This is an optimization exercise on Yosys and OpenROAD, whose aim is small area, a short achievable clock period and few clock cycles, not a production implementation. Function was checked by simulation only, so behaviour that the tests miss may differ from the original. Some runs may be left out. An edit can pass the tests and still lose a function that they never use.

**flow/run.sh**
```bash
#!/bin/bash
# synth_recipe.tcl (not shown) runs the flow's synth.tcl, then flattens the netlist and writes it again
# the make line also repeats each setting of config.mk as NAME=value (left out here)
make -C /OpenROAD-flow-scripts/flow DESIGN_CONFIG=/design/flow/config.mk WORK_HOME=/design/flow/orfs CLKGATE_MAP_FILE= SYNTH_SCRIPT=/design/flow/synth_recipe.tcl finish
```
**flow/constraint.sdc**
```tcl
create_clock -name core_clock -period 5.0 [get_ports {clk}]
set_input_delay 1.0000 -clock core_clock [delete_from_list [all_inputs] [get_ports {clk}]]
set_output_delay 1.0000 -clock core_clock [all_outputs]
set_load 0.01 [all_outputs]
```
**flow/config.mk**
```make
export PLATFORM = sky130hd
export DESIGN_NAME = DT
export DESIGN_NICKNAME = DT
export VERILOG_FILES = /design/flow/design.v
export SDC_FILE = /design/flow/constraint.sdc
export NUM_CORES = 4
export LEC_CHECK = 0
export CAP_MARGIN = 20
export CORE_MARGIN = 2
export CORE_UTILIZATION = 40
export SLEW_MARGIN = 20
```
**flow/design.v**
```verilog
`timescale 1ns/10ps
module DT(
	input 			clk, 
	input			reset,
	output	reg		done ,
	output	reg		sti_rd ,
	output	reg 	[9:0]	sti_addr ,
	input		[15:0]	sti_di,
	output	reg		res_wr ,
	output	reg		res_rd ,
	output	reg 	[13:0]	res_addr ,
	output	reg 	[7:0]	res_do,
	input		[7:0]	res_di,
	output  reg fwpass_finish
	);
reg[3:0] current_state;
reg[3:0] next_state;
reg[3:0] counter;
reg[7:0] min;  
parameter INIT = 4'd0;
parameter READ_ROM_I = 4'd1;
parameter READ_ROM = 4'd2;
parameter FORWARD_R = 4'd3;
parameter FORWARD = 4'd4;
parameter FORWARD_W = 4'd5;
parameter FORWARD_FINISH = 4'd6;
parameter BACKWARD = 4'd7;
always@(posedge clk or negedge reset)
begin
	if(!reset) current_state <= INIT;
	else current_state <= next_state;
end 
always@(*)
begin
	case(current_state)
	INIT:
	begin
		next_state = READ_ROM_I;
	end
	READ_ROM_I:
	begin
		next_state = READ_ROM;
	end
	READ_ROM:
	begin
		if(counter == 4'd15) 
		begin 
			if(res_addr == 14'd16383) next_state = FORWARD_R;
			else next_state = READ_ROM_I; 
		end
        else next_state = READ_ROM;
	end
    FORWARD_R:
	begin
		if(res_addr == 14'd16254) next_state = FORWARD_FINISH;
        else if(res_di == 8'd1) next_state = FORWARD;
		else next_state = FORWARD_R;
	end
    FORWARD:
    begin
		if(counter == 14'd5) next_state = FORWARD_W;
        else next_state = FORWARD;
	end
    FORWARD_W:
    begin
		next_state = FORWARD_R;
	end
	FORWARD_FINISH:
	begin
		next_state = BACKWARD;
	end
	BACKWARD:
	begin
		next_state = BACKWARD;
	end
	default: next_state = INIT;
	endcase
end
always@(posedge clk or negedge reset)
begin 
	if(!reset)	sti_rd <= 1'd0;
	else if(next_state == READ_ROM_I) sti_rd <= 1'd1;
	else sti_rd <= 1'd0;
end
always@(posedge clk or negedge reset)
begin
	if(!reset) sti_addr <= 10'd0;
	else if(current_state == READ_ROM_I || current_state == FORWARD_R) sti_addr <= sti_addr + 1'd1;
	else sti_addr <= sti_addr;
end 
always@(posedge clk or negedge reset)
begin
	if(!reset) res_addr <= 14'd16383;
	else if(next_state == FORWARD_R && res_addr == 14'd16383) res_addr <= 14'd128;
	else if(next_state == READ_ROM ) res_addr <= res_addr + 1'd1;
	else if(next_state == FORWARD_R) res_addr <= res_addr + 1'd1;
    else if(next_state == FORWARD)
    begin
        case(counter)
        4'd0:res_addr <= res_addr - 14'd129;
        4'd1:res_addr <= res_addr + 14'd1;
        4'd2:res_addr <= res_addr + 14'd1;
        4'd3:res_addr <= res_addr + 14'd126;
        4'd4:res_addr <= res_addr + 14'd1;
		default: res_addr <= res_addr;
        endcase
    end
	else if(current_state == BACKWARD || current_state == FORWARD_FINISH ) 
	begin
		case(counter)
        4'd0:res_addr <= res_addr + 14'd129;
        4'd1:res_addr <= res_addr - 14'd1;
        4'd2:res_addr <= res_addr - 14'd1;
        4'd3:res_addr <= res_addr - 14'd126;
        4'd4:res_addr <= res_addr - 14'd1;
		4'd7:res_addr <= res_addr - 14'd1;
		default: res_addr <= res_addr;
        endcase
	end
	else res_addr <= res_addr;
end 
always@(posedge clk or negedge reset)
begin 
	if(!reset) counter <= 4'd15;
	else if(next_state == READ_ROM) counter <= counter - 1'd1;
	else if(next_state == READ_ROM_I) counter <= 4'd15;
    else if(next_state == FORWARD) counter <= counter + 1'd1;
	else if(next_state == BACKWARD && counter != 4'd7) counter <= counter + 1'd1;
	else counter <= 4'd0;
end
always@(posedge clk or negedge reset)
begin 
	if(!reset) res_rd <= 1'd0;
	else if(next_state == FORWARD_R || next_state == FORWARD || next_state == BACKWARD) res_rd <= 1'd1;
	else res_rd <= 1'd0;
end  
always@(posedge clk or negedge reset)
begin 
	if(!reset) res_wr <= 1'd0;
	else if(next_state == READ_ROM || next_state == FORWARD_W) res_wr <= 1'd1;
	else if(current_state == BACKWARD && counter == 4'd6) res_wr <= 1'd1;
	else res_wr <= 1'd0;
end
always@(posedge clk or negedge reset)
begin 
	if(!reset) res_do <= 8'd0;
	else if(next_state == READ_ROM || current_state == READ_ROM) res_do <= sti_di[counter];
	else if(next_state == FORWARD_W) res_do<= min + 8'd1;
	else if(next_state == BACKWARD) res_do <= min;
	else res_do <= 8'd0;
end
always@(posedge clk or negedge reset)
begin 
	if(!reset) min <= 8'd0;
	else if(current_state == FORWARD) 
    begin
        if(counter == 4'd1) min <= res_di;
        else if(res_di < min) min <= res_di;
    end
	else if(next_state == BACKWARD)
	begin 
		if(counter == 4'd1) min <= res_di + 1;
		else if(counter != 4'd5)
			begin
				if(res_di + 1 < min) min <= res_di + 1;
			end
		else 
			begin
				if(res_di < min) min <= res_di;
			end
	end
	else min <= 8'd0;
end
always@(posedge clk or negedge reset)
begin 
	if(!reset) fwpass_finish <= 1'd0;
	else if(next_state == FORWARD_FINISH) fwpass_finish <= 1'd1;
	else fwpass_finish <= 1'd0;
end
always@(posedge clk or negedge reset)
begin
	if(!reset) done <= 1'd0;
	else if(next_state == BACKWARD && res_addr == 14'd128) done <= 1'd1;
	else done <= 1'd0;
end
endmodule
```
**Run 1: floorplan with the power grid**

Pins as bars on the die edge. Tap cells in grey.
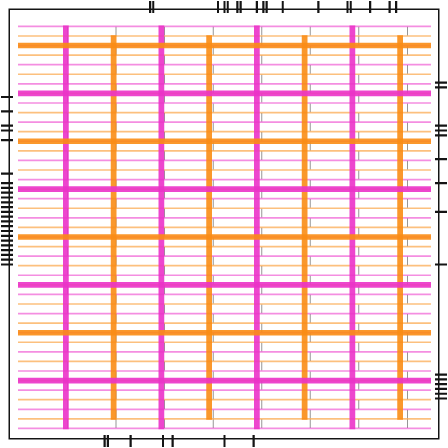
| net | colour |
|---|---|
| VDD | orange |
| VSS | magenta |
tap cells: 176
met1 rails: 43
met4 straps: 8
met5 straps: 8
rows: 42
core box area: 13400 um2
die width: 122 um
Die Y: 122 um

**Run 1: cell classes on the final placement**

Fill, decap, tap and diode cells in grey.
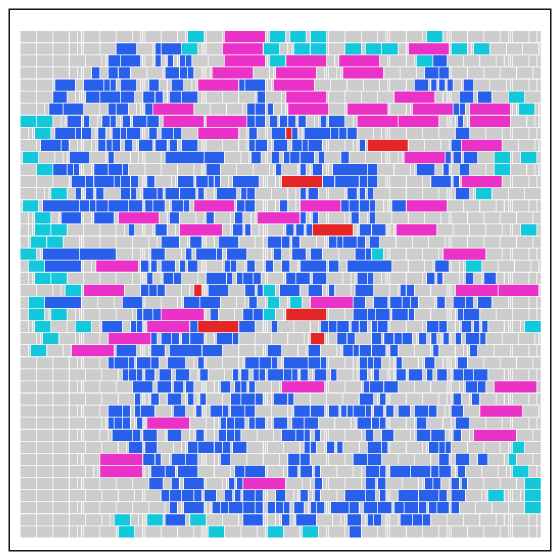
| class | colour | cells | share of their area |
|---|---|---|---|
| registers | magenta | 52 | 22% |
| remaining logic cells | blue | 588 | 65% |
| remaining buffers and delay cells | cyan | 68 | 11% |
| clock drivers and dummy loads | red | 8 | 2.3% |

**Run 1: clock distribution**

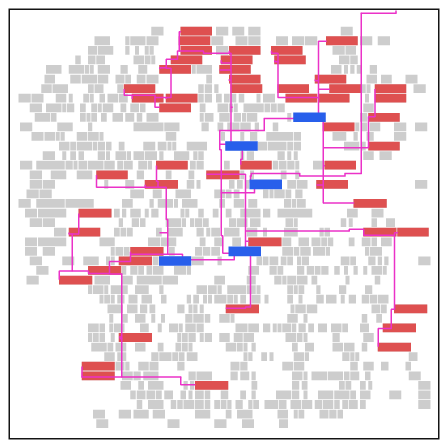
[flip-flops] red | count: 52
[clock-net drivers] blue | count: 5
[clock wires] magenta | length: 757 um
routed clock nets: 6
flops lie: all over the die
Clock Latency Late Sink: 300 ps

**Run 1: routed metal, one colour a layer**

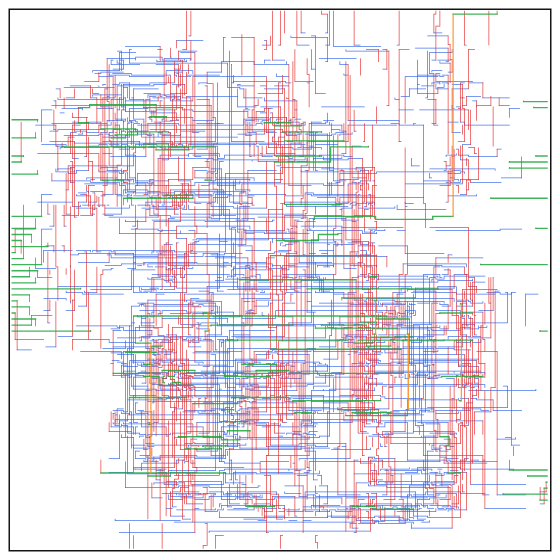
| layer | colour | wire length |
|---|---|---|
| M1 | blue | 8020 um |
| M3 | green | 1140 um |
| M2 | red | 7300 um |
| M4 | orange | 125 um |

==> impl_results.md, run 1 <==
* Outcome: finished clean
* Fmax at 0.225 GHz
* Adder and majority gate portion of the synthesized area at 9.86%
* Clk_buf instances at 6
* Largest net degree at the start of global routing at 53
* DR WL met3 at 1.14 mm
* Fraction of standard cell area that is sequential at 20.9%
* Routed vias/inst at 6.22
* Main combinational cell family by area after synthesis: compound AO/OA/AOI/OAI gates
* Hold EP: sti_addr[6]
* Clk cell area share at 2.26%
* Hold Path Depth at 1
* M1 WL at 8.02 mm
* Worst Setup SP: counter[0]
* IO Count at 63
* Synth Instances at 691
* Initial antenna violation count at 0
* Gpl congestion at 0.902
* Sum of negative setup slack at 0 ps
* Antenna Nets Post-Route at 0
* Async SR Flop Fraction at 100%
* Busiest grt layer: met2
* Synth unique cells at 81
* IO buf count at 62
* Leading cell type in the layout, fill and taps excluded: nand2_1
* CTS root buffer: clkbuf_16
* RSZ-0062 raised after global routing: false
* Multi-input gate share of total cell area at 61.4%
* Worst flop-to-flop path endpoint: res_addr[11]
* CP endpoint kind: flip-flop
* Die Area at 14800 um2
* FF+latch area at 1320 um2
* M1 GR Usage at 34.0%
* Crit path launch type: flip-flop
* Worst setup path endpoint: res_addr[11]
* Non-clk buf share at 10.5%
* CTS tree: yes
* Overall routing resource usage at 22.7%
* Post-synth EDFFs at 0
* Hold WC Path Type: flip-flop to flip-flop
* DR DRC count at 0
* Required @ worst endpoint at 5200 ps
* First-pass GRT wire length at 26.7 mm
* Layout cell share with drive strength beyond 1 at 8.66%
* Syn-to-layout area delta at 14.2%
* CP max-delay cell: dfstp_2
* Drt total wl at 16.6 mm
* Reg-to-Reg Start: counter[0]
* Seq_cells at 52
* CP Depth at 15
* # Taps at 176
* Vias in the first global route at 4935
* Final setup violation count at 0
* Inserted Diodes at 0
* GRT met2 Usage at 35.0%
* Reg2Reg Depth at 15
* Multi-input gates at 563
* DR top layer: met4
* Met3 usage at 3.23%
* Worst-path clk slew at 80 ps
* Clk buf depth at 2
* CP top delay family: compound AO/OA/AOI/OAI gates
* Most common flop cell mapped by yosys: dfrtp_1
* CP max stage delay at 720 ps
* # resized after CTS at 0
* Dpl hpwl at 12.0 mm
* First DRT Iteration DRCs at 540
* Top cell category: multi-input gates
* Drt pass-1 iters at 5
* Buffers excl. clock at 68
* Yosys reg bits at 52
* Number of setup buffers added after CTS at 0
* Clock Skew at 13.7 ps
* Fin crit period at 4450 ps
* Met2 wire len at 7.30 mm
* FILL cells at 1361
* CP Max Fanout at 14
* Fin cells at 892
* Multiplexer share of the synthesized area at 3.14%
* Starting density of the core at 41.3%
* Final period utilization at 89.1%
* Placed Cells incl. Taps at 884
* Max cap viols at 0
* Num CTS Buffers at 5
* Final Hold Vio Count at 0
* Crit Path Category: flip-flop to flip-flop
* Routed len/inst at 18.6 um
* Worst Tran Pin Value at 976 ps
* Hold_sp: sti_addr[6]
* CTS H-tree depth at 2
* CP Buf/Inv Count at 2
* Sequential-to-total area share from yosys stat at 23.9%
* Post-Synth Simple-Gate Area at 22.0%
* Synthesized cell area at 5530 um2
* Commonest cells after routing, fill and taps aside: 68 x nand2_1, 61 x clkdlybuf4s50_1, 54 x nor2_1, 54 x o21ai_0, 42 x ha_1
* Most used cell, CP: o21ai_0
* Hold Worst Slack at 487 ps
* Logic inverters at 25
* Final Max Slew Viols at 0
* Row count at 42
* # hold bufs at CTS at 0
* Synth Area in XOR/XNOR at 7.12%
* Flop2flop setup slack at 550 ps
* Synth Area in Compound Gates at 27.8%
* Sink Count at 52
* Syn avg cell area at 8.01 um2
* Worst path arrival time at 4650 ps
* Multi-input gate area at 3880 um2
* Routed vias at 5547
* Slew HR at 34.9%
* Yosys Warn Count at 1
* Total grt overflow at 0
* Final #Nets at 784
* Worst path cell trace: inv_1 -> ha_1 -> nor3_1 -> or3_1 -> buf_4 -> nand2_1 -> ha_1 -> o21ai_0 -> o21ai_0 -> a31oi_1 -> and2_1 -> xor2_1 -> a211oi_1 -> a221oi_1 -> o21ai_0
Testbench counts for the RTL of run 1, summed over its fixed seeds: cycles 3,540,294.
==> run 1: stage by stage <==
step	setup WS, ps	area [um2]	util [%]
floorplan	989	5530	-
global placement	662	6180	46.1
detailed placement	600	6180	46.1
CTS	565	6320	47.2
global route	186	6320	47.2
finish	547	6320	47.2
==> run 1: sequential cells by signal (all words and copies together) (netlist names) <==
name	flops
fwpass_finish	1
res_wr	1
sti_rd	1
res_rd	1
min	8
res_addr	14
res_do	8
counter	4
current_state	3
sti_addr	10
done	1
==> run 1: cells in the mapped netlist, types with 18 or more instances <==
cell type	instances	area, um2
nand3_1	26	130
nor2_1	54	203
clkbuf_1	25	93.8
xor2_1	18	158
inv_1	24	90.1
nand2_1	68	255
nor3_1	26	130
a21oi_1	36	180
xnor2_1	27	236
dfrtp_1	34	851
buf_2	18	90.1
ha_1	42	526
dfstp_2	18	473
o21ai_0	54	270
==> run 2: a larger rewrite; changed files in full <==
==> flow/design.v <==
`timescale 1ns/10ps
module DT(
	input 			clk,
	input			reset,
	output	reg		done ,
	output	reg		sti_rd ,
	output	reg 	[9:0]	sti_addr ,
	input		[15:0]	sti_di,
	output	reg		res_wr ,
	output	reg		res_rd ,
	output	reg 	[13:0]	res_addr ,
	output		[7:0]	res_do,
	input		[7:0]	res_di,
	output  reg fwpass_finish
	);
localparam OP_INIT  = 3'd0;
localparam OP_W     = 3'd1;    
localparam OP_RD    = 3'd2;    
localparam OP_FETCH = 3'd3;    
localparam OP_F     = 3'd4;    
localparam OP_FIX   = 3'd5;    
localparam OP_DONE  = 3'd6;
reg [2:0] op;
reg       bwd;
reg [1:0] slot;           
reg [13:0] P;
reg [5:0] far, mid, near;
reg       vf, vm, vn;
reg [5:0] rdo;
reg       pred, fresh, procd;
assign res_do = {2'b00, rdo};
wire [6:0] prow = P[13:7];
wire [6:0] pcol = P[6:0];
wire [5:0] di = res_di[5:0];
wire [5:0] mA = (rdo < far) ? rdo : far;
wire [5:0] mB = (mid < di) ? mid : di;
wire [5:0] mn = (mA < mB) ? mA : mB;
wire [5:0] m1 = (&mn) ? mn : mn + 6'd1;
wire [6:0] rowadj = bwd ? prow + 7'd1 : prow - 7'd1;
wire [15:0] bits;
genvar gi;
generate for (gi = 0; gi < 16; gi = gi + 1) begin : g_bits
	assign bits[gi] = sti_di[15-gi];
end endgenerate
wire [15:0] meff = bits & {bits[14:0], 1'b1};
wire [3:0] ppos = pcol[3:0];
reg [15:0] below;
integer k;
always @(*) begin
	for (k = 0; k < 16; k = k + 1) below[k] = fresh || (k < ppos);
end
wire [15:0] cand = meff & below;
reg [3:0] nx;
always @(*) begin
	nx = 4'd0;
	for (k = 0; k < 16; k = k + 1) if (cand[k]) nx = k[3:0];
end
wire any = |cand;
wire adj = procd && (fresh ? (ppos == 4'd0 && meff[15]) : (ppos != 4'd0 && meff[ppos - 4'd1]));
reg [2:0] n_op; reg n_bwd; reg [1:0] n_slot; reg [13:0] n_P;
reg [5:0] n_far, n_mid, n_near; reg n_vf, n_vm, n_vn;
reg [5:0] n_rdo; reg n_pred, n_fresh, n_procd;
reg [13:0] n_addr; reg n_rd, n_wr, n_srd; reg [9:0] n_saddr; reg n_done, n_fw;
reg [13:0] xn;
reg obj, zk, lt, gt, fix;
reg [5:0] rval;
reg [1:0] s;
reg [6:0] coff;
always @(*) begin
	n_op = op; n_bwd = bwd; n_slot = slot; n_P = P;
	n_far = far; n_mid = mid; n_near = near; n_vf = vf; n_vm = vm; n_vn = vn;
	n_rdo = rdo; n_pred = pred; n_fresh = fresh; n_procd = procd;
	n_addr = res_addr; n_rd = 1'b0; n_wr = 1'b0; n_srd = 1'b0; n_saddr = sti_addr;
	n_done = 1'b0; n_fw = 1'b0;
	xn = P + 14'd1; obj = 1'b0; zk = 1'b0; lt = 1'b0; gt = 1'b0; fix = 1'b0;
	rval = rdo; s = 2'd0; coff = 7'd0;
	case (op)
	OP_INIT: begin
		n_bwd = 1'b0; n_P = 14'd0; n_op = OP_W; n_wr = 1'b1; n_addr = 14'd0; n_rdo = 6'd0;
		n_saddr = 10'd1; n_vf = 1'b0; n_vm = 1'b0; n_vn = 1'b0;
	end
	OP_W: begin
		if (sti_rd) n_saddr = sti_addr + 10'd1;
		if (P == 14'd16383) begin
			n_op = OP_FETCH; n_bwd = 1'b1; n_srd = 1'b1; n_saddr = 10'd1015;
			n_fresh = 1'b1; n_procd = 1'b0; n_pred = 1'b1;
		end else begin
			n_P = xn;
			n_far = mid; n_mid = near; n_vf = vm; n_vm = vn; n_vn = 1'b0;
			obj = (xn[13:7] != 7'd0) && (xn[13:7] != 7'd127) && (xn[6:0] != 7'd0) && (xn[6:0] != 7'd127)
			      && sti_di[~xn[3:0]];
			zk = (rdo == 6'd0) || (vm && mid == 6'd0) || (vn && near == 6'd0);
			if (!obj || zk) begin
				n_op = OP_W; n_wr = 1'b1; n_addr = xn; n_rdo = {5'd0, obj};
				n_srd = (xn[3:0] == 4'hf); n_fw = (xn == 14'd16383);
			end else begin
				s = !vm ? 2'd0 : !vn ? 2'd1 : 2'd2;
				n_op = OP_RD; n_slot = s; n_rd = 1'b1;
				n_addr = {prow - 7'd1, pcol + {5'd0, s}};
			end
		end
	end
	OP_RD: begin
		if (slot == 2'd2) begin
			n_near = di; n_vn = 1'b1;
			n_rdo = m1; n_addr = P;
			if (!bwd) begin
				n_op = OP_W; n_wr = 1'b1; n_srd = (P[3:0] == 4'hf);
			end else begin
				n_op = OP_F; n_rd = 1'b1; n_wr = pred || (mn == 6'd0);
			end
		end else begin
			if (slot == 2'd0) begin n_far = di; n_vf = 1'b1; end
			else begin n_mid = di; n_vm = 1'b1; end
			s = (slot == 2'd0 && !vm) ? 2'd1 : 2'd2;
			n_slot = s; n_op = OP_RD; n_rd = 1'b1;
			coff = bwd ? (7'd1 - {5'd0, s}) : ({5'd0, s} - 7'd1);
			n_addr = {rowadj, pcol + coff};
		end
	end
	OP_DONE: begin
		n_done = 1'b1;
	end
	default: begin  
		if (op == OP_F) begin
			lt = di < rdo; gt = di > rdo;
			n_pred = !lt;
			rval = lt ? di : rdo;
			fix = res_wr ? lt : gt;
		end
		n_rdo = rval;
		if (fix) begin
			n_op = OP_FIX; n_wr = 1'b1;
		end else if (any) begin
			n_P = {sti_addr, nx}; n_fresh = 1'b0; n_procd = 1'b1;
			if (adj) begin
				n_far = mid; n_mid = near; n_vf = vm; n_vm = vn; n_vn = 1'b0;
				zk = (vm && mid == 6'd0) || (vn && near == 6'd0);
			end else begin
				n_vf = 1'b0; n_vm = 1'b0; n_vn = 1'b0;
			end
			if (adj && !zk) begin
				s = !vm ? 2'd0 : !vn ? 2'd1 : 2'd2;
				n_op = OP_RD; n_slot = s; n_rd = 1'b1;
				n_addr = {prow + 7'd1, pcol - {5'd0, s}};
			end else begin
				n_op = OP_F; n_rd = 1'b1; n_wr = 1'b1; n_rdo = 6'd1; n_addr = {sti_addr, nx};
			end
		end else if (sti_addr == 10'd8) begin
			n_op = OP_DONE; n_done = 1'b1;
		end else begin
			n_op = OP_FETCH; n_srd = 1'b1; n_saddr = sti_addr - 10'd1;
			n_fresh = 1'b1; n_procd = procd && !fresh;
		end
	end
	endcase
end
always @(posedge clk or negedge reset) begin
	if (!reset) begin
		op <= OP_INIT; res_rd <= 1'b0; res_wr <= 1'b0; sti_rd <= 1'b0;
		done <= 1'b0; fwpass_finish <= 1'b0;
	end else begin
		op <= n_op; res_rd <= n_rd; res_wr <= n_wr; sti_rd <= n_srd;
		done <= n_done; fwpass_finish <= n_fw;
	end
end
always @(posedge clk) begin
	bwd <= n_bwd; slot <= n_slot; P <= n_P;
	far <= n_far; mid <= n_mid; near <= n_near; vf <= n_vf; vm <= n_vm; vn <= n_vn;
	rdo <= n_rdo; pred <= n_pred; fresh <= n_fresh; procd <= n_procd;
	res_addr <= n_addr; sti_addr <= n_saddr;
end
endmodule
**Run 2: floorplan with the power grid**

Pins as bars on the die edge. Tap cells in grey.
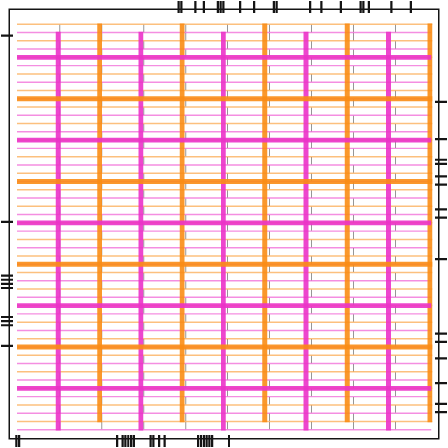
| net | colour |
|---|---|
| VSS | magenta |
| VDD | orange |
met4 straps: 10
met1 rails: 50
tap cells: 229

**Run 2: the routed nets**

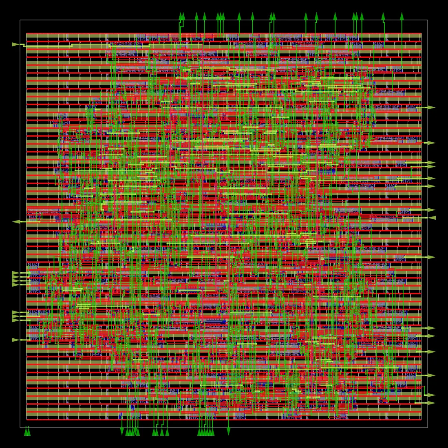
routed len/inst: 19.1 um
routed vias: 7093
DR WL met3: 1.31 mm

**Run 2: routed metal, one colour a layer**

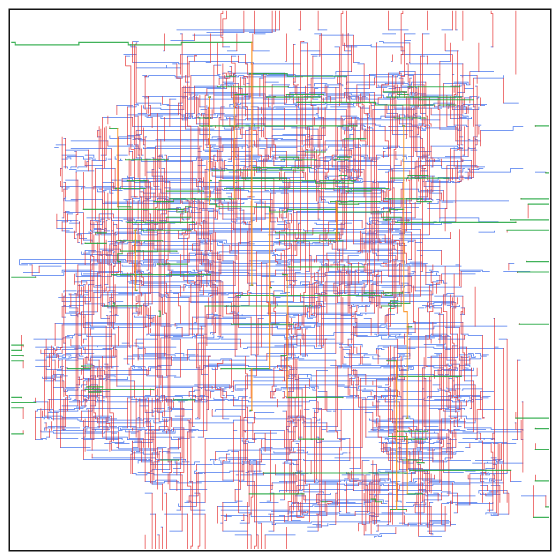
| layer | colour | wire length |
|---|---|---|
| M1 | blue | 10800 um |
| M3 | green | 1310 um |
| M2 | red | 10400 um |
| M4 | orange | 379 um |

**Run 2: clock distribution**

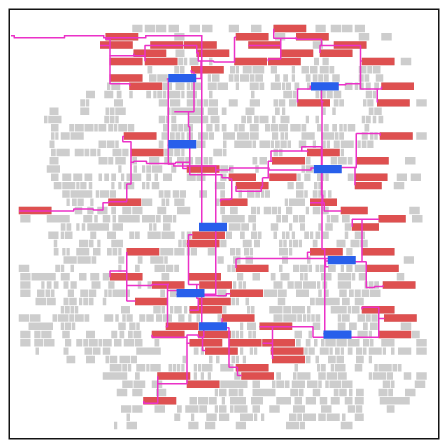
[flip-flops] red | count: 78
[clock wires] magenta | length: 1220 um
[clock-net drivers] blue | count: 9
routed clock nets: 10

==> impl_results.md, run 2 <==
* Outcome: finished clean
* CP Buf/Inv Count at 4
* Crit path launch type: primary input
* Post-Synth Simple-Gate Area at 22.2%
* Top cell category: multi-input gates
* Final setup violation count at 0
* Synth Area in XOR/XNOR at 5.49%
* Total grt overflow at 0
* Most common flop cell mapped by yosys: edfxtp_1
* Clk buf depth at 2
* CP max-delay cell: clkdlybuf4s50_1
* CP max stage delay at 480 ps
* Required @ worst endpoint at 5190 ps
* Final Hold Vio Count at 0
* Worst-path clk slew at 60 ps
* IO buf count at 58
* Inserted Diodes at 0
* Starting density of the core at 41.2%
* Busiest grt layer: met2
* Layout cell share with drive strength beyond 1 at 10.5%
* Most frequent cells after synthesis: 124 x nand2_1, 77 x nor2_1, 70 x edfxtp_1
* Fraction of standard cell area that is sequential at 26.0%
* GRT met2 Usage at 36.6%
* Final Max Slew Viols at 0
* Async SR Flop Fraction at 10.3%
* Cell area after layout at 8840 um2
* PnR worst setup slack at 235 ps
* Yosys reg bits at 78
* Antenna Nets Post-Route at 0
* Utilization after layout at 48.7%
* Cell accounting for the most synthesized area: edfxtp_1
* Fmax at 0.210 GHz
* Clock Latency Late Sink at 350 ps
* CP Max Fanout at 6
* DR DRC count at 0
* Hold WC Path Type: flip-flop to flip-flop
* Overall routing resource usage at 23.3%
* Synth Area in Compound Gates at 20.7%
* Row count at 49
* Met2 wire len at 10.4 mm
* Reg2Reg Depth at 18
* Vias in the first global route at 6473
* Drt total wl at 23.0 mm
* RSZ-0062 raised after global routing: false
* Routed vias/inst at 5.92
* FF+latch area at 2300 um2
* Logic inverters at 50
* Worst path arrival time at 4950 ps
* Slew HR at 27.6%
* Worst flop-to-flop path endpoint: rdo[0]
* Leading registers by flop count: P: 14 flops, res_addr: 14 flops, sti_addr: 10 flops
* Synth top area share at 28.1%
* Hold Path Depth at 2
* Commonest cells after routing, fill and taps aside: 123 x nand2_1, 76 x nor2_1, 70 x edfxtp_1, 58 x clkdlybuf4s50_1, 55 x a21oi_1
* IO Count at 63
* Final period utilization at 95.3%
* Hold Worst Slack at 527 ps
* Synth Instances at 903
* Fin crit period at 4760 ps
* Placed Cells incl. Taps at 1180
* Reg-to-Reg Start: rdo[5]
* Initial antenna violation count at 0
* Multi-input gate area at 4840 um2
* Dpl hpwl at 16.9 mm
* Non-clk buf share at 10.7%
* Cell Area, Placed at 8450 um2
* FILL cells at 1755
* CP top delay family: simple AND/OR/NAND/NOR gates
* Synth unique cells at 81
* Most frequent cell after synthesis: nand2_1
* Hold EP: res_wr
* Die Area at 19800 um2
* Met3 usage at 2.68%
* Max cap viols at 0
* First-pass GRT wire length at 36.3 mm
* Final #Nets at 1037
* Syn-to-layout area delta at 18.3%
* Buffers excl. clock at 107
* Hold_sp: pred
* Fin cells at 1199
* Sum of negative setup slack at 0 ps
* Die Y at 141 um
* M1 GR Usage at 33.8%
* M1 WL at 10.8 mm
* First DRT Iteration DRCs at 680
* Post-place setup slack at -435 ps
* Adder and majority gate portion of the synthesized area at 7.84%
* Multiplexer share of the synthesized area at 7.18%
* CTS H-tree depth at 3
* Multi-input gate share of total cell area at 54.7%
* Crit Path Category: primary input to flip-flop
* Worst Tran Pin Value at 1080 ps
* Clk cell area share at 3.18%
* Syn avg cell area at 8.28 um2
* Num CTS Buffers at 9
* Sink Count at 78
* Worst path cell trace: clkdlybuf4s50_1 -> inv_1 -> ha_1 -> nand4_1 -> o211ai_4 -> mux2i_1 -> ha_1 -> and4_4 -> buf_4 -> a41oi_1 -> and3_4 -> buf_4 -> mux2i_4 -> and4bb_2 -> or4b_1 -> o211ai_1
* CTS root buffer: clkbuf_16
* Core box area at 18100 um2
* # Taps at 229
* Synth area leaders: edfxtp_1 28%, ha_1 7.0%, nand2_1 6.2%
* Seq_cells at 78
* Synthesized cell area at 7470 um2
* Sequential-to-total area share from yosys stat at 30.8%
* Die width at 141 um
* Post-synth EDFFs at 70
* Multi-input gates at 720
* Main combinational cell family by area after synthesis: simple AND/OR/NAND/NOR gates
* Leading cell type in the layout, fill and taps excluded: nand2_1
* Flop2flop setup slack at 480 ps
* Clock Skew at 12.4 ps
* CTS tree: yes
* CP endpoint kind: flip-flop
* Clk_buf instances at 11
* Yosys Warn Count at 1
* Drt pass-1 iters at 7
* Largest net degree at the start of global routing at 28
* # hold bufs at CTS at 0
* Gpl congestion at 0.915
* DR top layer: met4
Testbench counts for the RTL of run 2, summed over its fixed seeds: cycles 592,173.
run 2: cell count changes in the layout (fill, tap and decap cells not counted), sizes merged, moves of 9 or more:
cell	change
edfxtp	+70
nand2	+54
buf	+42
mux2i	+34
dfrtp	-26
inv	+24
nor2	+23
a21oi	+18
dfstp	-18
o22ai	+11
a221oi	-9
run 2: how the worst max path moves through the flow:
stage	depth (start not counted)	start	slack, ps	to
floorplan	18	res_di[3]	110	rdo[0]
global placement	18	res_di[3]	-320	rdo[0]
detailed placement	18	res_di[3]	-430	rdo[0]
CTS	18	res_di[3]	6	rdo[0]
global route	17	res_di[5]	10	rdo[0]
finish	16	res_di[5]	240	rdo[0]
run 2: worst min-delay path, stage by stage, from the launching register on:
cell	delay [ps]
edfxtp_1	320
a311oi_1	50
o22ai_1	110
run 2: logic make-up after synthesis:
group | Yosys count
AO/OA/AOI/OAI | 238
XOR/XNOR | 46
adder cells (fa/ha/maj) | 45
buffers and inverters | 106
flip-flops | 78
multiplexers | 48
other | 1
AND/OR/NAND/NOR | 341
run 2: repair_timing:
action	CTS	global route
pin swaps	1	7
setup endpoints to repair	2	7
buffers inserted	1	3
resized for setup	2	16
## Run 3: files that changed since run 2, shown whole
==> flow/design.v <==
`timescale 1ns/10ps
module DT(
	input 			clk,
	input			reset,
	output	reg		done ,
	output	reg		sti_rd ,
	output	reg 	[9:0]	sti_addr ,
	input		[15:0]	sti_di,
	output	reg		res_wr ,
	output	reg		res_rd ,
	output	reg 	[13:0]	res_addr ,
	output		[7:0]	res_do,
	input		[7:0]	res_di,
	output  reg fwpass_finish
	);
localparam OP_INIT  = 3'd0;
localparam OP_W     = 3'd1;    
localparam OP_RD    = 3'd2;    
localparam OP_FETCH = 3'd3;    
localparam OP_F     = 3'd4;    
localparam OP_FIX   = 3'd5;    
localparam OP_DONE  = 3'd6;
reg [2:0] op;
reg       bwd;
reg [1:0] slot;           
reg [5:0] far, mid, near;
reg       vf, vm, vn;
reg [5:0] rdo;
reg       pred, fresh, procd;
assign res_do = {2'b00, rdo};
wire [6:0] arow = res_addr[13:7];
wire [6:0] acol = res_addr[6:0];
wire [3:0] apos = res_addr[3:0];
wire [5:0] di = res_di[5:0];
wire       c_fr = far < rdo;
wire       c_mr = mid < rdo;
wire       c_mf = mid < far;
wire [5:0] mk = (!c_fr && !c_mr) ? rdo : (!c_mf ? far : mid);    
wire [5:0] mk1 = (&mk) ? mk : mk + 6'd1;
wire [5:0] di1 = di + 6'd1;                              
wire       flt = di < rdo;
wire       dlt = flt && (di < far) && (di < mid);
wire [5:0] m1 = dlt ? di1 : mk1;
wire       mz = (mk == 6'd0) || (di == 6'd0);
wire       feq = di == rdo;
wire       zks = (vm && mid == 6'd0) || (vn && near == 6'd0);
wire [1:0] s0 = !vm ? 2'd0 : !vn ? 2'd1 : 2'd2;
wire [6:0] rowp1 = arow + 7'd1;
wire [6:0] rowm1 = arow - 7'd1;
wire [6:0] colp1 = acol + 7'd1;
wire [6:0] colp2 = acol + 7'd2;
wire [6:0] colm1 = acol - 7'd1;
wire [6:0] colm2 = acol - 7'd2;
wire [6:0] colps = (s0 == 2'd0) ? acol : (s0 == 2'd1) ? colp1 : colp2;
wire [6:0] colms = (s0 == 2'd0) ? acol : (s0 == 2'd1) ? colm1 : colm2;
wire [15:0] rb;
genvar gi;
generate for (gi = 0; gi < 16; gi = gi + 1) begin : g_rb
	assign rb[gi] = sti_di[(14 - gi) & 15];
end endgenerate
wire inter_n = (arow != 7'd0) && (arow != 7'd127) && (acol <= 7'd125);
wire objn = inter_n && rb[apos];
wire [15:0] bits;
generate for (gi = 0; gi < 16; gi = gi + 1) begin : g_bits
	assign bits[gi] = sti_di[15-gi];
end endgenerate
wire [15:0] meff = bits & {bits[14:0], 1'b1};
reg [15:0] below;
integer k;
always @(*) begin
	for (k = 0; k < 16; k = k + 1) below[k] = fresh || (k < apos);
end
wire [15:0] cand = meff & below;
reg [3:0] nx;
always @(*) begin
	nx = 4'd0;
	for (k = 0; k < 16; k = k + 1) if (cand[k]) nx = k[3:0];
end
wire any = |cand;
reg [15:0] pre;
always @(*) begin
	pre[0] = 1'b0;
	for (k = 1; k < 16; k = k + 1) pre[k] = pre[k-1] | cand[k-1];
end
wire more = |(cand & pre);
wire [3:0] aposm1 = apos - 4'd1;
wire adj = procd && (fresh ? (apos == 4'd0 && meff[15]) : (apos != 4'd0 && meff[aposm1]));
reg [2:0] n_op; reg n_bwd; reg [1:0] n_slot;
reg [5:0] n_far, n_mid, n_near; reg n_vf, n_vm, n_vn;
reg [5:0] n_rdo; reg n_pred, n_fresh, n_procd;
reg [13:0] n_addr; reg n_rd, n_wr, n_srd; reg [9:0] n_saddr; reg n_done, n_fw;
reg fix;
reg [5:0] rval;
always @(*) begin
	n_op = op; n_bwd = bwd; n_slot = slot;
	n_far = far; n_mid = mid; n_near = near; n_vf = vf; n_vm = vm; n_vn = vn;
	n_rdo = rdo; n_pred = pred; n_fresh = fresh; n_procd = procd;
	n_addr = res_addr; n_rd = 1'b0; n_wr = 1'b0; n_srd = 1'b0; n_saddr = sti_addr;
	n_done = 1'b0; n_fw = 1'b0;
	fix = 1'b0; rval = rdo;
	case (op)
	OP_INIT: begin
		n_bwd = 1'b0; n_op = OP_W; n_wr = 1'b1; n_addr = 14'd0; n_rdo = 6'd0;
		n_saddr = 10'd1; n_vf = 1'b0; n_vm = 1'b0; n_vn = 1'b0;
	end
	OP_W: begin
		if (sti_rd) n_saddr = sti_addr + 10'd1;
		if (res_addr == 14'd16383) begin
			n_op = OP_FETCH; n_bwd = 1'b1; n_srd = 1'b1; n_saddr = 10'd1015;
			n_fresh = 1'b1; n_procd = 1'b0; n_pred = 1'b1;
		end else begin
			n_far = mid; n_mid = near; n_vf = vm; n_vm = vn; n_vn = 1'b0;
			if (objn && !(rdo == 6'd0 || zks)) begin
				n_op = OP_RD; n_slot = s0; n_rd = 1'b1;
				n_addr = {rowm1, colps};
			end else begin
				n_op = OP_W; n_wr = 1'b1; n_rdo = {5'd0, objn};
				n_addr = {(acol == 7'd127) ? rowp1 : arow, colp1};
				n_srd = (apos == 4'he); n_fw = (res_addr == 14'd16382);
			end
		end
	end
	OP_RD: begin
		if (slot == 2'd2) begin
			n_near = di; n_vn = 1'b1;
			n_rdo = m1;
			if (!bwd) begin
				n_op = OP_W; n_wr = 1'b1; n_srd = (apos == 4'h0);
				n_addr = {rowp1, colm1};
			end else begin
				n_op = OP_F; n_rd = 1'b1; n_wr = pred || mz;
				n_addr = {rowm1, colp1};
			end
		end else begin
			if (slot == 2'd0) begin n_far = di; n_vf = 1'b1; end
			else begin n_mid = di; n_vm = 1'b1; end
			n_slot = slot + 2'd1; n_op = OP_RD; n_rd = 1'b1;
			n_addr = {arow, bwd ? colm1 : colp1};
		end
	end
	OP_DONE: begin
		n_done = 1'b1;
	end
	default: begin  
		if (op == OP_F) begin
			n_pred = !flt;
			rval = flt ? di : rdo;
			fix = res_wr ? flt : !(flt || feq);
		end
		n_rdo = rval;
		if (fix) begin
			n_op = OP_FIX; n_wr = 1'b1;
		end else if (any) begin
			n_procd = 1'b1;
			if (!more && sti_addr != 10'd8) begin
				n_srd = 1'b1; n_saddr = sti_addr - 10'd1; n_fresh = 1'b1;
			end else n_fresh = 1'b0;
			if (adj) begin
				n_far = mid; n_mid = near; n_vf = vm; n_vm = vn; n_vn = 1'b0;
			end else begin
				n_vf = 1'b0; n_vm = 1'b0; n_vn = 1'b0;
			end
			if (adj && !zks) begin
				n_op = OP_RD; n_slot = s0; n_rd = 1'b1;
				n_addr = {rowp1, colms};
			end else begin
				n_op = OP_F; n_rd = 1'b1; n_wr = 1'b1; n_rdo = 6'd1; n_addr = {sti_addr, nx};
			end
		end else if (sti_addr == 10'd8) begin
			n_op = OP_DONE; n_done = 1'b1;
		end else begin
			n_op = OP_FETCH; n_srd = 1'b1; n_saddr = sti_addr - 10'd1;
			n_fresh = 1'b1; n_procd = procd && !fresh;
		end
	end
	endcase
end
always @(posedge clk or negedge reset) begin
	if (!reset) begin
		op <= OP_INIT; res_rd <= 1'b0; res_wr <= 1'b0; sti_rd <= 1'b0;
		done <= 1'b0; fwpass_finish <= 1'b0;
	end else begin
		op <= n_op; res_rd <= n_rd; res_wr <= n_wr; sti_rd <= n_srd;
		done <= n_done; fwpass_finish <= n_fw;
	end
end
always @(posedge clk) begin
	bwd <= n_bwd; slot <= n_slot;
	far <= n_far; mid <= n_mid; near <= n_near; vf <= n_vf; vm <= n_vm; vn <= n_vn;
	rdo <= n_rdo; pred <= n_pred; fresh <= n_fresh; procd <= n_procd;
	res_addr <= n_addr; sti_addr <= n_saddr;
end
endmodule
**Run 3: floorplan with the power grid**

Pins as bars on the die edge. Tap cells in grey.
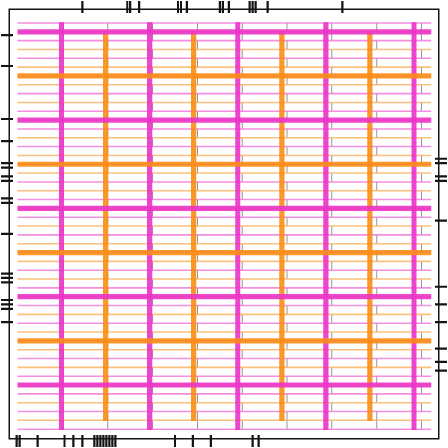
| net | colour |
|---|---|
| VDD | orange |
| VSS | magenta |
met5 straps: 9
met4 straps: 9
met1 rails: 47
rows: 46
tap cells: 216

**Run 3: cell classes on the final placement**

Fill, decap, tap and diode cells in grey.
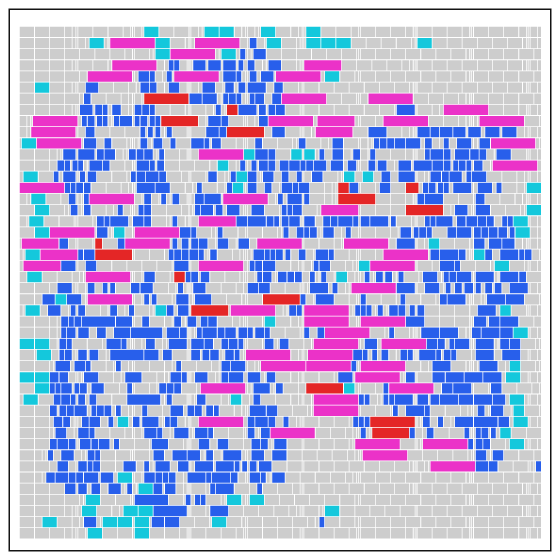
| class | colour | cells | share of their area |
|---|---|---|---|
| remaining buffers and delay cells | cyan | 81 | 10% |
| registers | magenta | 64 | 25% |
| remaining logic cells | blue | 679 | 60% |
| clock drivers and dummy loads | red | 16 | 4.3% |

**Run 3: clock distribution**

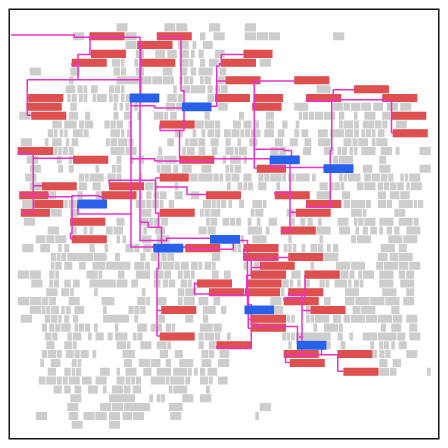
[clock wires] magenta | length: 1090 um
[flip-flops] red | count: 64
[clock-net drivers] blue | count: 9
flops lie: all over the die
routed clock nets: 10
Clock Skew: 9.11 ps

**Run 3: routed metal, one colour a layer**

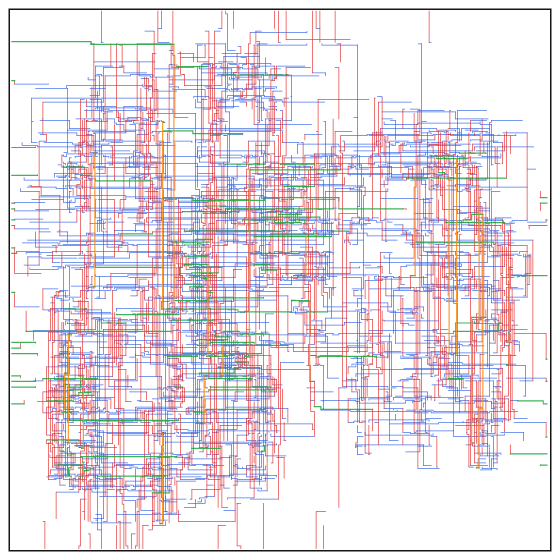
| layer | colour | wire length |
|---|---|---|
| M3 | green | 1180 um |
| M4 | orange | 602 um |
| M2 | red | 9740 um |
| M1 | blue | 8830 um |

==> impl_results.md, run 3 <==
* Most frequent cell after synthesis: nand2_1
* Clock Latency Late Sink at 350 ps
* Max cap viols at 0
* Row count at 46
* Vias in the first global route at 6140
* Synth top area share at 25.7%
* Yosys reg bits at 64
* Placed Cells incl. Taps at 1040
* Sink Count at 64
* Final Max Slew Viols at 0
* Overall routing resource usage at 23.5%
* Worst Tran Pin Value at 1020 ps
* Hold WC Path Type: flip-flop to flip-flop
* Final setup violation count at 0
* Antenna Nets Post-Route at 0
* Final period utilization at 82.6%
* Initial antenna violation count at 0
* Core box area at 15900 um2
* Leading cell type in the layout, fill and taps excluded: nand2_1
* Dpl hpwl at 15.2 mm
* Drt pass-1 iters at 6
* Synth Instances at 784
* Post-Synth Simple-Gate Area at 21.4%
* CP endpoint kind: flip-flop
* Crit path launch type: flip-flop
* Num CTS Buffers at 9
* Largest register by flop count: res_addr
* First-pass GRT wire length at 32.9 mm
* Cell Area, Placed at 7370 um2
* Most frequent cells after synthesis: 102 x nand2_1, 59 x o21ai_0, 56 x edfxtp_1
* CP max stage delay at 730 ps
* Multiplexer share of the synthesized area at 7.10%
* Syn-to-layout area delta at 17.7%
* Syn avg cell area at 8.34 um2
* CP max-delay cell: o311ai_0
* Routed vias/inst at 6.13
* Fin cells at 1056
* Synth Area in Compound Gates at 24.1%
* CP top delay family: compound AO/OA/AOI/OAI gates
* Commonest cells after routing, fill and taps aside: 102 x nand2_1, 59 x o21ai_0, 58 x clkdlybuf4s50_1, 56 x edfxtp_1
* CP Max Fanout at 15
* CTS tree: yes
* Die Y at 132 um
* Fin crit period at 4130 ps
* Largest net degree at the start of global routing at 29
* Synthesized cell area at 6540 um2
* CTS H-tree depth at 3
* # resized after CTS at 0
* Crit Path Category: flip-flop to flip-flop
* Number of setup buffers added after CTS at 0
* Worst path cell trace: buf_4 -> inv_1 -> ha_1 -> nor2b_1 -> o311ai_0 -> nand4_1 -> nor4_1 -> nand2_1 -> o21ai_0 -> nand4_1 -> a211oi_1 -> buf_4
* Final Hold Vio Count at 0
* Yosys Warn Count at 1
* Main combinational cell family by area after synthesis: compound AO/OA/AOI/OAI gates
* Cell accounting for the most synthesized area: edfxtp_1
* Utilization after layout at 48.3%
* Sequential-to-total area share from yosys stat at 28.8%
* Layout cell share with drive strength beyond 1 at 8.33%
* First DRT Iteration DRCs at 697
* Most common flop cell mapped by yosys: edfxtp_1
* Clk buf depth at 2
* Starting density of the core at 41.0%
* Drt total wl at 20.4 mm
* Die Area at 17400 um2
* Die width at 132 um
* Largest register FFs at 14
* RSZ-0062 raised after global routing: false
* Adder and majority gate portion of the synthesized area at 9.69%
* Post-synth EDFFs at 56
* Outcome: finished clean
* Routed len/inst at 19.3 um
* Worst-path clk slew at 60 ps
* Synth area leaders: edfxtp_1 26%, ha_1 9.4%, nand2_1 5.9%
* Slew HR at 31.3%
* Async SR Flop Fraction at 12.5%
* PnR worst setup slack at 871 ps
* # hold bufs at CTS at 0
* CTS root buffer: clkbuf_16
* Sum of negative setup slack at 0 ps
* Fmax at 0.242 GHz
* DR DRC count at 0
* Hold Worst Slack at 540 ps
* Synth Area in XOR/XNOR at 3.62%
* Post-place setup slack at 790 ps
* Final #Nets at 910
* Total grt overflow at 0
* Inserted Diodes at 0
* Cell area after layout at 7690 um2
* CP Buf/Inv Count at 3
* Required @ worst endpoint at 5050 ps
* Gpl congestion at 0.936
* Worst path arrival time at 4180 ps
* IO buf count at 58
* Leading registers by flop count: res_addr: 14 flops, sti_addr: 10 flops
* Synth unique cells at 78
* Routed vias at 6470
* IO Count at 63
Testbench counts for the RTL of run 3, summed over its fixed seeds: cycles 583,583.
==> run 3: layout make-up <==
class | instances | area, um2
fillers | 1570 | 8250
well taps | 216 | 270
clock buffers | 9 | 225
flip-flops and latches | 64 | 1880
clock inverters | 7 | 96.3
multi-input cells | 638 | 4310
repair buffers | 81 | 753
inverters | 41 | 154
==> run 3: path summary, 6_finish.rpt <==
check                            start          end  slack (ps)  cells past startpoint
max                        res_addr[1]  sti_addr[8]         870                     12
min                            near[5]       mid[5]         540                      2
max reg2reg                res_addr[1]  sti_addr[8]         870                     12
min reg2reg                    near[5]       mid[5]         540                      2
min in group asynchronous        reset        op[0]         980                      1
max in group asynchronous        reset       res_rd        3690                      1
==> run 3: metal layers <==
| layer | vias to the layer above | global-route usage, % | share of wire, % |
|---|---|---|---|
| li1 | 3053 | - | - |
| met1 | 3078 | 31.3 | 43 |
| met2 | 292 | 38.5 | 48 |
| met3 | 47 | 3.58 | 5.8 |
| met4 | 0 | 8.82 | 3.0 |
| met5 | - | 0 | 0 |
==> run 4: changes to the inputs <==
--- a/flow/config.mk
+++ b/flow/config.mk
@@ -9,3 +9,4 @@
 export CORE_MARGIN = 2
 export CORE_UTILIZATION = 40
+export SETUP_SLACK_MARGIN = 2.0
 export SLEW_MARGIN = 20
**Run 4: floorplan with the power grid**

Pins as bars on the die edge. Tap cells in grey.
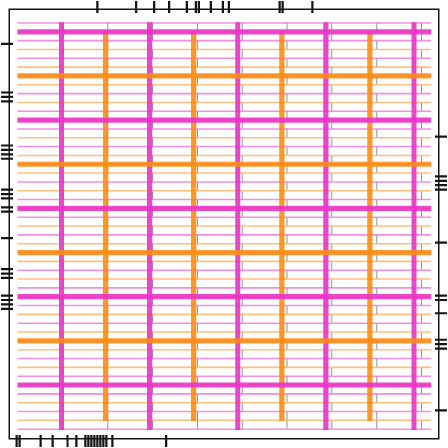
| net | colour |
|---|---|
| VDD | orange |
| VSS | magenta |
tap cells: 216
met5 straps: 9
rows: 46
Die Y: 132 um
core box area: 15900 um2
die width: 132 um

**Run 4: clock distribution**

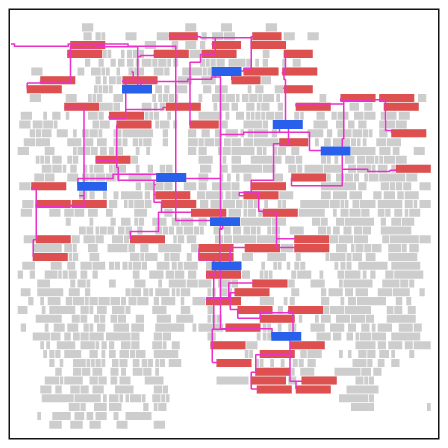
[flip-flops] red | count: 64
[clock-net drivers] blue | count: 9
[clock wires] magenta | length: 1080 um
routed clock nets: 10
Clock Latency Late Sink: 340 ps

**Run 4: the routed nets**

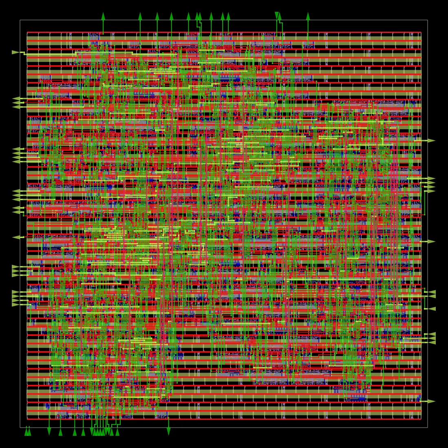
overall routing resource usage: 25.9%
M1 WL: 9.61 mm
routed vias: 6981

**Run 4: routed metal, one colour a layer**

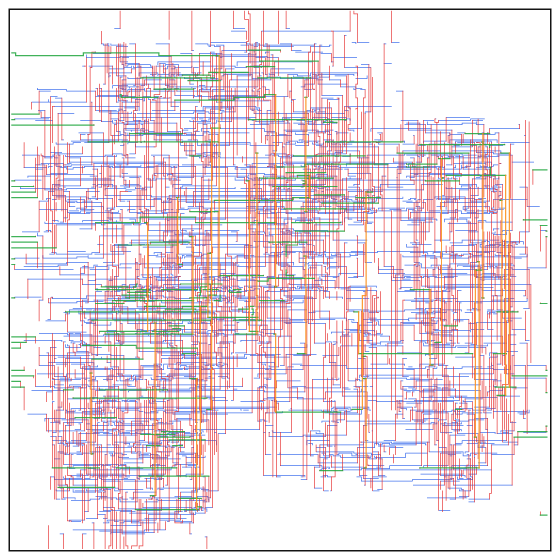
| layer | colour | wire length |
|---|---|---|
| M2 | red | 11100 um |
| M4 | orange | 973 um |
| M3 | green | 1410 um |
| M1 | blue | 9610 um |

==> impl_results.md, run 4 <==
* Outcome: finished clean
* Syn avg cell area at 8.34 um2
* Die Area at 17400 um2
* Worst flop-to-flop path endpoint: res_addr[9]
* Antenna Nets Post-Route at 0
* Worst Tran Pin Value at 798 ps
* Sequential-to-total area share from yosys stat at 28.8%
* Starting density of the core at 41.0%
* Drt total wl at 23.1 mm
* Largest register by flop count: res_addr
* Leading cell type in the layout, fill and taps excluded: nand2_1
* Worst path cell trace: buf_8 -> ha_4 -> a21oi_2 -> nand2_1 -> a221oi_4 -> mux2i_4 -> nor2_4 -> a211oi_4 -> o21a_1 -> a21boi_4 -> buf_12
* Flop2flop setup slack at 1970 ps
* Reg-to-Reg Start: res_addr[0]
* Dpl hpwl at 15.4 mm
* Worst path arrival time at 3110 ps
* DR DRC count at 0
* Most frequent cell after synthesis: nand2_1
* Async SR Flop Fraction at 12.5%
* Cell area after layout at 9150 um2
* First-pass GRT wire length at 36.2 mm
* CTS tree: yes
* CP Max Fanout at 7
* Synth Area in XOR/XNOR at 3.62%
* Most common flop cell mapped by yosys: edfxtp_1
* CP Buf/Inv Count at 2
* CP endpoint kind: flip-flop
* IO buf count at 58
* Multi-input gate area at 5160 um2
* Required @ worst endpoint at 5060 ps
* Yosys reg bits at 64
* Synth area leaders: edfxtp_1 26%, ha_1 9.4%, nand2_1 5.9%
* Fmax at 0.328 GHz
* Slew HR at 46.8%
* Hold_sp: near[5]
* CTS H-tree depth at 3
* Crit path launch type: primary input
* Synth Instances at 784
* Worst-path clk slew at 50 ps
* Syn-to-layout area delta at 40.0%
* CTS root buffer: clkbuf_16
* Adder and majority gate portion of the synthesized area at 9.69%
* Max cap viols at 0
* Total grt overflow at 0
* Worst Setup SP: res_di[4]
* Routed vias/inst at 6.17
* Post-synth EDFFs at 56
* CP top delay family: compound AO/OA/AOI/OAI gates
* RSZ-0062 raised after global routing: true
* CP max-delay cell: a221oi_4
* Hold Worst Slack at 547 ps
* Cell Area, Placed at 7640 um2
* Sink Count at 64
* Largest net degree at the start of global routing at 22
* Main combinational cell family by area after synthesis: compound AO/OA/AOI/OAI gates
* Multiplexer share of the synthesized area at 7.10%
* FF+latch area at 1880 um2
* Num CTS Buffers at 9
* Fin crit period at 3050 ps
* Row count at 46
* Hold WC Path Type: flip-flop to flip-flop
* Post-Synth Simple-Gate Area at 21.4%
* Synth unique cells at 78
* Most frequent cells after synthesis: 102 x nand2_1, 59 x o21ai_0, 56 x edfxtp_1
* Vias in the first global route at 6721
* Gpl congestion at 0.863
* Crit Path Category: primary input to flip-flop
* Drt pass-1 iters at 6
* Synth Area in Compound Gates at 24.1%
* Synth top area share at 25.7%
* Clk buf depth at 2
* Final #Nets at 985
* Hold Path Depth at 2
* CP Depth at 11
* CP max stage delay at 370 ps
* Commonest cells after routing, fill and taps aside: 98 x nand2_1, 79 x buf_4, 56 x edfxtp_1, 44 x nor2_1, 41 x o21ai_0
* Leading registers by flop count: res_addr: 14 flops, sti_addr: 10 flops
* Final period utilization at 61.0%
* Worst setup path endpoint: res_addr[11]
* Final Max Slew Viols at 0
* FILL cells at 1407
* Inserted Diodes at 0
* Hold EP: mid[5]
* Largest register FFs at 14
* IO Count at 63
* Layout cell share with drive strength beyond 1 at 29.9%
* Reg2Reg Depth at 12
* Synthesized cell area at 6540 um2
* First DRT Iteration DRCs at 550
* Final Hold Vio Count at 0
* Sum of negative setup slack at 0 ps
* Routed len/inst at 20.4 um
* Yosys Warn Count at 1
* Initial antenna violation count at 0
* Cell accounting for the most synthesized area: edfxtp_1
* Clock Skew at 5.71 ps
* Final setup violation count at 0
* Utilization after layout at 57.4%
==> run 4: cell counts after synthesis <==
No cell type changed its count.
==> run 4: cell type report <==
type / instances / share of cell area, %
clock buffers: 9 / 2.46
inverters: 41 / 1.89
well taps: 216 / 2.95
clock inverters: 7 / 0.684
multi-input cells: 638 / 56.4
flip-flops and latches: 64 / 20.6
repair buffers: 156 / 15.1
==> run 4: repair_timing <==
action / in CTS / in global routing
pin swaps: 26 / 14
cloned: 0 / 0
endpoints found under the setup margin: 78 / 73
buffers inserted: 69 / 12
gates resized for setup: 142 / 68
hold buffers: 0 / 0
==> run 4: per-stage QoR <==
step                setup slack, ps  instances
floorplan                      1830        785
global placement                825       1034
detailed placement              751       1034
CTS                            1940       1119
global route                   1830       1131
finish                         1950       1131
==> run 4: metal layers <==
| layer | vias to the layer above | global-route usage, % | share of wire (%) |
|---|---|---|---|
| met5 | - | 0 | 0 |
| met1 | 3414 | 33.3 | 42 |
| met4 | 0 | 11.8 | 4.2 |
| met3 | 62 | 4.19 | 6.1 |
| met2 | 301 | 43.0 | 48 |
| li1 | 3204 | - | - |
==> run 5: changes to the inputs <==
--- a/flow/config.mk
+++ b/flow/config.mk
@@ -9,4 +9,4 @@
 export CORE_MARGIN = 2
 export CORE_UTILIZATION = 40
-export SETUP_SLACK_MARGIN = 2.0
+export SETUP_SLACK_MARGIN = 2.6
 export SLEW_MARGIN = 20
**Run 5: the routed nets**

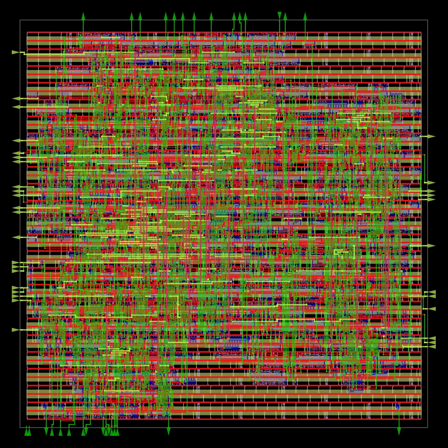
routed vias: 7438
DR WL met3: 1.48 mm

**Run 5: floorplan with the power grid**

Pins as bars on the die edge. Tap cells in grey.
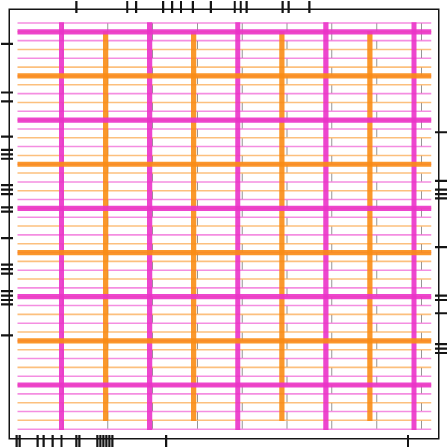
| net | colour |
|---|---|
| VDD | orange |
| VSS | magenta |
rows: 46
tap cells: 216
met1 rails: 47
signal pins: 63

**Run 5: cell classes on the final placement**

Fill, decap, tap and diode cells in grey.
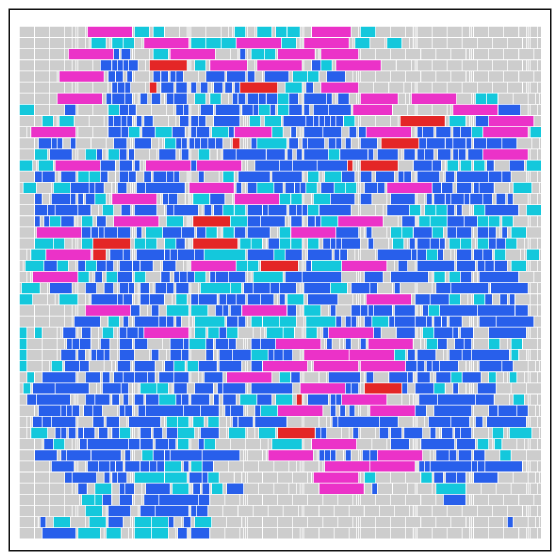
| class | colour | cells | share of their area |
|---|---|---|---|
| remaining buffers and delay cells | cyan | 238 | 22% |
| registers | magenta | 64 | 19% |
| remaining logic cells | blue | 679 | 56% |
| clock drivers and dummy loads | red | 16 | 3.1% |

**Run 5: routed metal, one colour a layer**

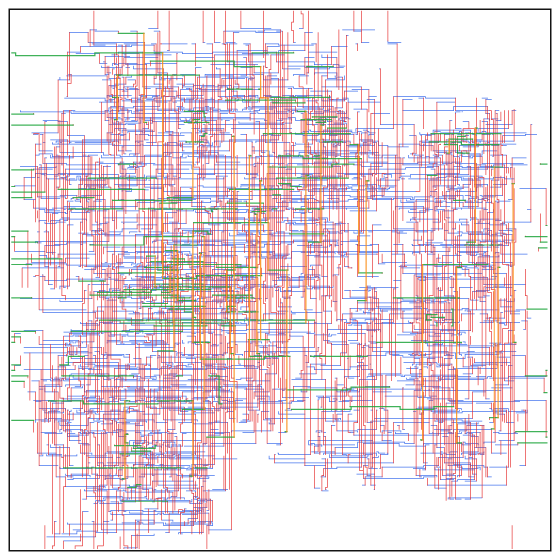
| layer | colour | wire length |
|---|---|---|
| M4 | orange | 997 um |
| M1 | blue | 9920 um |
| M3 | green | 1480 um |
| M2 | red | 12600 um |

==> impl_results.md, run 5 <==
* Cell area after layout at 10300 um2
* Gpl congestion at 0.869
* Row count at 46
* Synth Area in XOR/XNOR at 3.62%
* Sequential-to-total area share from yosys stat at 28.8%
* Hold_sp: near[5]
* Drt total wl at 25.0 mm
* Final period utilization at 63.6%
* Dpl hpwl at 15.6 mm
* Hold WC Path Type: flip-flop to flip-flop
* Commonest cells after routing, fill and taps aside: 133 x buf_4, 89 x nand2_1, 56 x edfxtp_1, 45 x buf_6, 41 x nor2_1
* Cell accounting for the most synthesized area: edfxtp_1
* Routed len/inst at 20.6 um
* Utilization after layout at 64.4%
* Async SR Flop Fraction at 12.5%
* Die width at 132 um
* CP Buf/Inv Count at 3
* First DRT Iteration DRCs at 584
* FF+latch area at 1880 um2
* Synth unique cells at 78
* Overall routing resource usage at 27.2%
* CP endpoint kind: flip-flop
* Die Y at 132 um
* Seq_cells at 64
* Main combinational cell family by area after synthesis: compound AO/OA/AOI/OAI gates
* Leading cell type in the layout, fill and taps excluded: buf_4
* Reg-to-Reg Start: res_addr[0]
* Final Max Slew Viols at 0
* Cell Area, Placed at 7680 um2
* Most frequent cells after synthesis: 102 x nand2_1, 59 x o21ai_0, 56 x edfxtp_1
* Buffers excl. clock at 238
* CP Depth at 11
* Hold EP: mid[5]
* Clk cell area share at 3.04%
* Worst-path clk slew at 60 ps
* PnR worst setup slack at 1820 ps
* Synth top area share at 25.7%
* Initial antenna violation count at 0
* Final Hold Vio Count at 0
* Largest net degree at the start of global routing at 28
* CP max stage delay at 360 ps
* # Taps at 216
* Synth Instances at 784
* Largest register FFs at 14
* Starting density of the core at 41.0%
* Layout cell share with drive strength beyond 1 at 40.5%
* Yosys reg bits at 64
* CTS root buffer: clkbuf_16
* Synthesized cell area at 6540 um2
* Clk_buf instances at 9
* Multiplexer share of the synthesized area at 7.10%
* Sum of negative setup slack at 0 ps
* Worst path arrival time at 3200 ps
* Multi-input gate area at 5450 um2
* Synth area leaders: edfxtp_1 26%, ha_1 9.4%, nand2_1 5.9%
* Routed vias/inst at 6.13
* Drt pass-1 iters at 5
* Post-Synth Simple-Gate Area at 21.4%
* FILL cells at 1265
* First-pass GRT wire length at 37.9 mm
* Hold Path Depth at 2
* # hold bufs at CTS at 0
* Core box area at 15900 um2
* Final setup violation count at 0
* Worst Tran Pin Value at 1030 ps
* Required @ worst endpoint at 5020 ps
* Max cap viols at 0
* IO buf count at 58
* Worst Setup SP: res_di[0]
* Antenna Nets Post-Route at 0
* Outcome: finished clean
* CP Max Fanout at 7
* RSZ-0062 raised after global routing: true
* Die Area at 17400 um2
* Placed Cells incl. Taps at 1035
* Worst path cell trace: buf_4 -> inv_4 -> ha_4 -> inv_2 -> a21o_1 -> a221oi_4 -> mux2i_4 -> nor2_4 -> a211oi_4 -> o21a_1 -> a21boi_4
* Adder and majority gate portion of the synthesized area at 9.69%
* Vias in the first global route at 7190
* Logic inverters at 41
* Fmax at 0.314 GHz
* Sink Count at 64
* Hold Worst Slack at 549 ps
* Slew HR at 31.3%
* Multi-input gate share of total cell area at 53.1%
* Top cell category: multi-input gates
* Multi-input gates at 638
* Synth Area in Compound Gates at 24.1%
* CP top delay family: compound AO/OA/AOI/OAI gates
* Syn-to-layout area delta at 57.0%
* Fin cells at 1213
* DR DRC count at 0
* Clock Skew at 7.35 ps
* Most frequent cell after synthesis: nand2_1
* CP max-delay cell: mux2i_4
* Crit path launch type: primary input
* Clk buf depth at 2
* Final #Nets at 1067
* Crit Path Category: primary input to flip-flop
* Post-place setup slack at 822 ps
* Worst setup path endpoint: res_addr[12]
* Inserted Diodes at 0
* Yosys Warn Count at 1
* Worst flop-to-flop path endpoint: sti_addr[4]
* Clock Latency Late Sink at 350 ps
* Fin crit period at 3180 ps
* Leading registers by flop count: res_addr: 14 flops, sti_addr: 10 flops
* Num CTS Buffers at 9
* IO Count at 63
* CTS tree: yes
* Most common flop cell mapped by yosys: edfxtp_1
* Flop2flop setup slack at 1860 ps
* Fraction of standard cell area that is sequential at 18.4%
* Reg2Reg Depth at 13
* Total grt overflow at 0
* CTS H-tree depth at 3
* Largest register by flop count: res_addr
* Post-synth EDFFs at 56
* Syn avg cell area at 8.34 um2
* Non-clk buf share at 21.2%
==> run 5: cell types whose count changed in the layout (fill, tap and decap cells not counted), moves of 6 or more <==
| cell | previous run | this run |
|---|---|---|
| nand2_2 | 3 | 11 |
| o221ai_1 | 8 | 2 |
| buf_4 | 79 | 133 |
| clkdlybuf4s50_1 | 36 | 19 |
| nand2_1 | 98 | 89 |
| buf_6 | 16 | 45 |
| o221ai_2 | 0 | 6 |
==> run 5: repair_timing <==
item,4_1_cts,5_1_grt
setup buffers,105,56
gates resized for setup,264,91
pin swaps,51,41
endpoints found under the setup margin,116,99
cloned,1,0
==> run 5: per-layer routing <==
layer / routed length (um) / vias up / global-route usage, %
met5: 0 / - / 0
met3: 1480 / 71 / 4.19
met1: 9920 / 3667 / 33.7
met2: 12600 / 318 / 46.5
met4: 996 / 0 / 12.8
li1: - / 3382 / -
==> run 5: kinds of logic after synthesis <==
group,count (synthesis)
xor gates and xnor gates,27
and+or+nand+nor,288
adders and majority gates,51
AOI/OAI and AO/OA,231
other,1
DFF,64
buffers and inverters,83
muxes,39
==> run 6: changes to the inputs <==
--- a/flow/config.mk
+++ b/flow/config.mk
@@ -9,4 +9,4 @@
 export CORE_MARGIN = 2
 export CORE_UTILIZATION = 40
-export SETUP_SLACK_MARGIN = 2.6
+export SETUP_SLACK_MARGIN = 3.2
 export SLEW_MARGIN = 20
**Run 6: floorplan with the power grid**

Pins as bars on the die edge. Tap cells in grey.
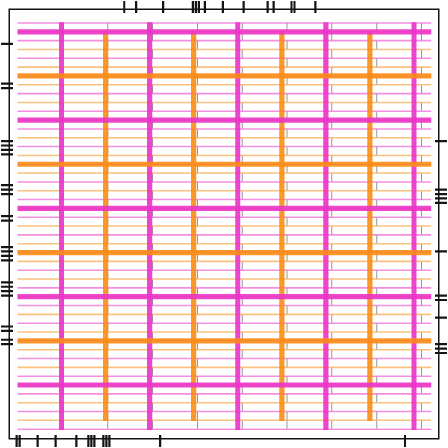
| net | colour |
|---|---|
| VDD | orange |
| VSS | magenta |
met5 straps: 9
signal pins: 63
rows: 46

**Run 6: the routed nets**

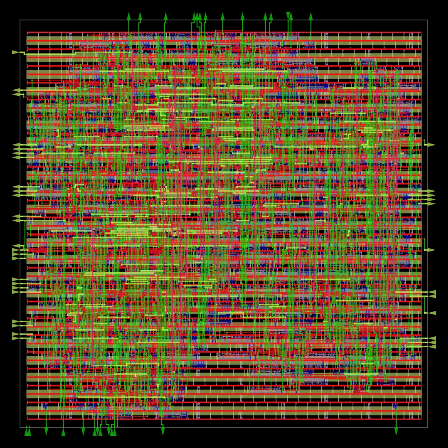
DR WL met3: 1.65 mm
routed len/inst: 20.9 um

**Run 6: clock distribution**

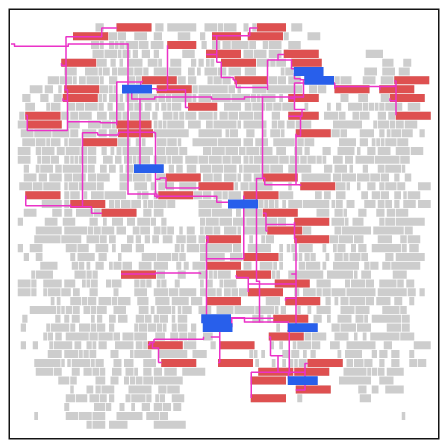
[clock-net drivers] blue | count: 9
[clock wires] magenta | length: 1060 um
[flip-flops] red | count: 64
routed clock nets: 10
Clock Skew: 12.7 ps
Clock Latency Late Sink: 350 ps

**Run 6: cell classes on the final placement**

Fill, decap, tap and diode cells in grey.
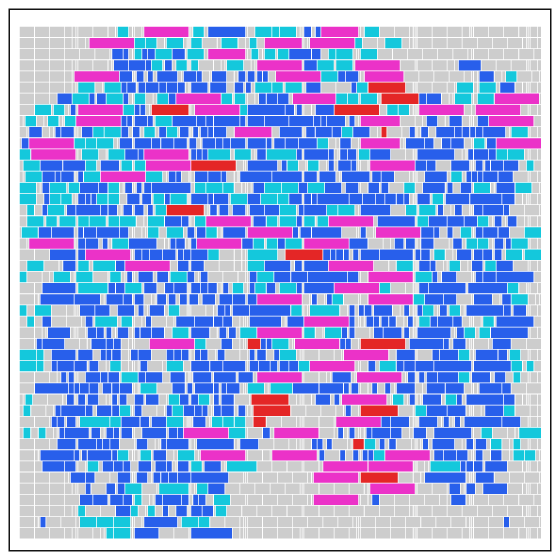
| class | colour | cells | share of their area |
|---|---|---|---|
| remaining logic cells | blue | 680 | 54% |
| registers | magenta | 64 | 18% |
| clock drivers and dummy loads | red | 16 | 3.3% |
| remaining buffers and delay cells | cyan | 269 | 24% |

==> impl_results.md, run 6 <==
* CTS H-tree depth at 3
* DR DRC count at 0
* Core box area at 15900 um2
* CP Max Fanout at 10
* Multi-input gate area at 5430 um2
* CTS tree: yes
* Hold Path Depth at 2
* IO buf count at 58
* Sequential-to-total area share from yosys stat at 28.8%
* Post-place setup slack at 782 ps
* Synth unique cells at 78
* Routed vias at 7623
* IO Count at 63
* Post-synth EDFFs at 56
* Synth top area share at 25.7%
* Worst Tran Pin Value at 1080 ps
* Die Y at 132 um
* Overall routing resource usage at 28.1%
* Cell Area, Placed at 7770 um2
* CP max stage delay at 420 ps
* Most common flop cell mapped by yosys: edfxtp_1
* Seq_cells at 64
* Leading cell type in the layout, fill and taps excluded: buf_4
* Drt pass-1 iters at 8
* Fmax at 0.321 GHz
* Reg2Reg Depth at 13
* Top cell category: multi-input gates
* Starting density of the core at 41.0%
* Largest register FFs at 14
* First DRT Iteration DRCs at 643
* Final setup violation count at 0
* Worst path cell trace: buf_12 -> inv_8 -> ha_4 -> or3b_4 -> o21ai_2 -> nand4_1 -> nor4_1 -> nand2_1 -> o21ai_0 -> nand4_1 -> buf_6 -> a211oi_4 -> buf_12
* Buffers excl. clock at 269
* Vias in the first global route at 7223
* Hold Worst Slack at 559 ps
* Syn-to-layout area delta at 62.1%
* Largest net degree at the start of global routing at 22
* Utilization after layout at 66.5%
* Leading registers by flop count: res_addr: 14 flops, sti_addr: 10 flops
* CP endpoint kind: flip-flop
* RSZ-0062 raised after global routing: true
* Drt total wl at 26.1 mm
* Antenna Nets Post-Route at 0
* Final Hold Vio Count at 0
* Row count at 46
* Crit Path Category: flip-flop to flip-flop
* Layout cell share with drive strength beyond 1 at 46.6%
* Dpl hpwl at 15.6 mm
* Worst-path clk slew at 60 ps
* CP Depth at 13
* # Taps at 216
* Die width at 132 um
* FF+latch area at 1890 um2
* PnR worst setup slack at 1880 ps
* CP top delay family: simple AND/OR/NAND/NOR gates
* Fraction of standard cell area that is sequential at 17.8%
* CP max-delay cell: edfxtp_1
* Slew HR at 27.5%
* Initial antenna violation count at 0
* Required @ worst endpoint at 5060 ps
* Final Max Slew Viols at 0
* Non-clk buf share at 23.3%
* Hold WC Path Type: flip-flop to flip-flop
* Sink Count at 64
* Flop2flop setup slack at 1880 ps
* Synth area leaders: edfxtp_1 26%, ha_1 9.4%, nand2_1 5.9%
* Crit path launch type: flip-flop
* Final #Nets at 1099
* CTS root buffer: clkbuf_16
* Placed Cells incl. Taps at 1033
* Fin cells at 1245
* Async SR Flop Fraction at 12.5%
* Largest register by flop count: res_addr
* Sum of negative setup slack at 0 ps
* Outcome: finished clean
* Worst path arrival time at 3180 ps
* Cell area after layout at 10600 um2
* FILL cells at 1232
* Syn avg cell area at 8.34 um2
* Multi-input gate share of total cell area at 51.2%
* Commonest cells after routing, fill and taps aside: 127 x buf_4, 99 x buf_6, 86 x nand2_1, 56 x edfxtp_1, 41 x nor2_1
* Yosys reg bits at 64
* Most frequent cell after synthesis: nand2_1
* CP Buf/Inv Count at 4
* Yosys Warn Count at 1
* Die Area at 17400 um2
* Multi-input gates at 638
* Inserted Diodes at 0
* Num CTS Buffers at 9
* Cell accounting for the most synthesized area: edfxtp_1
* Final period utilization at 62.4%
* Clk_buf instances at 9
* Synth Instances at 784
* Fin crit period at 3120 ps
* Most frequent cells after synthesis: 102 x nand2_1, 59 x o21ai_0, 56 x edfxtp_1
* # hold bufs at CTS at 0
* Synthesized cell area at 6540 um2
* Max cap viols at 0
* Total grt overflow at 0
* Routed vias/inst at 6.12
* First-pass GRT wire length at 38.8 mm
* Clk cell area share at 3.25%
* Gpl congestion at 0.901
* Logic inverters at 42
* Clk buf depth at 2
## run 6: cell counts after synthesis
No cell type changed its count.
## run 6: what timing repair did
item / 4_1_cts / 5_1_grt
pin swaps: 52 / 31
gates resized for setup: 408 / 103
endpoints found under the setup margin: 148 / 133
setup buffers: 148 / 47
cloned: 1 / 0
## run 6: cell families (layout without fill, tap and decap cells)
logic type / Yosys count / in the layout / synth area share (%)
xor gates and xnor gates: 27 / 27 / 3.62
DFF: 64 / 64 / 28.8
buffers and inverters: 83 / 327 / 5.26
other: 1 / 2 / 0.0574
and+or+nand+nor: 288 / 288 / 21.4
adders and majority gates: 51 / 51 / 9.69
muxes: 39 / 39 / 7.10
AOI/OAI and AO/OA: 231 / 231 / 24.1
## run 6: per-layer routing
layer,vias to the layer above,track usage (%),routed length [um]
met5,-,0,0
met4,0,12.8,1260
met3,88,4.27,1650
met2,375,49.4,13100
met1,3708,33.8,10100
li1,3452,-,-
## run 6: worst paths after layout
check | startpoint | to
setup / recovery | res_addr[0] | sti_addr[2]
hold / removal | near[3] | mid[3]
setup reg to reg | res_addr[0] | sti_addr[2]
hold reg to reg | near[3] | mid[3]
max in group asynchronous | reset | op[0]
min in group asynchronous | reset | fwpass_finish
==> run 7: changes to the inputs <==
--- a/flow/design.v
+++ b/flow/design.v
@@ -90,6 +90,31 @@
 reg [5:0] n_rdo; reg n_pred, n_fresh, n_procd;
 reg [13:0] n_addr; reg n_rd, n_wr, n_srd; reg [9:0] n_saddr; reg n_done, n_fw;
-reg fix;
-reg [5:0] rval;
+reg [2:0] np_op; reg [1:0] np_slot;
+reg np_vf, np_vm, np_sh, np_fresh, np_procd, np_one;
+reg [13:0] np_addr; reg np_rd, np_wr, np_srd, np_done;
+always @(*) begin
+	np_op = OP_FETCH; np_slot = s0; np_vf = 1'b0; np_vm = 1'b0; np_sh = 1'b0;
+	np_fresh = 1'b1; np_procd = procd && !fresh; np_one = 1'b0;
+	np_addr = res_addr; np_rd = 1'b0; np_wr = 1'b0; np_srd = 1'b0; np_done = 1'b0;
+	if (any) begin
+		np_procd = 1'b1;
+		np_fresh = !more && sti_addr != 10'd8;
+		np_srd = np_fresh;
+		np_sh = adj;
+		np_vf = adj && vm; np_vm = adj && vn;
+		np_rd = 1'b1;
+		if (adj && !zks) begin
+			np_op = OP_RD; np_addr = {rowp1, colms};
+		end else begin
+			np_op = OP_F; np_wr = 1'b1; np_one = 1'b1; np_addr = {sti_addr, nx};
+		end
+	end else if (sti_addr == 10'd8) begin
+		np_op = OP_DONE; np_done = 1'b1; np_fresh = fresh; np_procd = procd;
+	end else begin
+		np_srd = 1'b1;
+	end
+end
+wire fix = (op == OP_F) && (res_wr ? flt : !(flt || feq));
+wire [5:0] rval = (op == OP_F && flt) ? di : rdo;
 always @(*) begin
 	n_op = op; n_bwd = bwd; n_slot = slot;
@@ -98,5 +123,4 @@
 	n_addr = res_addr; n_rd = 1'b0; n_wr = 1'b0; n_srd = 1'b0; n_saddr = sti_addr;
 	n_done = 1'b0; n_fw = 1'b0;
-	fix = 1'b0; rval = rdo;
 	case (op)
 	OP_INIT: begin
@@ -143,33 +167,17 @@
 	end
 	default: begin  
-		if (op == OP_F) begin
-			n_pred = !flt;
-			rval = flt ? di : rdo;
-			fix = res_wr ? flt : !(flt || feq);
-		end
-		n_rdo = rval;
+		if (op == OP_F) n_pred = !flt;
 		if (fix) begin
-			n_op = OP_FIX; n_wr = 1'b1;
-		end else if (any) begin
-			n_procd = 1'b1;
-			if (!more && sti_addr != 10'd8) begin
-				n_srd = 1'b1; n_saddr = sti_addr - 10'd1; n_fresh = 1'b1;
-			end else n_fresh = 1'b0;
-			if (adj) begin
-				n_far = mid; n_mid = near; n_vf = vm; n_vm = vn; n_vn = 1'b0;
-			end else begin
-				n_vf = 1'b0; n_vm = 1'b0; n_vn = 1'b0;
+			n_op = OP_FIX; n_wr = 1'b1; n_rdo = rval;
+		end else begin
+			n_op = np_op; n_slot = np_slot; n_addr = np_addr;
+			n_rd = np_rd; n_wr = np_wr; n_srd = np_srd; n_done = np_done;
+			n_fresh = np_fresh; n_procd = np_procd;
+			n_rdo = np_one ? 6'd1 : rval;
+			if (np_srd) n_saddr = sti_addr - 10'd1;
+			if (any) begin
+				n_vf = np_vf; n_vm = np_vm; n_vn = 1'b0;
+				if (np_sh) begin n_far = mid; n_mid = near; end
 			end
-			if (adj && !zks) begin
-				n_op = OP_RD; n_slot = s0; n_rd = 1'b1;
-				n_addr = {rowp1, colms};
-			end else begin
-				n_op = OP_F; n_rd = 1'b1; n_wr = 1'b1; n_rdo = 6'd1; n_addr = {sti_addr, nx};
-			end
-		end else if (sti_addr == 10'd8) begin
-			n_op = OP_DONE; n_done = 1'b1;
-		end else begin
-			n_op = OP_FETCH; n_srd = 1'b1; n_saddr = sti_addr - 10'd1;
-			n_fresh = 1'b1; n_procd = procd && !fresh;
 		end
 	end
--- a/flow/config.mk
+++ b/flow/config.mk
@@ -9,4 +9,4 @@
 export CORE_MARGIN = 2
 export CORE_UTILIZATION = 40
-export SETUP_SLACK_MARGIN = 3.2
+export SETUP_SLACK_MARGIN = 2.0
 export SLEW_MARGIN = 20
**Run 7: floorplan with the power grid**

Pins as bars on the die edge. Tap cells in grey.
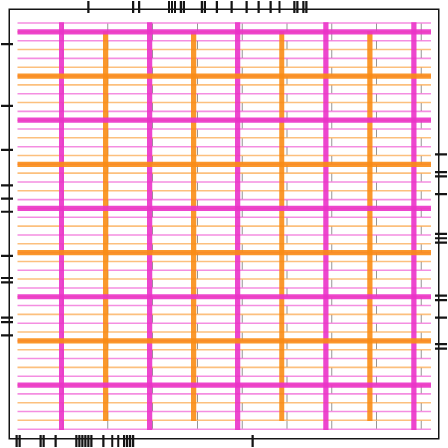
| net | colour |
|---|---|
| VDD | orange |
| VSS | magenta |
met4 straps: 9
met1 rails: 47
tap cells: 216
rows: 46
Die Y: 132 um
die width: 132 um

**Run 7: cell classes on the final placement**

Fill, decap, tap and diode cells in grey.
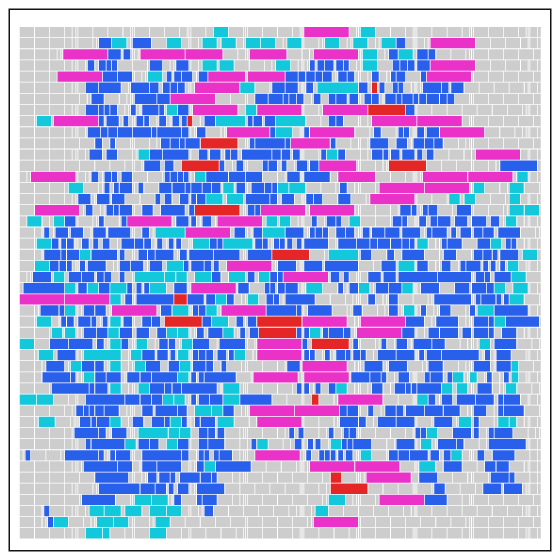
| class | colour | cells | share of their area |
|---|---|---|---|
| remaining logic cells | blue | 676 | 57% |
| remaining buffers and delay cells | cyan | 172 | 18% |
| registers | magenta | 64 | 21% |
| clock drivers and dummy loads | red | 16 | 3.5% |

**Run 7: the routed nets**

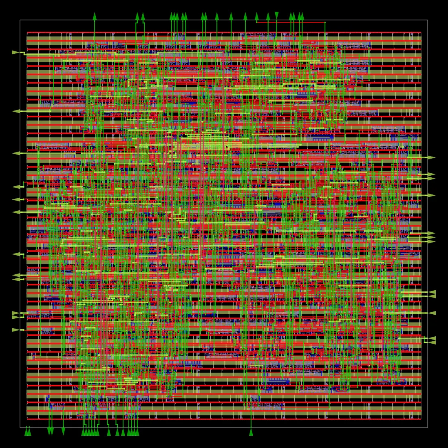
M1 WL: 9.76 mm
met2 wire len: 11.3 mm

**Run 7: routed metal, one colour a layer**

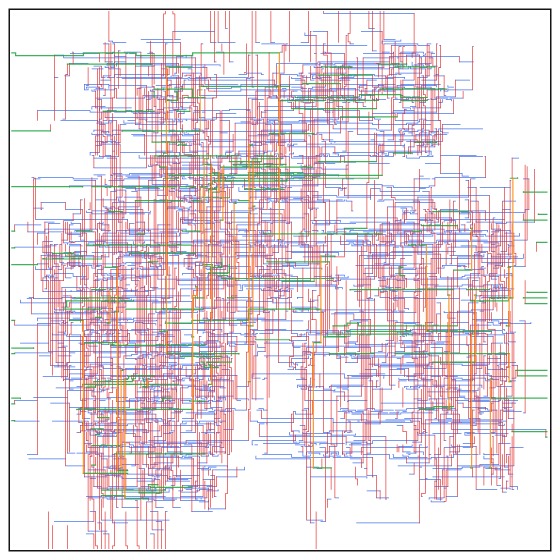
| layer | colour | wire length |
|---|---|---|
| M4 | orange | 763 um |
| M1 | blue | 9760 um |
| M2 | red | 11300 um |
| M3 | green | 1560 um |

==> impl_results.md, run 7 <==
* Fmax at 0.287 GHz
* Fin cells at 1144
* Post-Synth Simple-Gate Area at 21.3%
* DR WL met3 at 1.56 mm
* Initial antenna violation count at 0
* Largest register by flop count: res_addr
* # Taps at 216
* Cell accounting for the most synthesized area: edfxtp_1
* Number of setup buffers added after CTS at 67
* Placed Cells incl. Taps at 1022
* Leading cell type in the layout, fill and taps excluded: nand2_1
* Slew HR at 57.0%
* DR DRC count at 0
* Leading registers by flop count: res_addr: 14 flops, sti_addr: 10 flops
* Largest net degree at the start of global routing at 25
* Die Area at 17400 um2
* Sequential-to-total area share from yosys stat at 28.8%
* Multi-input gates at 636
* Largest register FFs at 14
* Multi-input gate share of total cell area at 53.9%
* GRT met2 Usage at 43.3%
* FF+latch area at 1890 um2
* Non-clk buf share at 17.6%
* Vias in the first global route at 6654
* Met3 usage at 4.69%
* Num CTS Buffers at 9
* Routed vias/inst at 6.15
* Routed vias at 7037
* Hold WC Path Type: flip-flop to flip-flop
* Outcome: finished clean
* Buffers excl. clock at 172
* Overall routing resource usage at 25.9%
* Post-synth EDFFs at 56
* Synth Area in Compound Gates at 22.6%
* Clock Latency Late Sink at 340 ps
* Clk buf depth at 2
* Layout cell share with drive strength beyond 1 at 27.7%
* Syn avg cell area at 8.38 um2
* RSZ-0062 raised after global routing: true
* # hold bufs at CTS at 0
* Crit path launch type: flip-flop
* Yosys Warn Count at 1
* Yosys reg bits at 64
* Syn-to-layout area delta at 41.6%
* Multi-input gate area at 4990 um2
* # resized after CTS at 138
* Multiplexer share of the synthesized area at 7.40%
* Most frequent cell after synthesis: nand2_1
* Drt pass-1 iters at 6
* Drt total wl at 23.4 mm
* Final period utilization at 69.6%
* Synth top area share at 25.7%
* Final Max Slew Viols at 0
* Worst-path clk slew at 60 ps
* Max cap viols at 0
* Total grt overflow at 0
* Worst path arrival time at 3560 ps
* Commonest cells after routing, fill and taps aside: 95 x nand2_1, 83 x buf_4, 58 x nor2_1, 56 x edfxtp_1, 42 x ha_1
* Synth Area in XOR/XNOR at 4.69%
* Final #Nets at 999
* Post-place setup slack at 697 ps
Testbench counts for the RTL of run 7, summed over its fixed seeds: cycles 583,583.
-- run 7: changes by cell type after synthesis, sizes merged, moves of 5 or more --
cell / before / now
a31oi: 5 / 11
and3: 17 / 10
mux2i: 25 / 30
nand2b: 10 / 16
nor2: 49 / 61
nor2b: 10 / 3
nor4: 11 / 6
nor4b: 0 / 5
o211ai: 6 / 18
o21ai: 59 / 42
o31ai: 12 / 3
xnor2: 14 / 19
-- run 7: kinds of logic after synthesis --
group | count (synthesis)
flops | 64
xor+xnor | 35
compound gates | 216
fa+ha+maj | 51
simple gates | 289
mux | 41
other cells | 1
buf+inv | 83
-- run 7: final timing paths --
kind | startpoint | to | slack, ps | depth (start not counted)
setup / recovery | mid[2] | rdo[1] | 1520 | 17
hold / removal | pred | res_wr | 530 | 2
setup reg to reg | mid[2] | rdo[1] | 1520 | 17
hold reg to reg | pred | res_wr | 530 | 2
max in group asynchronous | reset | op[0] | 3720 | 1
min in group asynchronous | reset | done | 950 | 1
==> run 8: changes to the inputs <==
--- a/flow/design.v
+++ b/flow/design.v
@@ -36,12 +36,17 @@
 wire       c_mr = mid < rdo;
 wire       c_mf = mid < far;
-wire [5:0] mk = (!c_fr && !c_mr) ? rdo : (!c_mf ? far : mid);    
-wire [5:0] mk1 = (&mk) ? mk : mk + 6'd1;
+wire       sel_r = !c_fr && !c_mr;
+wire       sel_f = !sel_r && !c_mf;
+wire [5:0] mk = sel_r ? rdo : (sel_f ? far : mid);        
+wire [5:0] rdo1 = (&rdo) ? rdo : rdo + 6'd1;
+wire [5:0] far1 = (&far) ? far : far + 6'd1;
+wire [5:0] mid1 = (&mid) ? mid : mid + 6'd1;
+wire [5:0] mk1 = sel_r ? rdo1 : (sel_f ? far1 : mid1);
 wire [5:0] di1 = di + 6'd1;                              
 wire       flt = di < rdo;
+wire       fgt = rdo < di;
 wire       dlt = flt && (di < far) && (di < mid);
 wire [5:0] m1 = dlt ? di1 : mk1;
 wire       mz = (mk == 6'd0) || (di == 6'd0);
-wire       feq = di == rdo;
 wire       zks = (vm && mid == 6'd0) || (vn && near == 6'd0);
 wire [1:0] s0 = !vm ? 2'd0 : !vn ? 2'd1 : 2'd2;
@@ -66,24 +71,35 @@
 end endgenerate
 wire [15:0] meff = bits & {bits[14:0], 1'b1};
+integer k;
 reg [15:0] below;
-integer k;
 always @(*) begin
 	for (k = 0; k < 16; k = k + 1) below[k] = fresh || (k < apos);
 end
 wire [15:0] cand = meff & below;
-reg [3:0] nx;
-always @(*) begin
-	nx = 4'd0;
-	for (k = 0; k < 16; k = k + 1) if (cand[k]) nx = k[3:0];
-end
-wire any = |cand;
-reg [15:0] pre;
-always @(*) begin
-	pre[0] = 1'b0;
-	for (k = 1; k < 16; k = k + 1) pre[k] = pre[k-1] | cand[k-1];
-end
-wire more = |(cand & pre);
-wire [3:0] aposm1 = apos - 4'd1;
-wire adj = procd && (fresh ? (apos == 4'd0 && meff[15]) : (apos != 4'd0 && meff[aposm1]));
+wire [7:0] a1, m1t; wire [7:0] i1;
+wire [3:0] a2, m2; wire [7:0] i2;
+wire [1:0] a3, m3; wire [5:0] i3;
+generate for (gi = 0; gi < 8; gi = gi + 1) begin : g_t1
+	assign a1[gi] = cand[2*gi+1] | cand[2*gi];
+	assign m1t[gi] = cand[2*gi+1] & cand[2*gi];
+	assign i1[gi] = cand[2*gi+1];
+end endgenerate
+generate for (gi = 0; gi < 4; gi = gi + 1) begin : g_t2
+	assign a2[gi] = a1[2*gi+1] | a1[2*gi];
+	assign m2[gi] = m1t[2*gi+1] | m1t[2*gi] | (a1[2*gi+1] & a1[2*gi]);
+	assign i2[2*gi+1] = a1[2*gi+1];
+	assign i2[2*gi] = a1[2*gi+1] ? i1[2*gi+1] : i1[2*gi];
+end endgenerate
+generate for (gi = 0; gi < 2; gi = gi + 1) begin : g_t3
+	assign a3[gi] = a2[2*gi+1] | a2[2*gi];
+	assign m3[gi] = m2[2*gi+1] | m2[2*gi] | (a2[2*gi+1] & a2[2*gi]);
+	assign i3[3*gi+2] = a2[2*gi+1];
+	assign i3[3*gi+1:3*gi] = a2[2*gi+1] ? i2[4*gi+3:4*gi+2] : i2[4*gi+1:4*gi];
+end endgenerate
+wire any = a3[1] | a3[0];
+wire more = m3[1] | m3[0] | (a3[1] & a3[0]);
+wire [3:0] nx = a3[1] ? {1'b1, i3[5:3]} : {1'b0, i3[2:0]};
+wire [15:0] msh = {meff[14:0], 1'b0};
+wire adj = procd && (fresh ? (apos == 4'd0 && meff[15]) : msh[apos]);
 reg [2:0] n_op; reg n_bwd; reg [1:0] n_slot;
 reg [5:0] n_far, n_mid, n_near; reg n_vf, n_vm, n_vn;
@@ -115,5 +131,5 @@
 	end
 end
-wire fix = (op == OP_F) && (res_wr ? flt : !(flt || feq));
+wire fix = (op == OP_F) && (res_wr ? flt : fgt);
 wire [5:0] rval = (op == OP_F && flt) ? di : rdo;
 always @(*) begin
**Run 8: the routed nets**

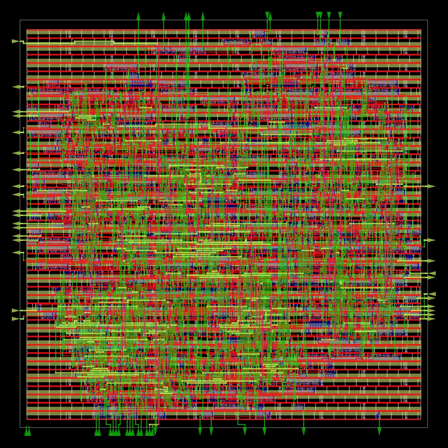
overall routing resource usage: 25.9%
DR WL met3: 1.58 mm
DR top layer: met4
met2 wire len: 11.1 mm
drt total wl: 23.6 mm

**Run 8: floorplan with the power grid**

Pins as bars on the die edge. Tap cells in grey.
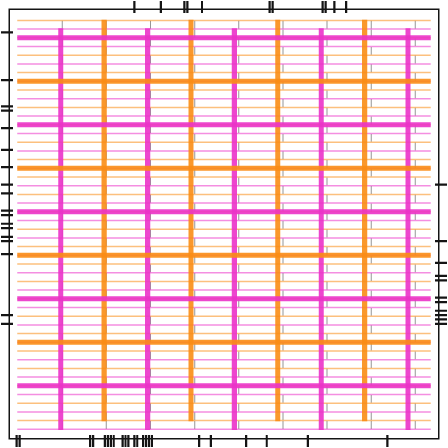
| net | colour |
|---|---|
| VDD | orange |
| VSS | magenta |
rows: 47
signal pins: 63
core box area: 16500 um2
Die Y: 134 um
die width: 134 um

**Run 8: clock distribution**

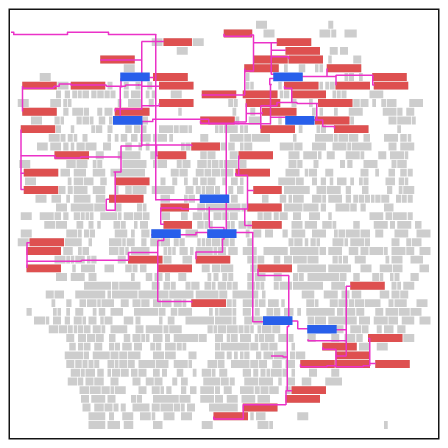
[flip-flops] red | count: 64
[clock-net drivers] blue | count: 9
[clock wires] magenta | length: 1090 um
flops lie: all over the die
Clock Skew: 6.58 ps
Clock Latency Late Sink: 340 ps

**Run 8: routed metal, one colour a layer**

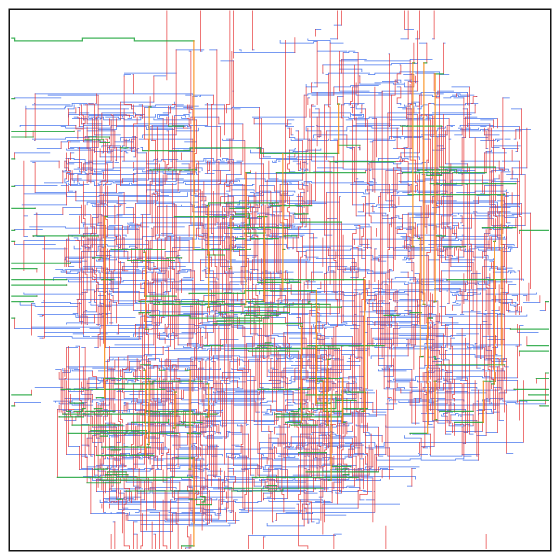
| layer | colour | wire length |
|---|---|---|
| M4 | orange | 821 um |
| M1 | blue | 10100 um |
| M3 | green | 1580 um |
| M2 | red | 11100 um |

==> impl_results.md, run 8 <==
* Outcome: finished clean
* Synth Instances at 817
* Synth Area in XOR/XNOR at 3.64%
* Hold_sp: near[3]
* Crit path launch type: primary input
* First DRT Iteration DRCs at 580
* Synth area leaders: edfxtp_1 25%, ha_1 10%, nand2_1 5.2%
* CP Max Fanout at 5
* CP max-delay cell: a221oi_4
* Routed vias at 7117
* IO buf count at 58
* CTS H-tree depth at 3
* Die Area at 17900 um2
* CP Depth at 9
* Reg-to-Reg Start: res_addr[0]
* Vias in the first global route at 6677
* Hold EP: mid[3]
* Sum of negative setup slack at 0 ps
* CTS root buffer: clkbuf_16
* Required @ worst endpoint at 5040 ps
* DR DRC count at 0
* Hold WC Path Type: flip-flop to flip-flop
* Final Hold Vio Count at 0
* CP top delay family: compound AO/OA/AOI/OAI gates
* Worst path cell trace: dlygate4sd2_1 -> and3_4 -> o21bai_4 -> nand3b_1 -> buf_6 -> or2_1 -> o21bai_2 -> a221oi_4 -> o221a_4
* Dpl hpwl at 16.1 mm
* Starting density of the core at 40.8%
* Hold Worst Slack at 561 ps
* RSZ-0062 raised after global routing: true
* Gpl congestion at 0.851
* Syn-to-layout area delta at 33.8%
* Flop2flop setup slack at 1980 ps
* Placed Cells incl. Taps at 1066
* Post-synth EDFFs at 56
* Yosys Warn Count at 1
* Most frequent cells after synthesis: 93 x nand2_1, 60 x nor2_1, 56 x edfxtp_1, 56 x o21ai_0, 54 x ha_1
* Synth Area in Compound Gates at 25.1%
* IO Count at 63
* Reg2Reg Depth at 11
* Total grt overflow at 0
* Largest register FFs at 14
* Max cap viols at 0
* Post-place setup slack at 838 ps
* CP max stage delay at 420 ps
* Leading cell type in the layout, fill and taps excluded: nand2_1
* Async SR Flop Fraction at 12.5%
* Worst setup path endpoint: sti_addr[0]
* Clk buf depth at 2
* Multiplexer share of the synthesized area at 5.92%
* Leading registers by flop count: res_addr: 14 flops, sti_addr: 10 flops
* Most frequent cell after synthesis: nand2_1
* Worst flop-to-flop path endpoint: sti_addr[0]
* Routed len/inst at 20.3 um
* Synth top area share at 24.9%
* Inserted Diodes at 0
* Sink Count at 64
* Antenna Nets Post-Route at 0
* Hold Path Depth at 2
* Adder and majority gate portion of the synthesized area at 10.0%
* Fmax at 0.328 GHz
* Post-Synth Simple-Gate Area at 21.4%
* Sequential-to-total area share from yosys stat at 27.9%
* Final Max Slew Viols at 0
* Slew HR at 59.5%
* CP endpoint kind: flip-flop
* Worst-path clk slew at 60 ps
* CP Buf/Inv Count at 2
* PnR worst setup slack at 1950 ps
* Fin cells at 1163
* Drt pass-1 iters at 6
* Cell accounting for the most synthesized area: edfxtp_1
* Worst Setup SP: sti_di[0]
* Worst Tran Pin Value at 607 ps
* Yosys reg bits at 64
* Commonest cells after routing, fill and taps aside: 88 x nand2_1, 78 x buf_4, 56 x edfxtp_1, 53 x nor2_1, 52 x o21ai_0
* Largest register by flop count: res_addr
Testbench counts for the RTL of run 8, summed over its fixed seeds: cycles 583,583.
## run 8: layer usage
| layer | wire length (um) | GRT usage (%) | part of all wire [%] |
|---|---|---|---|
| met5 | 0 | 0 | 0 |
| met4 | 821 | 10.4 | 3.5 |
| met3 | 1580 | 4.01 | 6.7 |
| met2 | 11100 | 42.3 | 47 |
| met1 | 10100 | 34.3 | 43 |
## run 8: through the flow
stage	cell area (um2)	utilization, %
after floorplan	6850	-
after global placement	7580	45.9
after detailed placement	7580	45.9
after CTS	8620	52.2
after global routing	9020	54.6
final	9020	54.6
## run 8: layout make-up
cell class	count	area, um2
well taps	220	275
clock buffers	9	225
fillers	1522	7510
multi-input cells	665	4990
flip-flops and latches	64	1880
inverters	46	190
clock inverters	7	95.1
repair inverters	1	5.00
repair buffers	151	1350
## run 8: repair_timing
| item | 4_1_cts | 5_1_grt |
|---|---|---|
| buffers inserted | 52 | 26 |
| pin swaps | 28 | 30 |
| setup endpoints to repair | 88 | 68 |
| hold buffers | 0 | 0 |
| gates cloned | 2 | 1 |
| resized for setup | 128 | 48 |
==> run 9: changes to the inputs <==
--- a/flow/config.mk
+++ b/flow/config.mk
@@ -9,4 +9,4 @@
 export CORE_MARGIN = 2
 export CORE_UTILIZATION = 40
-export SETUP_SLACK_MARGIN = 2.0
+export SETUP_SLACK_MARGIN = 2.4
 export SLEW_MARGIN = 20
**Run 9: floorplan with the power grid**

Pins as bars on the die edge. Tap cells in grey.
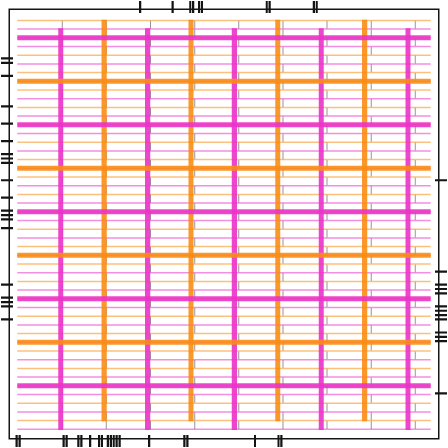
| net | colour |
|---|---|
| VDD | orange |
| VSS | magenta |
met1 rails: 48
met4 straps: 9
tap cells: 220
rows: 47
met5 straps: 9

**Run 9: routed metal, one colour a layer**

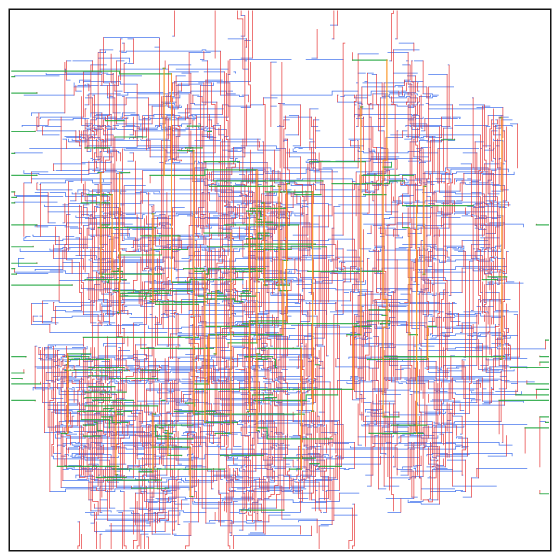
| layer | colour | wire length |
|---|---|---|
| M4 | orange | 1050 um |
| M1 | blue | 10200 um |
| M3 | green | 1490 um |
| M2 | red | 12400 um |

**Run 9: the routed nets**

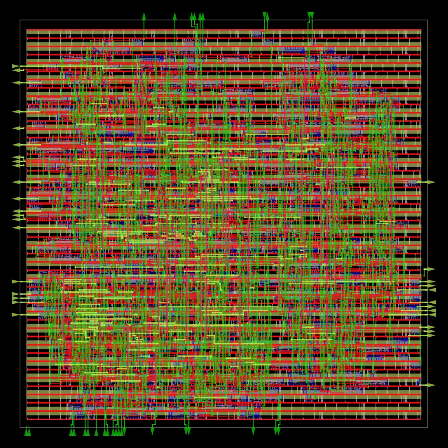
drt total wl: 25.1 mm
DR WL met3: 1.49 mm

**Run 9: clock distribution**

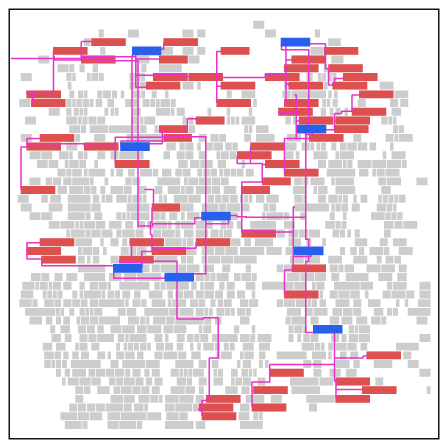
[clock-net drivers] blue | count: 9
[flip-flops] red | count: 64
[clock wires] magenta | length: 1150 um
flops lie: all over the die
routed clock nets: 10

==> impl_results.md, run 9 <==
* Async SR Flop Fraction at 12.5%
* Slew HR at 53.6%
* Clock Latency Late Sink at 350 ps
* Num CTS Buffers at 9
* CP Buf/Inv Count at 3
* DR DRC count at 0
* Clk cell area share at 3.58%
* Flop2flop setup slack at 1960 ps
* Post-synth EDFFs at 56
* Worst path arrival time at 3140 ps
* Non-clk buf share at 17.8%
* Most frequent cell after synthesis: nand2_1
* Synth Instances at 817
* Routed len/inst at 21.0 um
* Cell area after layout at 9600 um2
* Multi-input gates at 665
* Cell Area, Placed at 7670 um2
* Total grt overflow at 0
* Reg2Reg Depth at 11
* Clk buf depth at 2
* CP endpoint kind: flip-flop
* Final period utilization at 60.8%
* Routed vias/inst at 6.19
* Largest net degree at the start of global routing at 26
* Busiest grt layer: met2
* CTS H-tree depth at 3
* GRT met2 Usage at 47.3%
* First-pass GRT wire length at 38.9 mm
* Sum of negative setup slack at 0 ps
* Required @ worst endpoint at 5100 ps
* DR top layer: met4
* Clock Skew at 5.83 ps
* Final Hold Vio Count at 0
* Worst flop-to-flop path endpoint: res_addr[8]
* Multi-input gate share of total cell area at 54.0%
* First DRT Iteration DRCs at 625
* RSZ-0062 raised after global routing: true
* Yosys Warn Count at 1
* Cell accounting for the most synthesized area: edfxtp_1
* Hold Path Depth at 2
* M1 GR Usage at 33.8%
* Final #Nets at 1049
* Met2 wire len at 12.4 mm
* Met3 usage at 4.01%
* FILL cells at 1418
* CP Depth at 11
* Gpl congestion at 0.919
* Sink Count at 64
* Largest register FFs at 14
* Reg-to-Reg Start: res_addr[0]
* Top cell category: multi-input gates
* # hold bufs at CTS at 0
* M1 WL at 10.2 mm
* Worst Tran Pin Value at 690 ps
* CP top delay family: simple AND/OR/NAND/NOR gates
* Die width at 134 um
* Buffers excl. clock at 182
* Hold EP: mid[2]
* Synth unique cells at 79
* Die Y at 134 um
* Overall routing resource usage at 27.6%
* Initial antenna violation count at 0
* CTS root buffer: clkbuf_16
* Most frequent cells after synthesis: 93 x nand2_1, 60 x nor2_1, 56 x edfxtp_1, 56 x o21ai_0, 54 x ha_1
* Most common flop cell mapped by yosys: edfxtp_1
* IO buf count at 58
* Dpl hpwl at 16.5 mm
* CTS tree: yes
* CP max stage delay at 490 ps
* IO Count at 63
* Multi-input gate area at 5190 um2
* Final Max Slew Viols at 0
* Synthesized cell area at 6740 um2
* Die Area at 17900 um2
* Row count at 47
* Leading registers by flop count: res_addr: 14 flops, sti_addr: 10 flops
* Fin crit period at 3040 ps
* Final setup violation count at 0
* Core box area at 16500 um2
* CP Max Fanout at 8
* Hold WC Path Type: flip-flop to flip-flop
* Worst setup path endpoint: res_addr[8]
* Commonest cells after routing, fill and taps aside: 95 x buf_4, 81 x nand2_1, 56 x edfxtp_1, 48 x nor2_1, 48 x ha_1
* Crit path launch type: flip-flop
* Synth top area share at 24.9%
* Yosys reg bits at 64
* Syn-to-layout area delta at 42.5%
* Outcome: finished clean
* Placed Cells incl. Taps at 1064
* Worst Setup SP: res_addr[0]
* Worst path cell trace: buf_4 -> buf_6 -> mux4_2 -> or3_1 -> nand4_1 -> nor4_4 -> and2_4 -> a22oi_4 -> buf_12 -> nor3_2 -> a211o_1
* Clk_buf instances at 9
* Sequential-to-total area share from yosys stat at 27.9%
* Routed vias at 7393
* Synth area leaders: edfxtp_1 25%, ha_1 10%, nand2_1 5.2%
* Logic inverters at 47
* Antenna Nets Post-Route at 0
* Vias in the first global route at 7130
* Hold_sp: near[2]
* Syn avg cell area at 8.25 um2
-- run 9: cell count changes in the layout (fill, tap and decap cells not counted), moves of 6 or more --
cell / delta
buf_4: +17
buf_6: +13
a21oi_1: -8
a21oi_2: +8
nand2_1: -7
o21ai_0: -7
buf_12: +6
clkdlybuf4s15_2: +6
-- run 9: metrics by stage --
| stage | util (%) | hold WS, ps | setup slack [ps] |
|---|---|---|---|
| after CTS | 54.5 | 551 | 2020 |
| after global routing | 58.1 | 582 | 1840 |
| final | 58.1 | 553 | 1960 |
| after global placement | 46.4 | 532 | 875 |
| after detailed placement | 46.4 | 537 | 832 |
| after floorplan | - | 517 | 1880 |
-- run 9: kinds of logic after synthesis --
logic type	share of synthesized area, %
other	0.0556
and+or+nand+nor	21.4
xor gates and xnor gates	3.64
AOI/OAI and AO/OA	25.1
DFF	27.9
adders and majority gates	10.0
buffers and inverters	5.88
muxes	5.92
-- run 9: timing repair --
action                     4_1_cts  5_1_grt
pin swaps                       43       41
cloned                           2        0
resized for setup              187       58
setup buffers                   66       46
setup endpoints to repair       98       98
==> run 10: changes to the inputs <==
--- a/flow/config.mk
+++ b/flow/config.mk
@@ -8,5 +8,7 @@
 export CAP_MARGIN = 20
 export CORE_MARGIN = 2
-export CORE_UTILIZATION = 40
-export SETUP_SLACK_MARGIN = 2.4
+export CORE_UTILIZATION = 65
+export CTS_BUF_LIST = sky130_fd_sc_hd__clkbuf_8
+export CTS_CLUSTER_SIZE = 40
+export SETUP_SLACK_MARGIN = 2.0
 export SLEW_MARGIN = 20
**Run 10: cell classes on the final placement**

Fill, decap, tap and diode cells in grey.
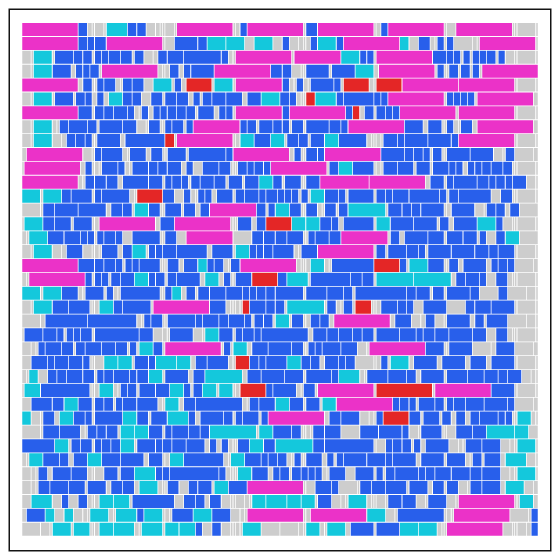
| class | colour | cells | share of their area |
|---|---|---|---|
| clock drivers and dummy loads | red | 16 | 2.2% |
| remaining buffers and delay cells | cyan | 131 | 15% |
| remaining logic cells | blue | 711 | 61% |
| registers | magenta | 64 | 22% |
row count: 37
utilization after layout: 83.9%

**Run 10: floorplan with the power grid**

Pins as bars on the die edge. Tap cells in grey.
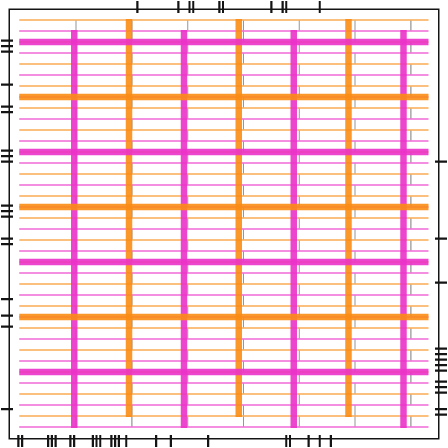
| net | colour |
|---|---|
| VDD | orange |
| VSS | magenta |
met1 rails: 38
met4 straps: 7
tap cells: 136
rows: 37
met5 straps: 7

**Run 10: clock distribution**

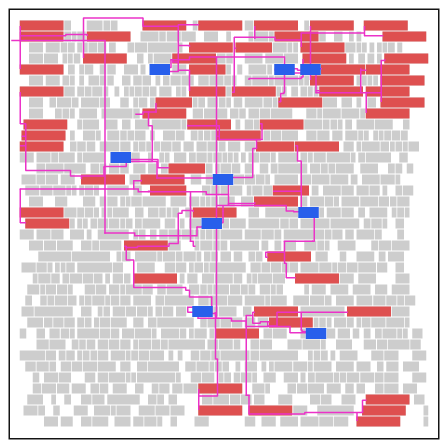
[clock wires] magenta | length: 1050 um
[clock-net drivers] blue | count: 9
[flip-flops] red | count: 64
flops lie: all over the die
routed clock nets: 10

**Run 10: routed metal, one colour a layer**

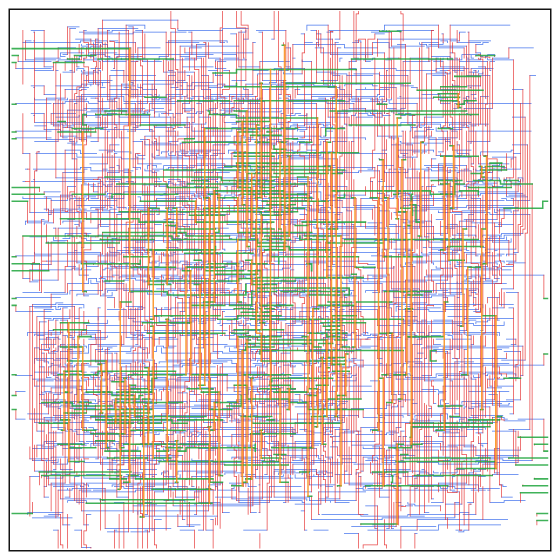
| layer | colour | wire length |
|---|---|---|
| M4 | orange | 1950 um |
| M2 | red | 11300 um |
| M1 | blue | 8680 um |
| M3 | green | 2650 um |

==> impl_results.md, run 10 <==
* Outcome: finished clean
* Core box area at 10200 um2
* Synth area leaders: edfxtp_1 25%, ha_1 10%, nand2_1 5.2%
* Commonest cells after routing, fill and taps aside: 89 x nand2_1, 59 x buf_4, 56 x edfxtp_1, 55 x nor2_1
* Starting density of the core at 66.2%
* DR DRC count at 0
* Antenna Nets Post-Route at 0
* Leading cell type in the layout, fill and taps excluded: nand2_1
* First-pass GRT wire length at 36.0 mm
* Fin crit period at 3080 ps
* CP top delay family: buffers and inverters
* Largest register by flop count: res_addr
* Dpl hpwl at 15.4 mm
* Most common flop cell mapped by yosys: edfxtp_1
* Layout cell share with drive strength beyond 1 at 20.1%
* Reg2Reg Depth at 11
* Num CTS Buffers at 9
* M1 WL at 8.68 mm
* Reg-to-Reg Start: op[1]
* Vias in the first global route at 7095
* Routed vias at 7699
* RSZ-0062 raised after global routing: true
* PnR worst setup slack at 1920 ps
* CTS H-tree depth at 3
* First DRT Iteration DRCs at 1476
* Worst Tran Pin Value at 854 ps
* Placed Cells incl. Taps at 974
* Worst path cell trace: inv_1 -> nor2_1 -> nand2b_1 -> inv_1 -> nand2_1 -> clkinvlp_4 -> a22oi_4 -> buf_4 -> buf_6 -> o221a_2 -> o22ai_1
* Syn avg cell area at 8.25 um2
* Flop2flop setup slack at 1920 ps
* Cell area after layout at 8540 um2
* Multi-input gate area at 4890 um2
* Met3 usage at 6.86%
* Async SR Flop Fraction at 12.5%
* Yosys reg bits at 64
* Fmax at 0.325 GHz
* CTS root buffer: clkbuf_8
* Drt total wl at 24.6 mm
* Final Max Slew Viols at 0
* M1 GR Usage at 49.3%
* Clock Skew at 21.5 ps
* Sink Count at 64
* Cell accounting for the most synthesized area: edfxtp_1
* IO Count at 63
* Hold_sp: near[2]
* Drt pass-1 iters at 6
* Die Area at 11200 um2
* DR WL met3 at 2.65 mm
* CP Max Fanout at 16
* Die width at 106 um
* Leading registers by flop count: res_addr: 14 flops, sti_addr: 10 flops
* Gpl congestion at 0.951
* Synthesized cell area at 6740 um2
* # resized after CTS at 104
* Post-place setup slack at 738 ps
* Total grt overflow at 0
* Cell Area, Placed at 7410 um2
* Worst-path clk slew at 100 ps
* Crit path launch type: flip-flop
* Hold EP: mid[2]
* Syn-to-layout area delta at 26.7%
* FF+latch area at 1880 um2
* Max cap viols at 0
* Most used cell, CP: inv_1
* Routed len/inst at 23.2 um
* Synth Instances at 817
* Overall routing resource usage at 40.5%
* Final setup violation count at 0
* Hold Path Depth at 2
* Final #Nets at 997
* Crit Path Category: flip-flop to flip-flop
* Busiest grt layer: met2
* CP Buf/Inv Count at 5
* CP max-delay cell: dfrtp_2
* Clock Latency Late Sink at 380 ps
* Yosys Warn Count at 1
* Number of setup buffers added after CTS at 34
* Sum of negative setup slack at 0 ps
* CTS tree: yes
* IO buf count at 58
* FILL cells at 595
* Final period utilization at 61.6%
* Routed vias/inst at 7.28
* GRT met2 Usage at 67.2%
* Sequential-to-total area share from yosys stat at 27.9%
* # hold bufs at CTS at 0
* CP max stage delay at 590 ps
* Fin cells at 1058
* Final Hold Vio Count at 0
* Initial antenna violation count at 0
* Largest net degree at the start of global routing at 28
* Die Y at 106 um
* Worst flop-to-flop path endpoint: res_addr[10]
* Most frequent cell after synthesis: nand2_1
* DR top layer: met4
* Post-synth EDFFs at 56
* Hold WC Path Type: flip-flop to flip-flop
* CP endpoint kind: flip-flop
* Synth unique cells at 79
* Inserted Diodes at 0
* Slew HR at 42.6%
* Required @ worst endpoint at 5210 ps
* Worst path arrival time at 3290 ps
* Synth top area share at 24.9%
==> run 10: cell counts after synthesis <==
Identical to the previous run, type by type.
==> run 10: worst max path at each step <==
| stage | start | end | slack [ps] | cells past startpoint |
|---|---|---|---|---|
| 2_1_floorplan | res_addr[0] | sti_addr[0] | 1880 | 12 |
| 3_3_place_gp | res_di[3] | rdo[5] | 780 | 9 |
| 3_5_place_dp | res_di[3] | far[5] | 740 | 9 |
| 4_1_cts | res_addr[1] | res_addr[8] | 1960 | 10 |
| 5_1_grt | op[1] | res_addr[10] | 1840 | 11 |
| 6_report | op[1] | res_addr[10] | 1920 | 11 |
==> run 10: cell type report <==
| cell class | count | share of cell area (%) |
|---|---|---|
| repair buffers | 131 | 14.3 |
| multi-input cells | 665 | 57.3 |
| clock inverters | 7 | 0.747 |
| well taps | 136 | 1.99 |
| flip-flops and latches | 64 | 22.0 |
| inverters | 46 | 2.20 |
| clock buffers | 9 | 1.45 |
==> run 10: cells by family after synthesis <==
group / after synthesis / synth area share [%]
other cells: 1 / 0.0556
mux: 36 / 5.92
xor+xnor: 28 / 3.64
flops: 64 / 27.9
compound gates: 248 / 25.1
buf+inv: 90 / 5.88
simple gates: 296 / 21.4
fa+ha+maj: 54 / 10.0
==> run 11: changes to the inputs <==
==> flow/flow/run.sh (new file) <==
#!/bin/bash
# The standard layout, with the port buffers made from the smallest buffer cell.
set -euo pipefail
bash standard.sh 'BUFFER_PORTS_ARGS=-buffer_cell sky130_fd_sc_hd__buf_1' finish > layout.log 2>&1
==> flow/standard.sh (new file) <==
#!/bin/bash
# synth_recipe.tcl (not shown) runs the flow's synth.tcl, then flattens the netlist and writes it again
# the make line also repeats each setting of config.mk as NAME=value (left out here)
make -C /OpenROAD-flow-scripts/flow DESIGN_CONFIG=/design/flow/config.mk WORK_HOME=/design/flow/orfs CLKGATE_MAP_FILE= SYNTH_SCRIPT=/design/flow/synth_recipe.tcl "${@:-finish}"
--- a/flow/config.mk
+++ b/flow/config.mk
@@ -8,7 +8,8 @@
 export CAP_MARGIN = 20
 export CORE_MARGIN = 2
-export CORE_UTILIZATION = 65
+export CORE_UTILIZATION = 40
 export CTS_BUF_LIST = sky130_fd_sc_hd__clkbuf_8
 export CTS_CLUSTER_SIZE = 40
-export SETUP_SLACK_MARGIN = 2.0
+export PLACE_DENSITY = 0.8
+export SETUP_SLACK_MARGIN = 2.2
 export SLEW_MARGIN = 20
removed: flow/run.sh
**Run 11: routed metal, one colour a layer**

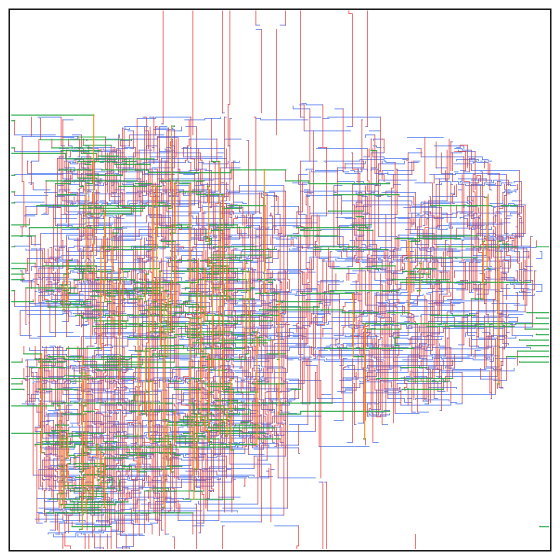
| layer | colour | wire length |
|---|---|---|
| M2 | red | 11300 um |
| M4 | orange | 1380 um |
| M1 | blue | 9330 um |
| M3 | green | 2720 um |

**Run 11: cell classes on the final placement**

Fill, decap, tap and diode cells in grey.
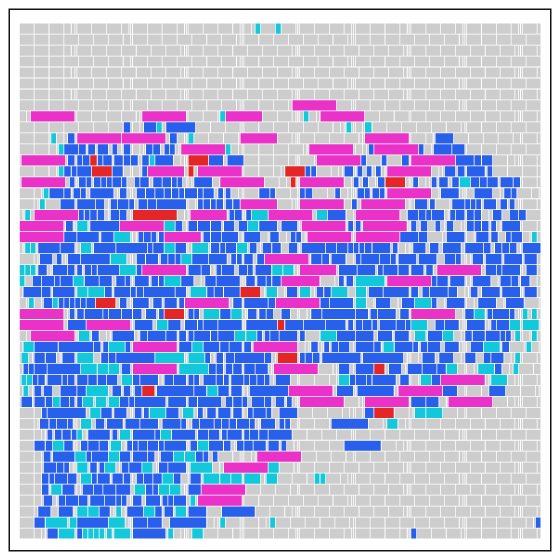
| class | colour | cells | share of their area |
|---|---|---|---|
| registers | magenta | 64 | 22% |
| remaining logic cells | blue | 712 | 62% |
| remaining buffers and delay cells | cyan | 156 | 13% |
| clock drivers and dummy loads | red | 16 | 2.2% |

**Run 11: floorplan with the power grid**

Pins as bars on the die edge. Tap cells in grey.
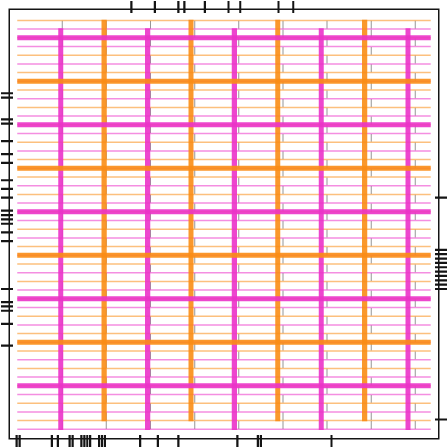
| net | colour |
|---|---|
| VDD | orange |
| VSS | magenta |
rows: 47
tap cells: 220
signal pins: 63
met5 straps: 9
met4 straps: 9

**Run 11: clock distribution**

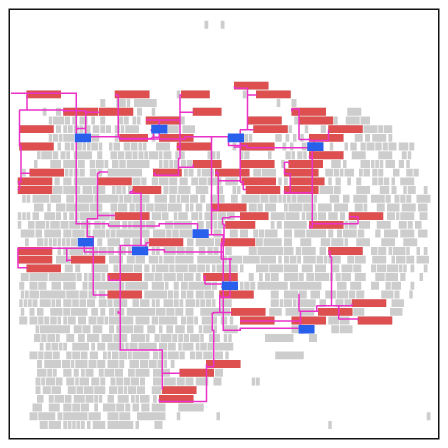
[flip-flops] red | count: 64
[clock wires] magenta | length: 1060 um
[clock-net drivers] blue | count: 9
routed clock nets: 10

==> impl_results.md, run 11 <==
* Outcome: finished clean
* Final Hold Vio Count at 0
* Synth top area share at 24.9%
* Hold Worst Slack at 544 ps
* Required @ worst endpoint at 5070 ps
* Most frequent cell after synthesis: nand2_1
* Synth Instances at 817
* Routed len/inst at 21.2 um
* Sink Count at 64
* Worst Tran Pin Value at 639 ps
* Fin cells at 1168
* Most frequent cells after synthesis: 93 x nand2_1, 60 x nor2_1, 56 x edfxtp_1, 56 x o21ai_0, 54 x ha_1
* Synth Area in XOR/XNOR at 3.64%
* Clock Latency Late Sink at 370 ps
* Cell Area, Placed at 7250 um2
* Synth area leaders: edfxtp_1 25%, ha_1 10%, nand2_1 5.2%
* Antenna Nets Post-Route at 0
* Crit path launch type: flip-flop
* IO buf count at 58
* Sequential-to-total area share from yosys stat at 27.9%
* Total grt overflow at 0
* Post-Synth Simple-Gate Area at 21.4%
* IO Count at 63
* Drt total wl at 24.8 mm
* Flop2flop setup slack at 1910 ps
* Met3 usage at 5.97%
* Routed vias/inst at 6.55
* Clk buf depth at 2
* Dpl hpwl at 14.7 mm
* Multi-input gate area at 5100 um2
* Cell area after layout at 8810 um2
* Drt pass-1 iters at 8
* Utilization after layout at 53.3%
* Initial antenna violation count at 0
* Starting density of the core at 40.8%
* Layout cell share with drive strength beyond 1 at 24.4%
* Num CTS Buffers at 9
* Max cap viols at 0
* Reg-to-Reg Start: res_addr[0]
* Cell accounting for the most synthesized area: edfxtp_1
* Sum of negative setup slack at 0 ps
* First DRT Iteration DRCs at 1103
* Worst setup path endpoint: sti_addr[9]
* Yosys Warn Count at 1
* Largest register by flop count: res_addr
* DR WL met3 at 2.72 mm
* Synthesized cell area at 6740 um2
* Worst Setup SP: res_addr[0]
* Number of setup buffers added after CTS at 49
* Most common flop cell mapped by yosys: edfxtp_1
* Worst flop-to-flop path endpoint: sti_addr[9]
* Reg2Reg Depth at 11
* Leading registers by flop count: res_addr: 14 flops, sti_addr: 10 flops
* # resized after CTS at 77
* Die width at 134 um
* Gpl congestion at 0.929
* CTS H-tree depth at 3
* Final period utilization at 61.8%
* Hold Path Depth at 2
* Post-synth EDFFs at 56
* Row count at 47
* Die Area at 17900 um2
* M1 WL at 9.33 mm
* Worst-path clk slew at 80 ps
* Synth Area in Compound Gates at 25.1%
* Fmax at 0.324 GHz
* DR DRC count at 0
* Die Y at 134 um
* Fin crit period at 3090 ps
* Adder and majority gate portion of the synthesized area at 10.0%
* Async SR Flop Fraction at 12.5%
* Largest register FFs at 14
* PnR worst setup slack at 1910 ps
* Leading cell type in the layout, fill and taps excluded: nand2_1
* Routed vias at 7651
* Inserted Diodes at 0
* Post-place setup slack at 1230 ps
* Yosys reg bits at 64
* Final #Nets at 1023
* Core box area at 16500 um2
* First-pass GRT wire length at 35.7 mm
* DR top layer: met4
* Final setup violation count at 0
* FILL cells at 1395
* Busiest grt layer: met2
* CP endpoint kind: flip-flop
* Hold_sp: near[4]
* Hold WC Path Type: flip-flop to flip-flop
* Commonest cells after routing, fill and taps aside: 83 x nand2_1, 71 x buf_4, 56 x edfxtp_1, 50 x o21ai_0
* Final Max Slew Viols at 0
* # hold bufs at CTS at 0
* FF+latch area at 1880 um2
* Synth unique cells at 79
* Syn-to-layout area delta at 30.7%
* Main combinational cell family by area after synthesis: compound AO/OA/AOI/OAI gates
* CP Max Fanout at 6
* Met2 wire len at 11.3 mm
* Worst path arrival time at 3160 ps
* GRT met2 Usage at 39.8%
* Multiplexer share of the synthesized area at 5.92%
* Crit Path Category: flip-flop to flip-flop
* Clock Skew at 13.7 ps
* Vias in the first global route at 6806
* Overall routing resource usage at 24.9%
* Syn avg cell area at 8.25 um2
* CTS root buffer: clkbuf_8
* Placed Cells incl. Taps at 1062
* RSZ-0062 raised after global routing: true
* Hold EP: mid[4]
* CTS tree: yes
* Largest net degree at the start of global routing at 26
* M1 GR Usage at 31.9%
* Slew HR at 57.2%
run 11: changes by cell type in the layout (fill, tap and decap cells not counted), sizes merged:
cell           previous run  this run
clkinvlp                  3         4
inv                      45        43
clkdlybuf4s50            36         0
buf                      80       155
clkdlybuf4s15             4         0
dlygate4sd2               4         0
clkbuf                   16        10
clkinv                    4         6
run 11: layout make-up:
| cell class | instances | area share [%] |
|---|---|---|
| clock inverters | 7 | 0.724 |
| repair inverters | 1 | 0.0568 |
| flip-flops and latches | 64 | 21.4 |
| well taps | 220 | 3.12 |
| clock buffers | 9 | 1.41 |
| repair buffers | 156 | 13.0 |
| inverters | 46 | 2.39 |
| multi-input cells | 665 | 57.9 |
run 11: worst max-delay path: stages (launching register included):
cell and delay [ps]:
edfxtp_1 460, buf_12 170, clkinv_8 40, ha_4 180, and3b_1 190, o211ai_1 270
nand3b_1 190, or2_1 280, o21bai_1 190, a221oi_2 350, buf_4 220, o221a_4 250

## static timing again, ports no longer ideal
Ports are ideal in the flow. The routed layouts listed here were re-timed in OpenROAD. Step 1, drivers: a clkbuf_16 drives clk and a buf_2 each remaining input, both assumed. Step 2 adds t to the input delays and takes it off the output delays; t is the mean of the earliest and latest rising clock arrival at the registers after step 1. Input paths then give back, and output paths get back, about the clock's delay inside the block. a / b / c = ideal / step 1 / step 2; a / b = the first two.
run | shift t [ns] | setup slack, ns | slew at the worst register clock pin (ns)
run 1 | 0.332 | 0.547 / 0.547 / 0.547 | 0.08 / 0.08
run 2 | 0.390 | 0.235 / 0.244 / -0.146 | 0.07 / 0.07
run 3 | 0.385 | 0.871 / 0.871 / 0.713 | 0.06 / 0.06
run 4 | 0.382 | 1.949 / 1.952 / 1.571 | 0.06 / 0.06
run 5 | 0.390 | 1.819 / 1.832 / 1.442 | 0.06 / 0.06
run 6 | 0.384 | 1.880 / 1.880 / 1.536 | 0.06 / 0.06
run 7 | 0.378 | 1.519 / 1.519 / 1.456 | 0.06 / 0.06
run 8 | 0.375 | 1.953 / 1.948 / 1.573 | 0.06 / 0.06
run 9 | 0.394 | 1.959 / 1.959 / 1.589 | 0.06 / 0.06
run 10 | 0.406 | 1.920 / 1.920 / 1.544 | 0.10 / 0.10
run 11 | 0.404 | 1.912 / 1.912 / 1.551 | 0.08 / 0.08
With both steps, setup timing fails in run 2, where it was met with ideal ports. The setup slack of run 2, which loses most, moves by +0.009 ns with the drivers and by -0.381 ns with both steps.
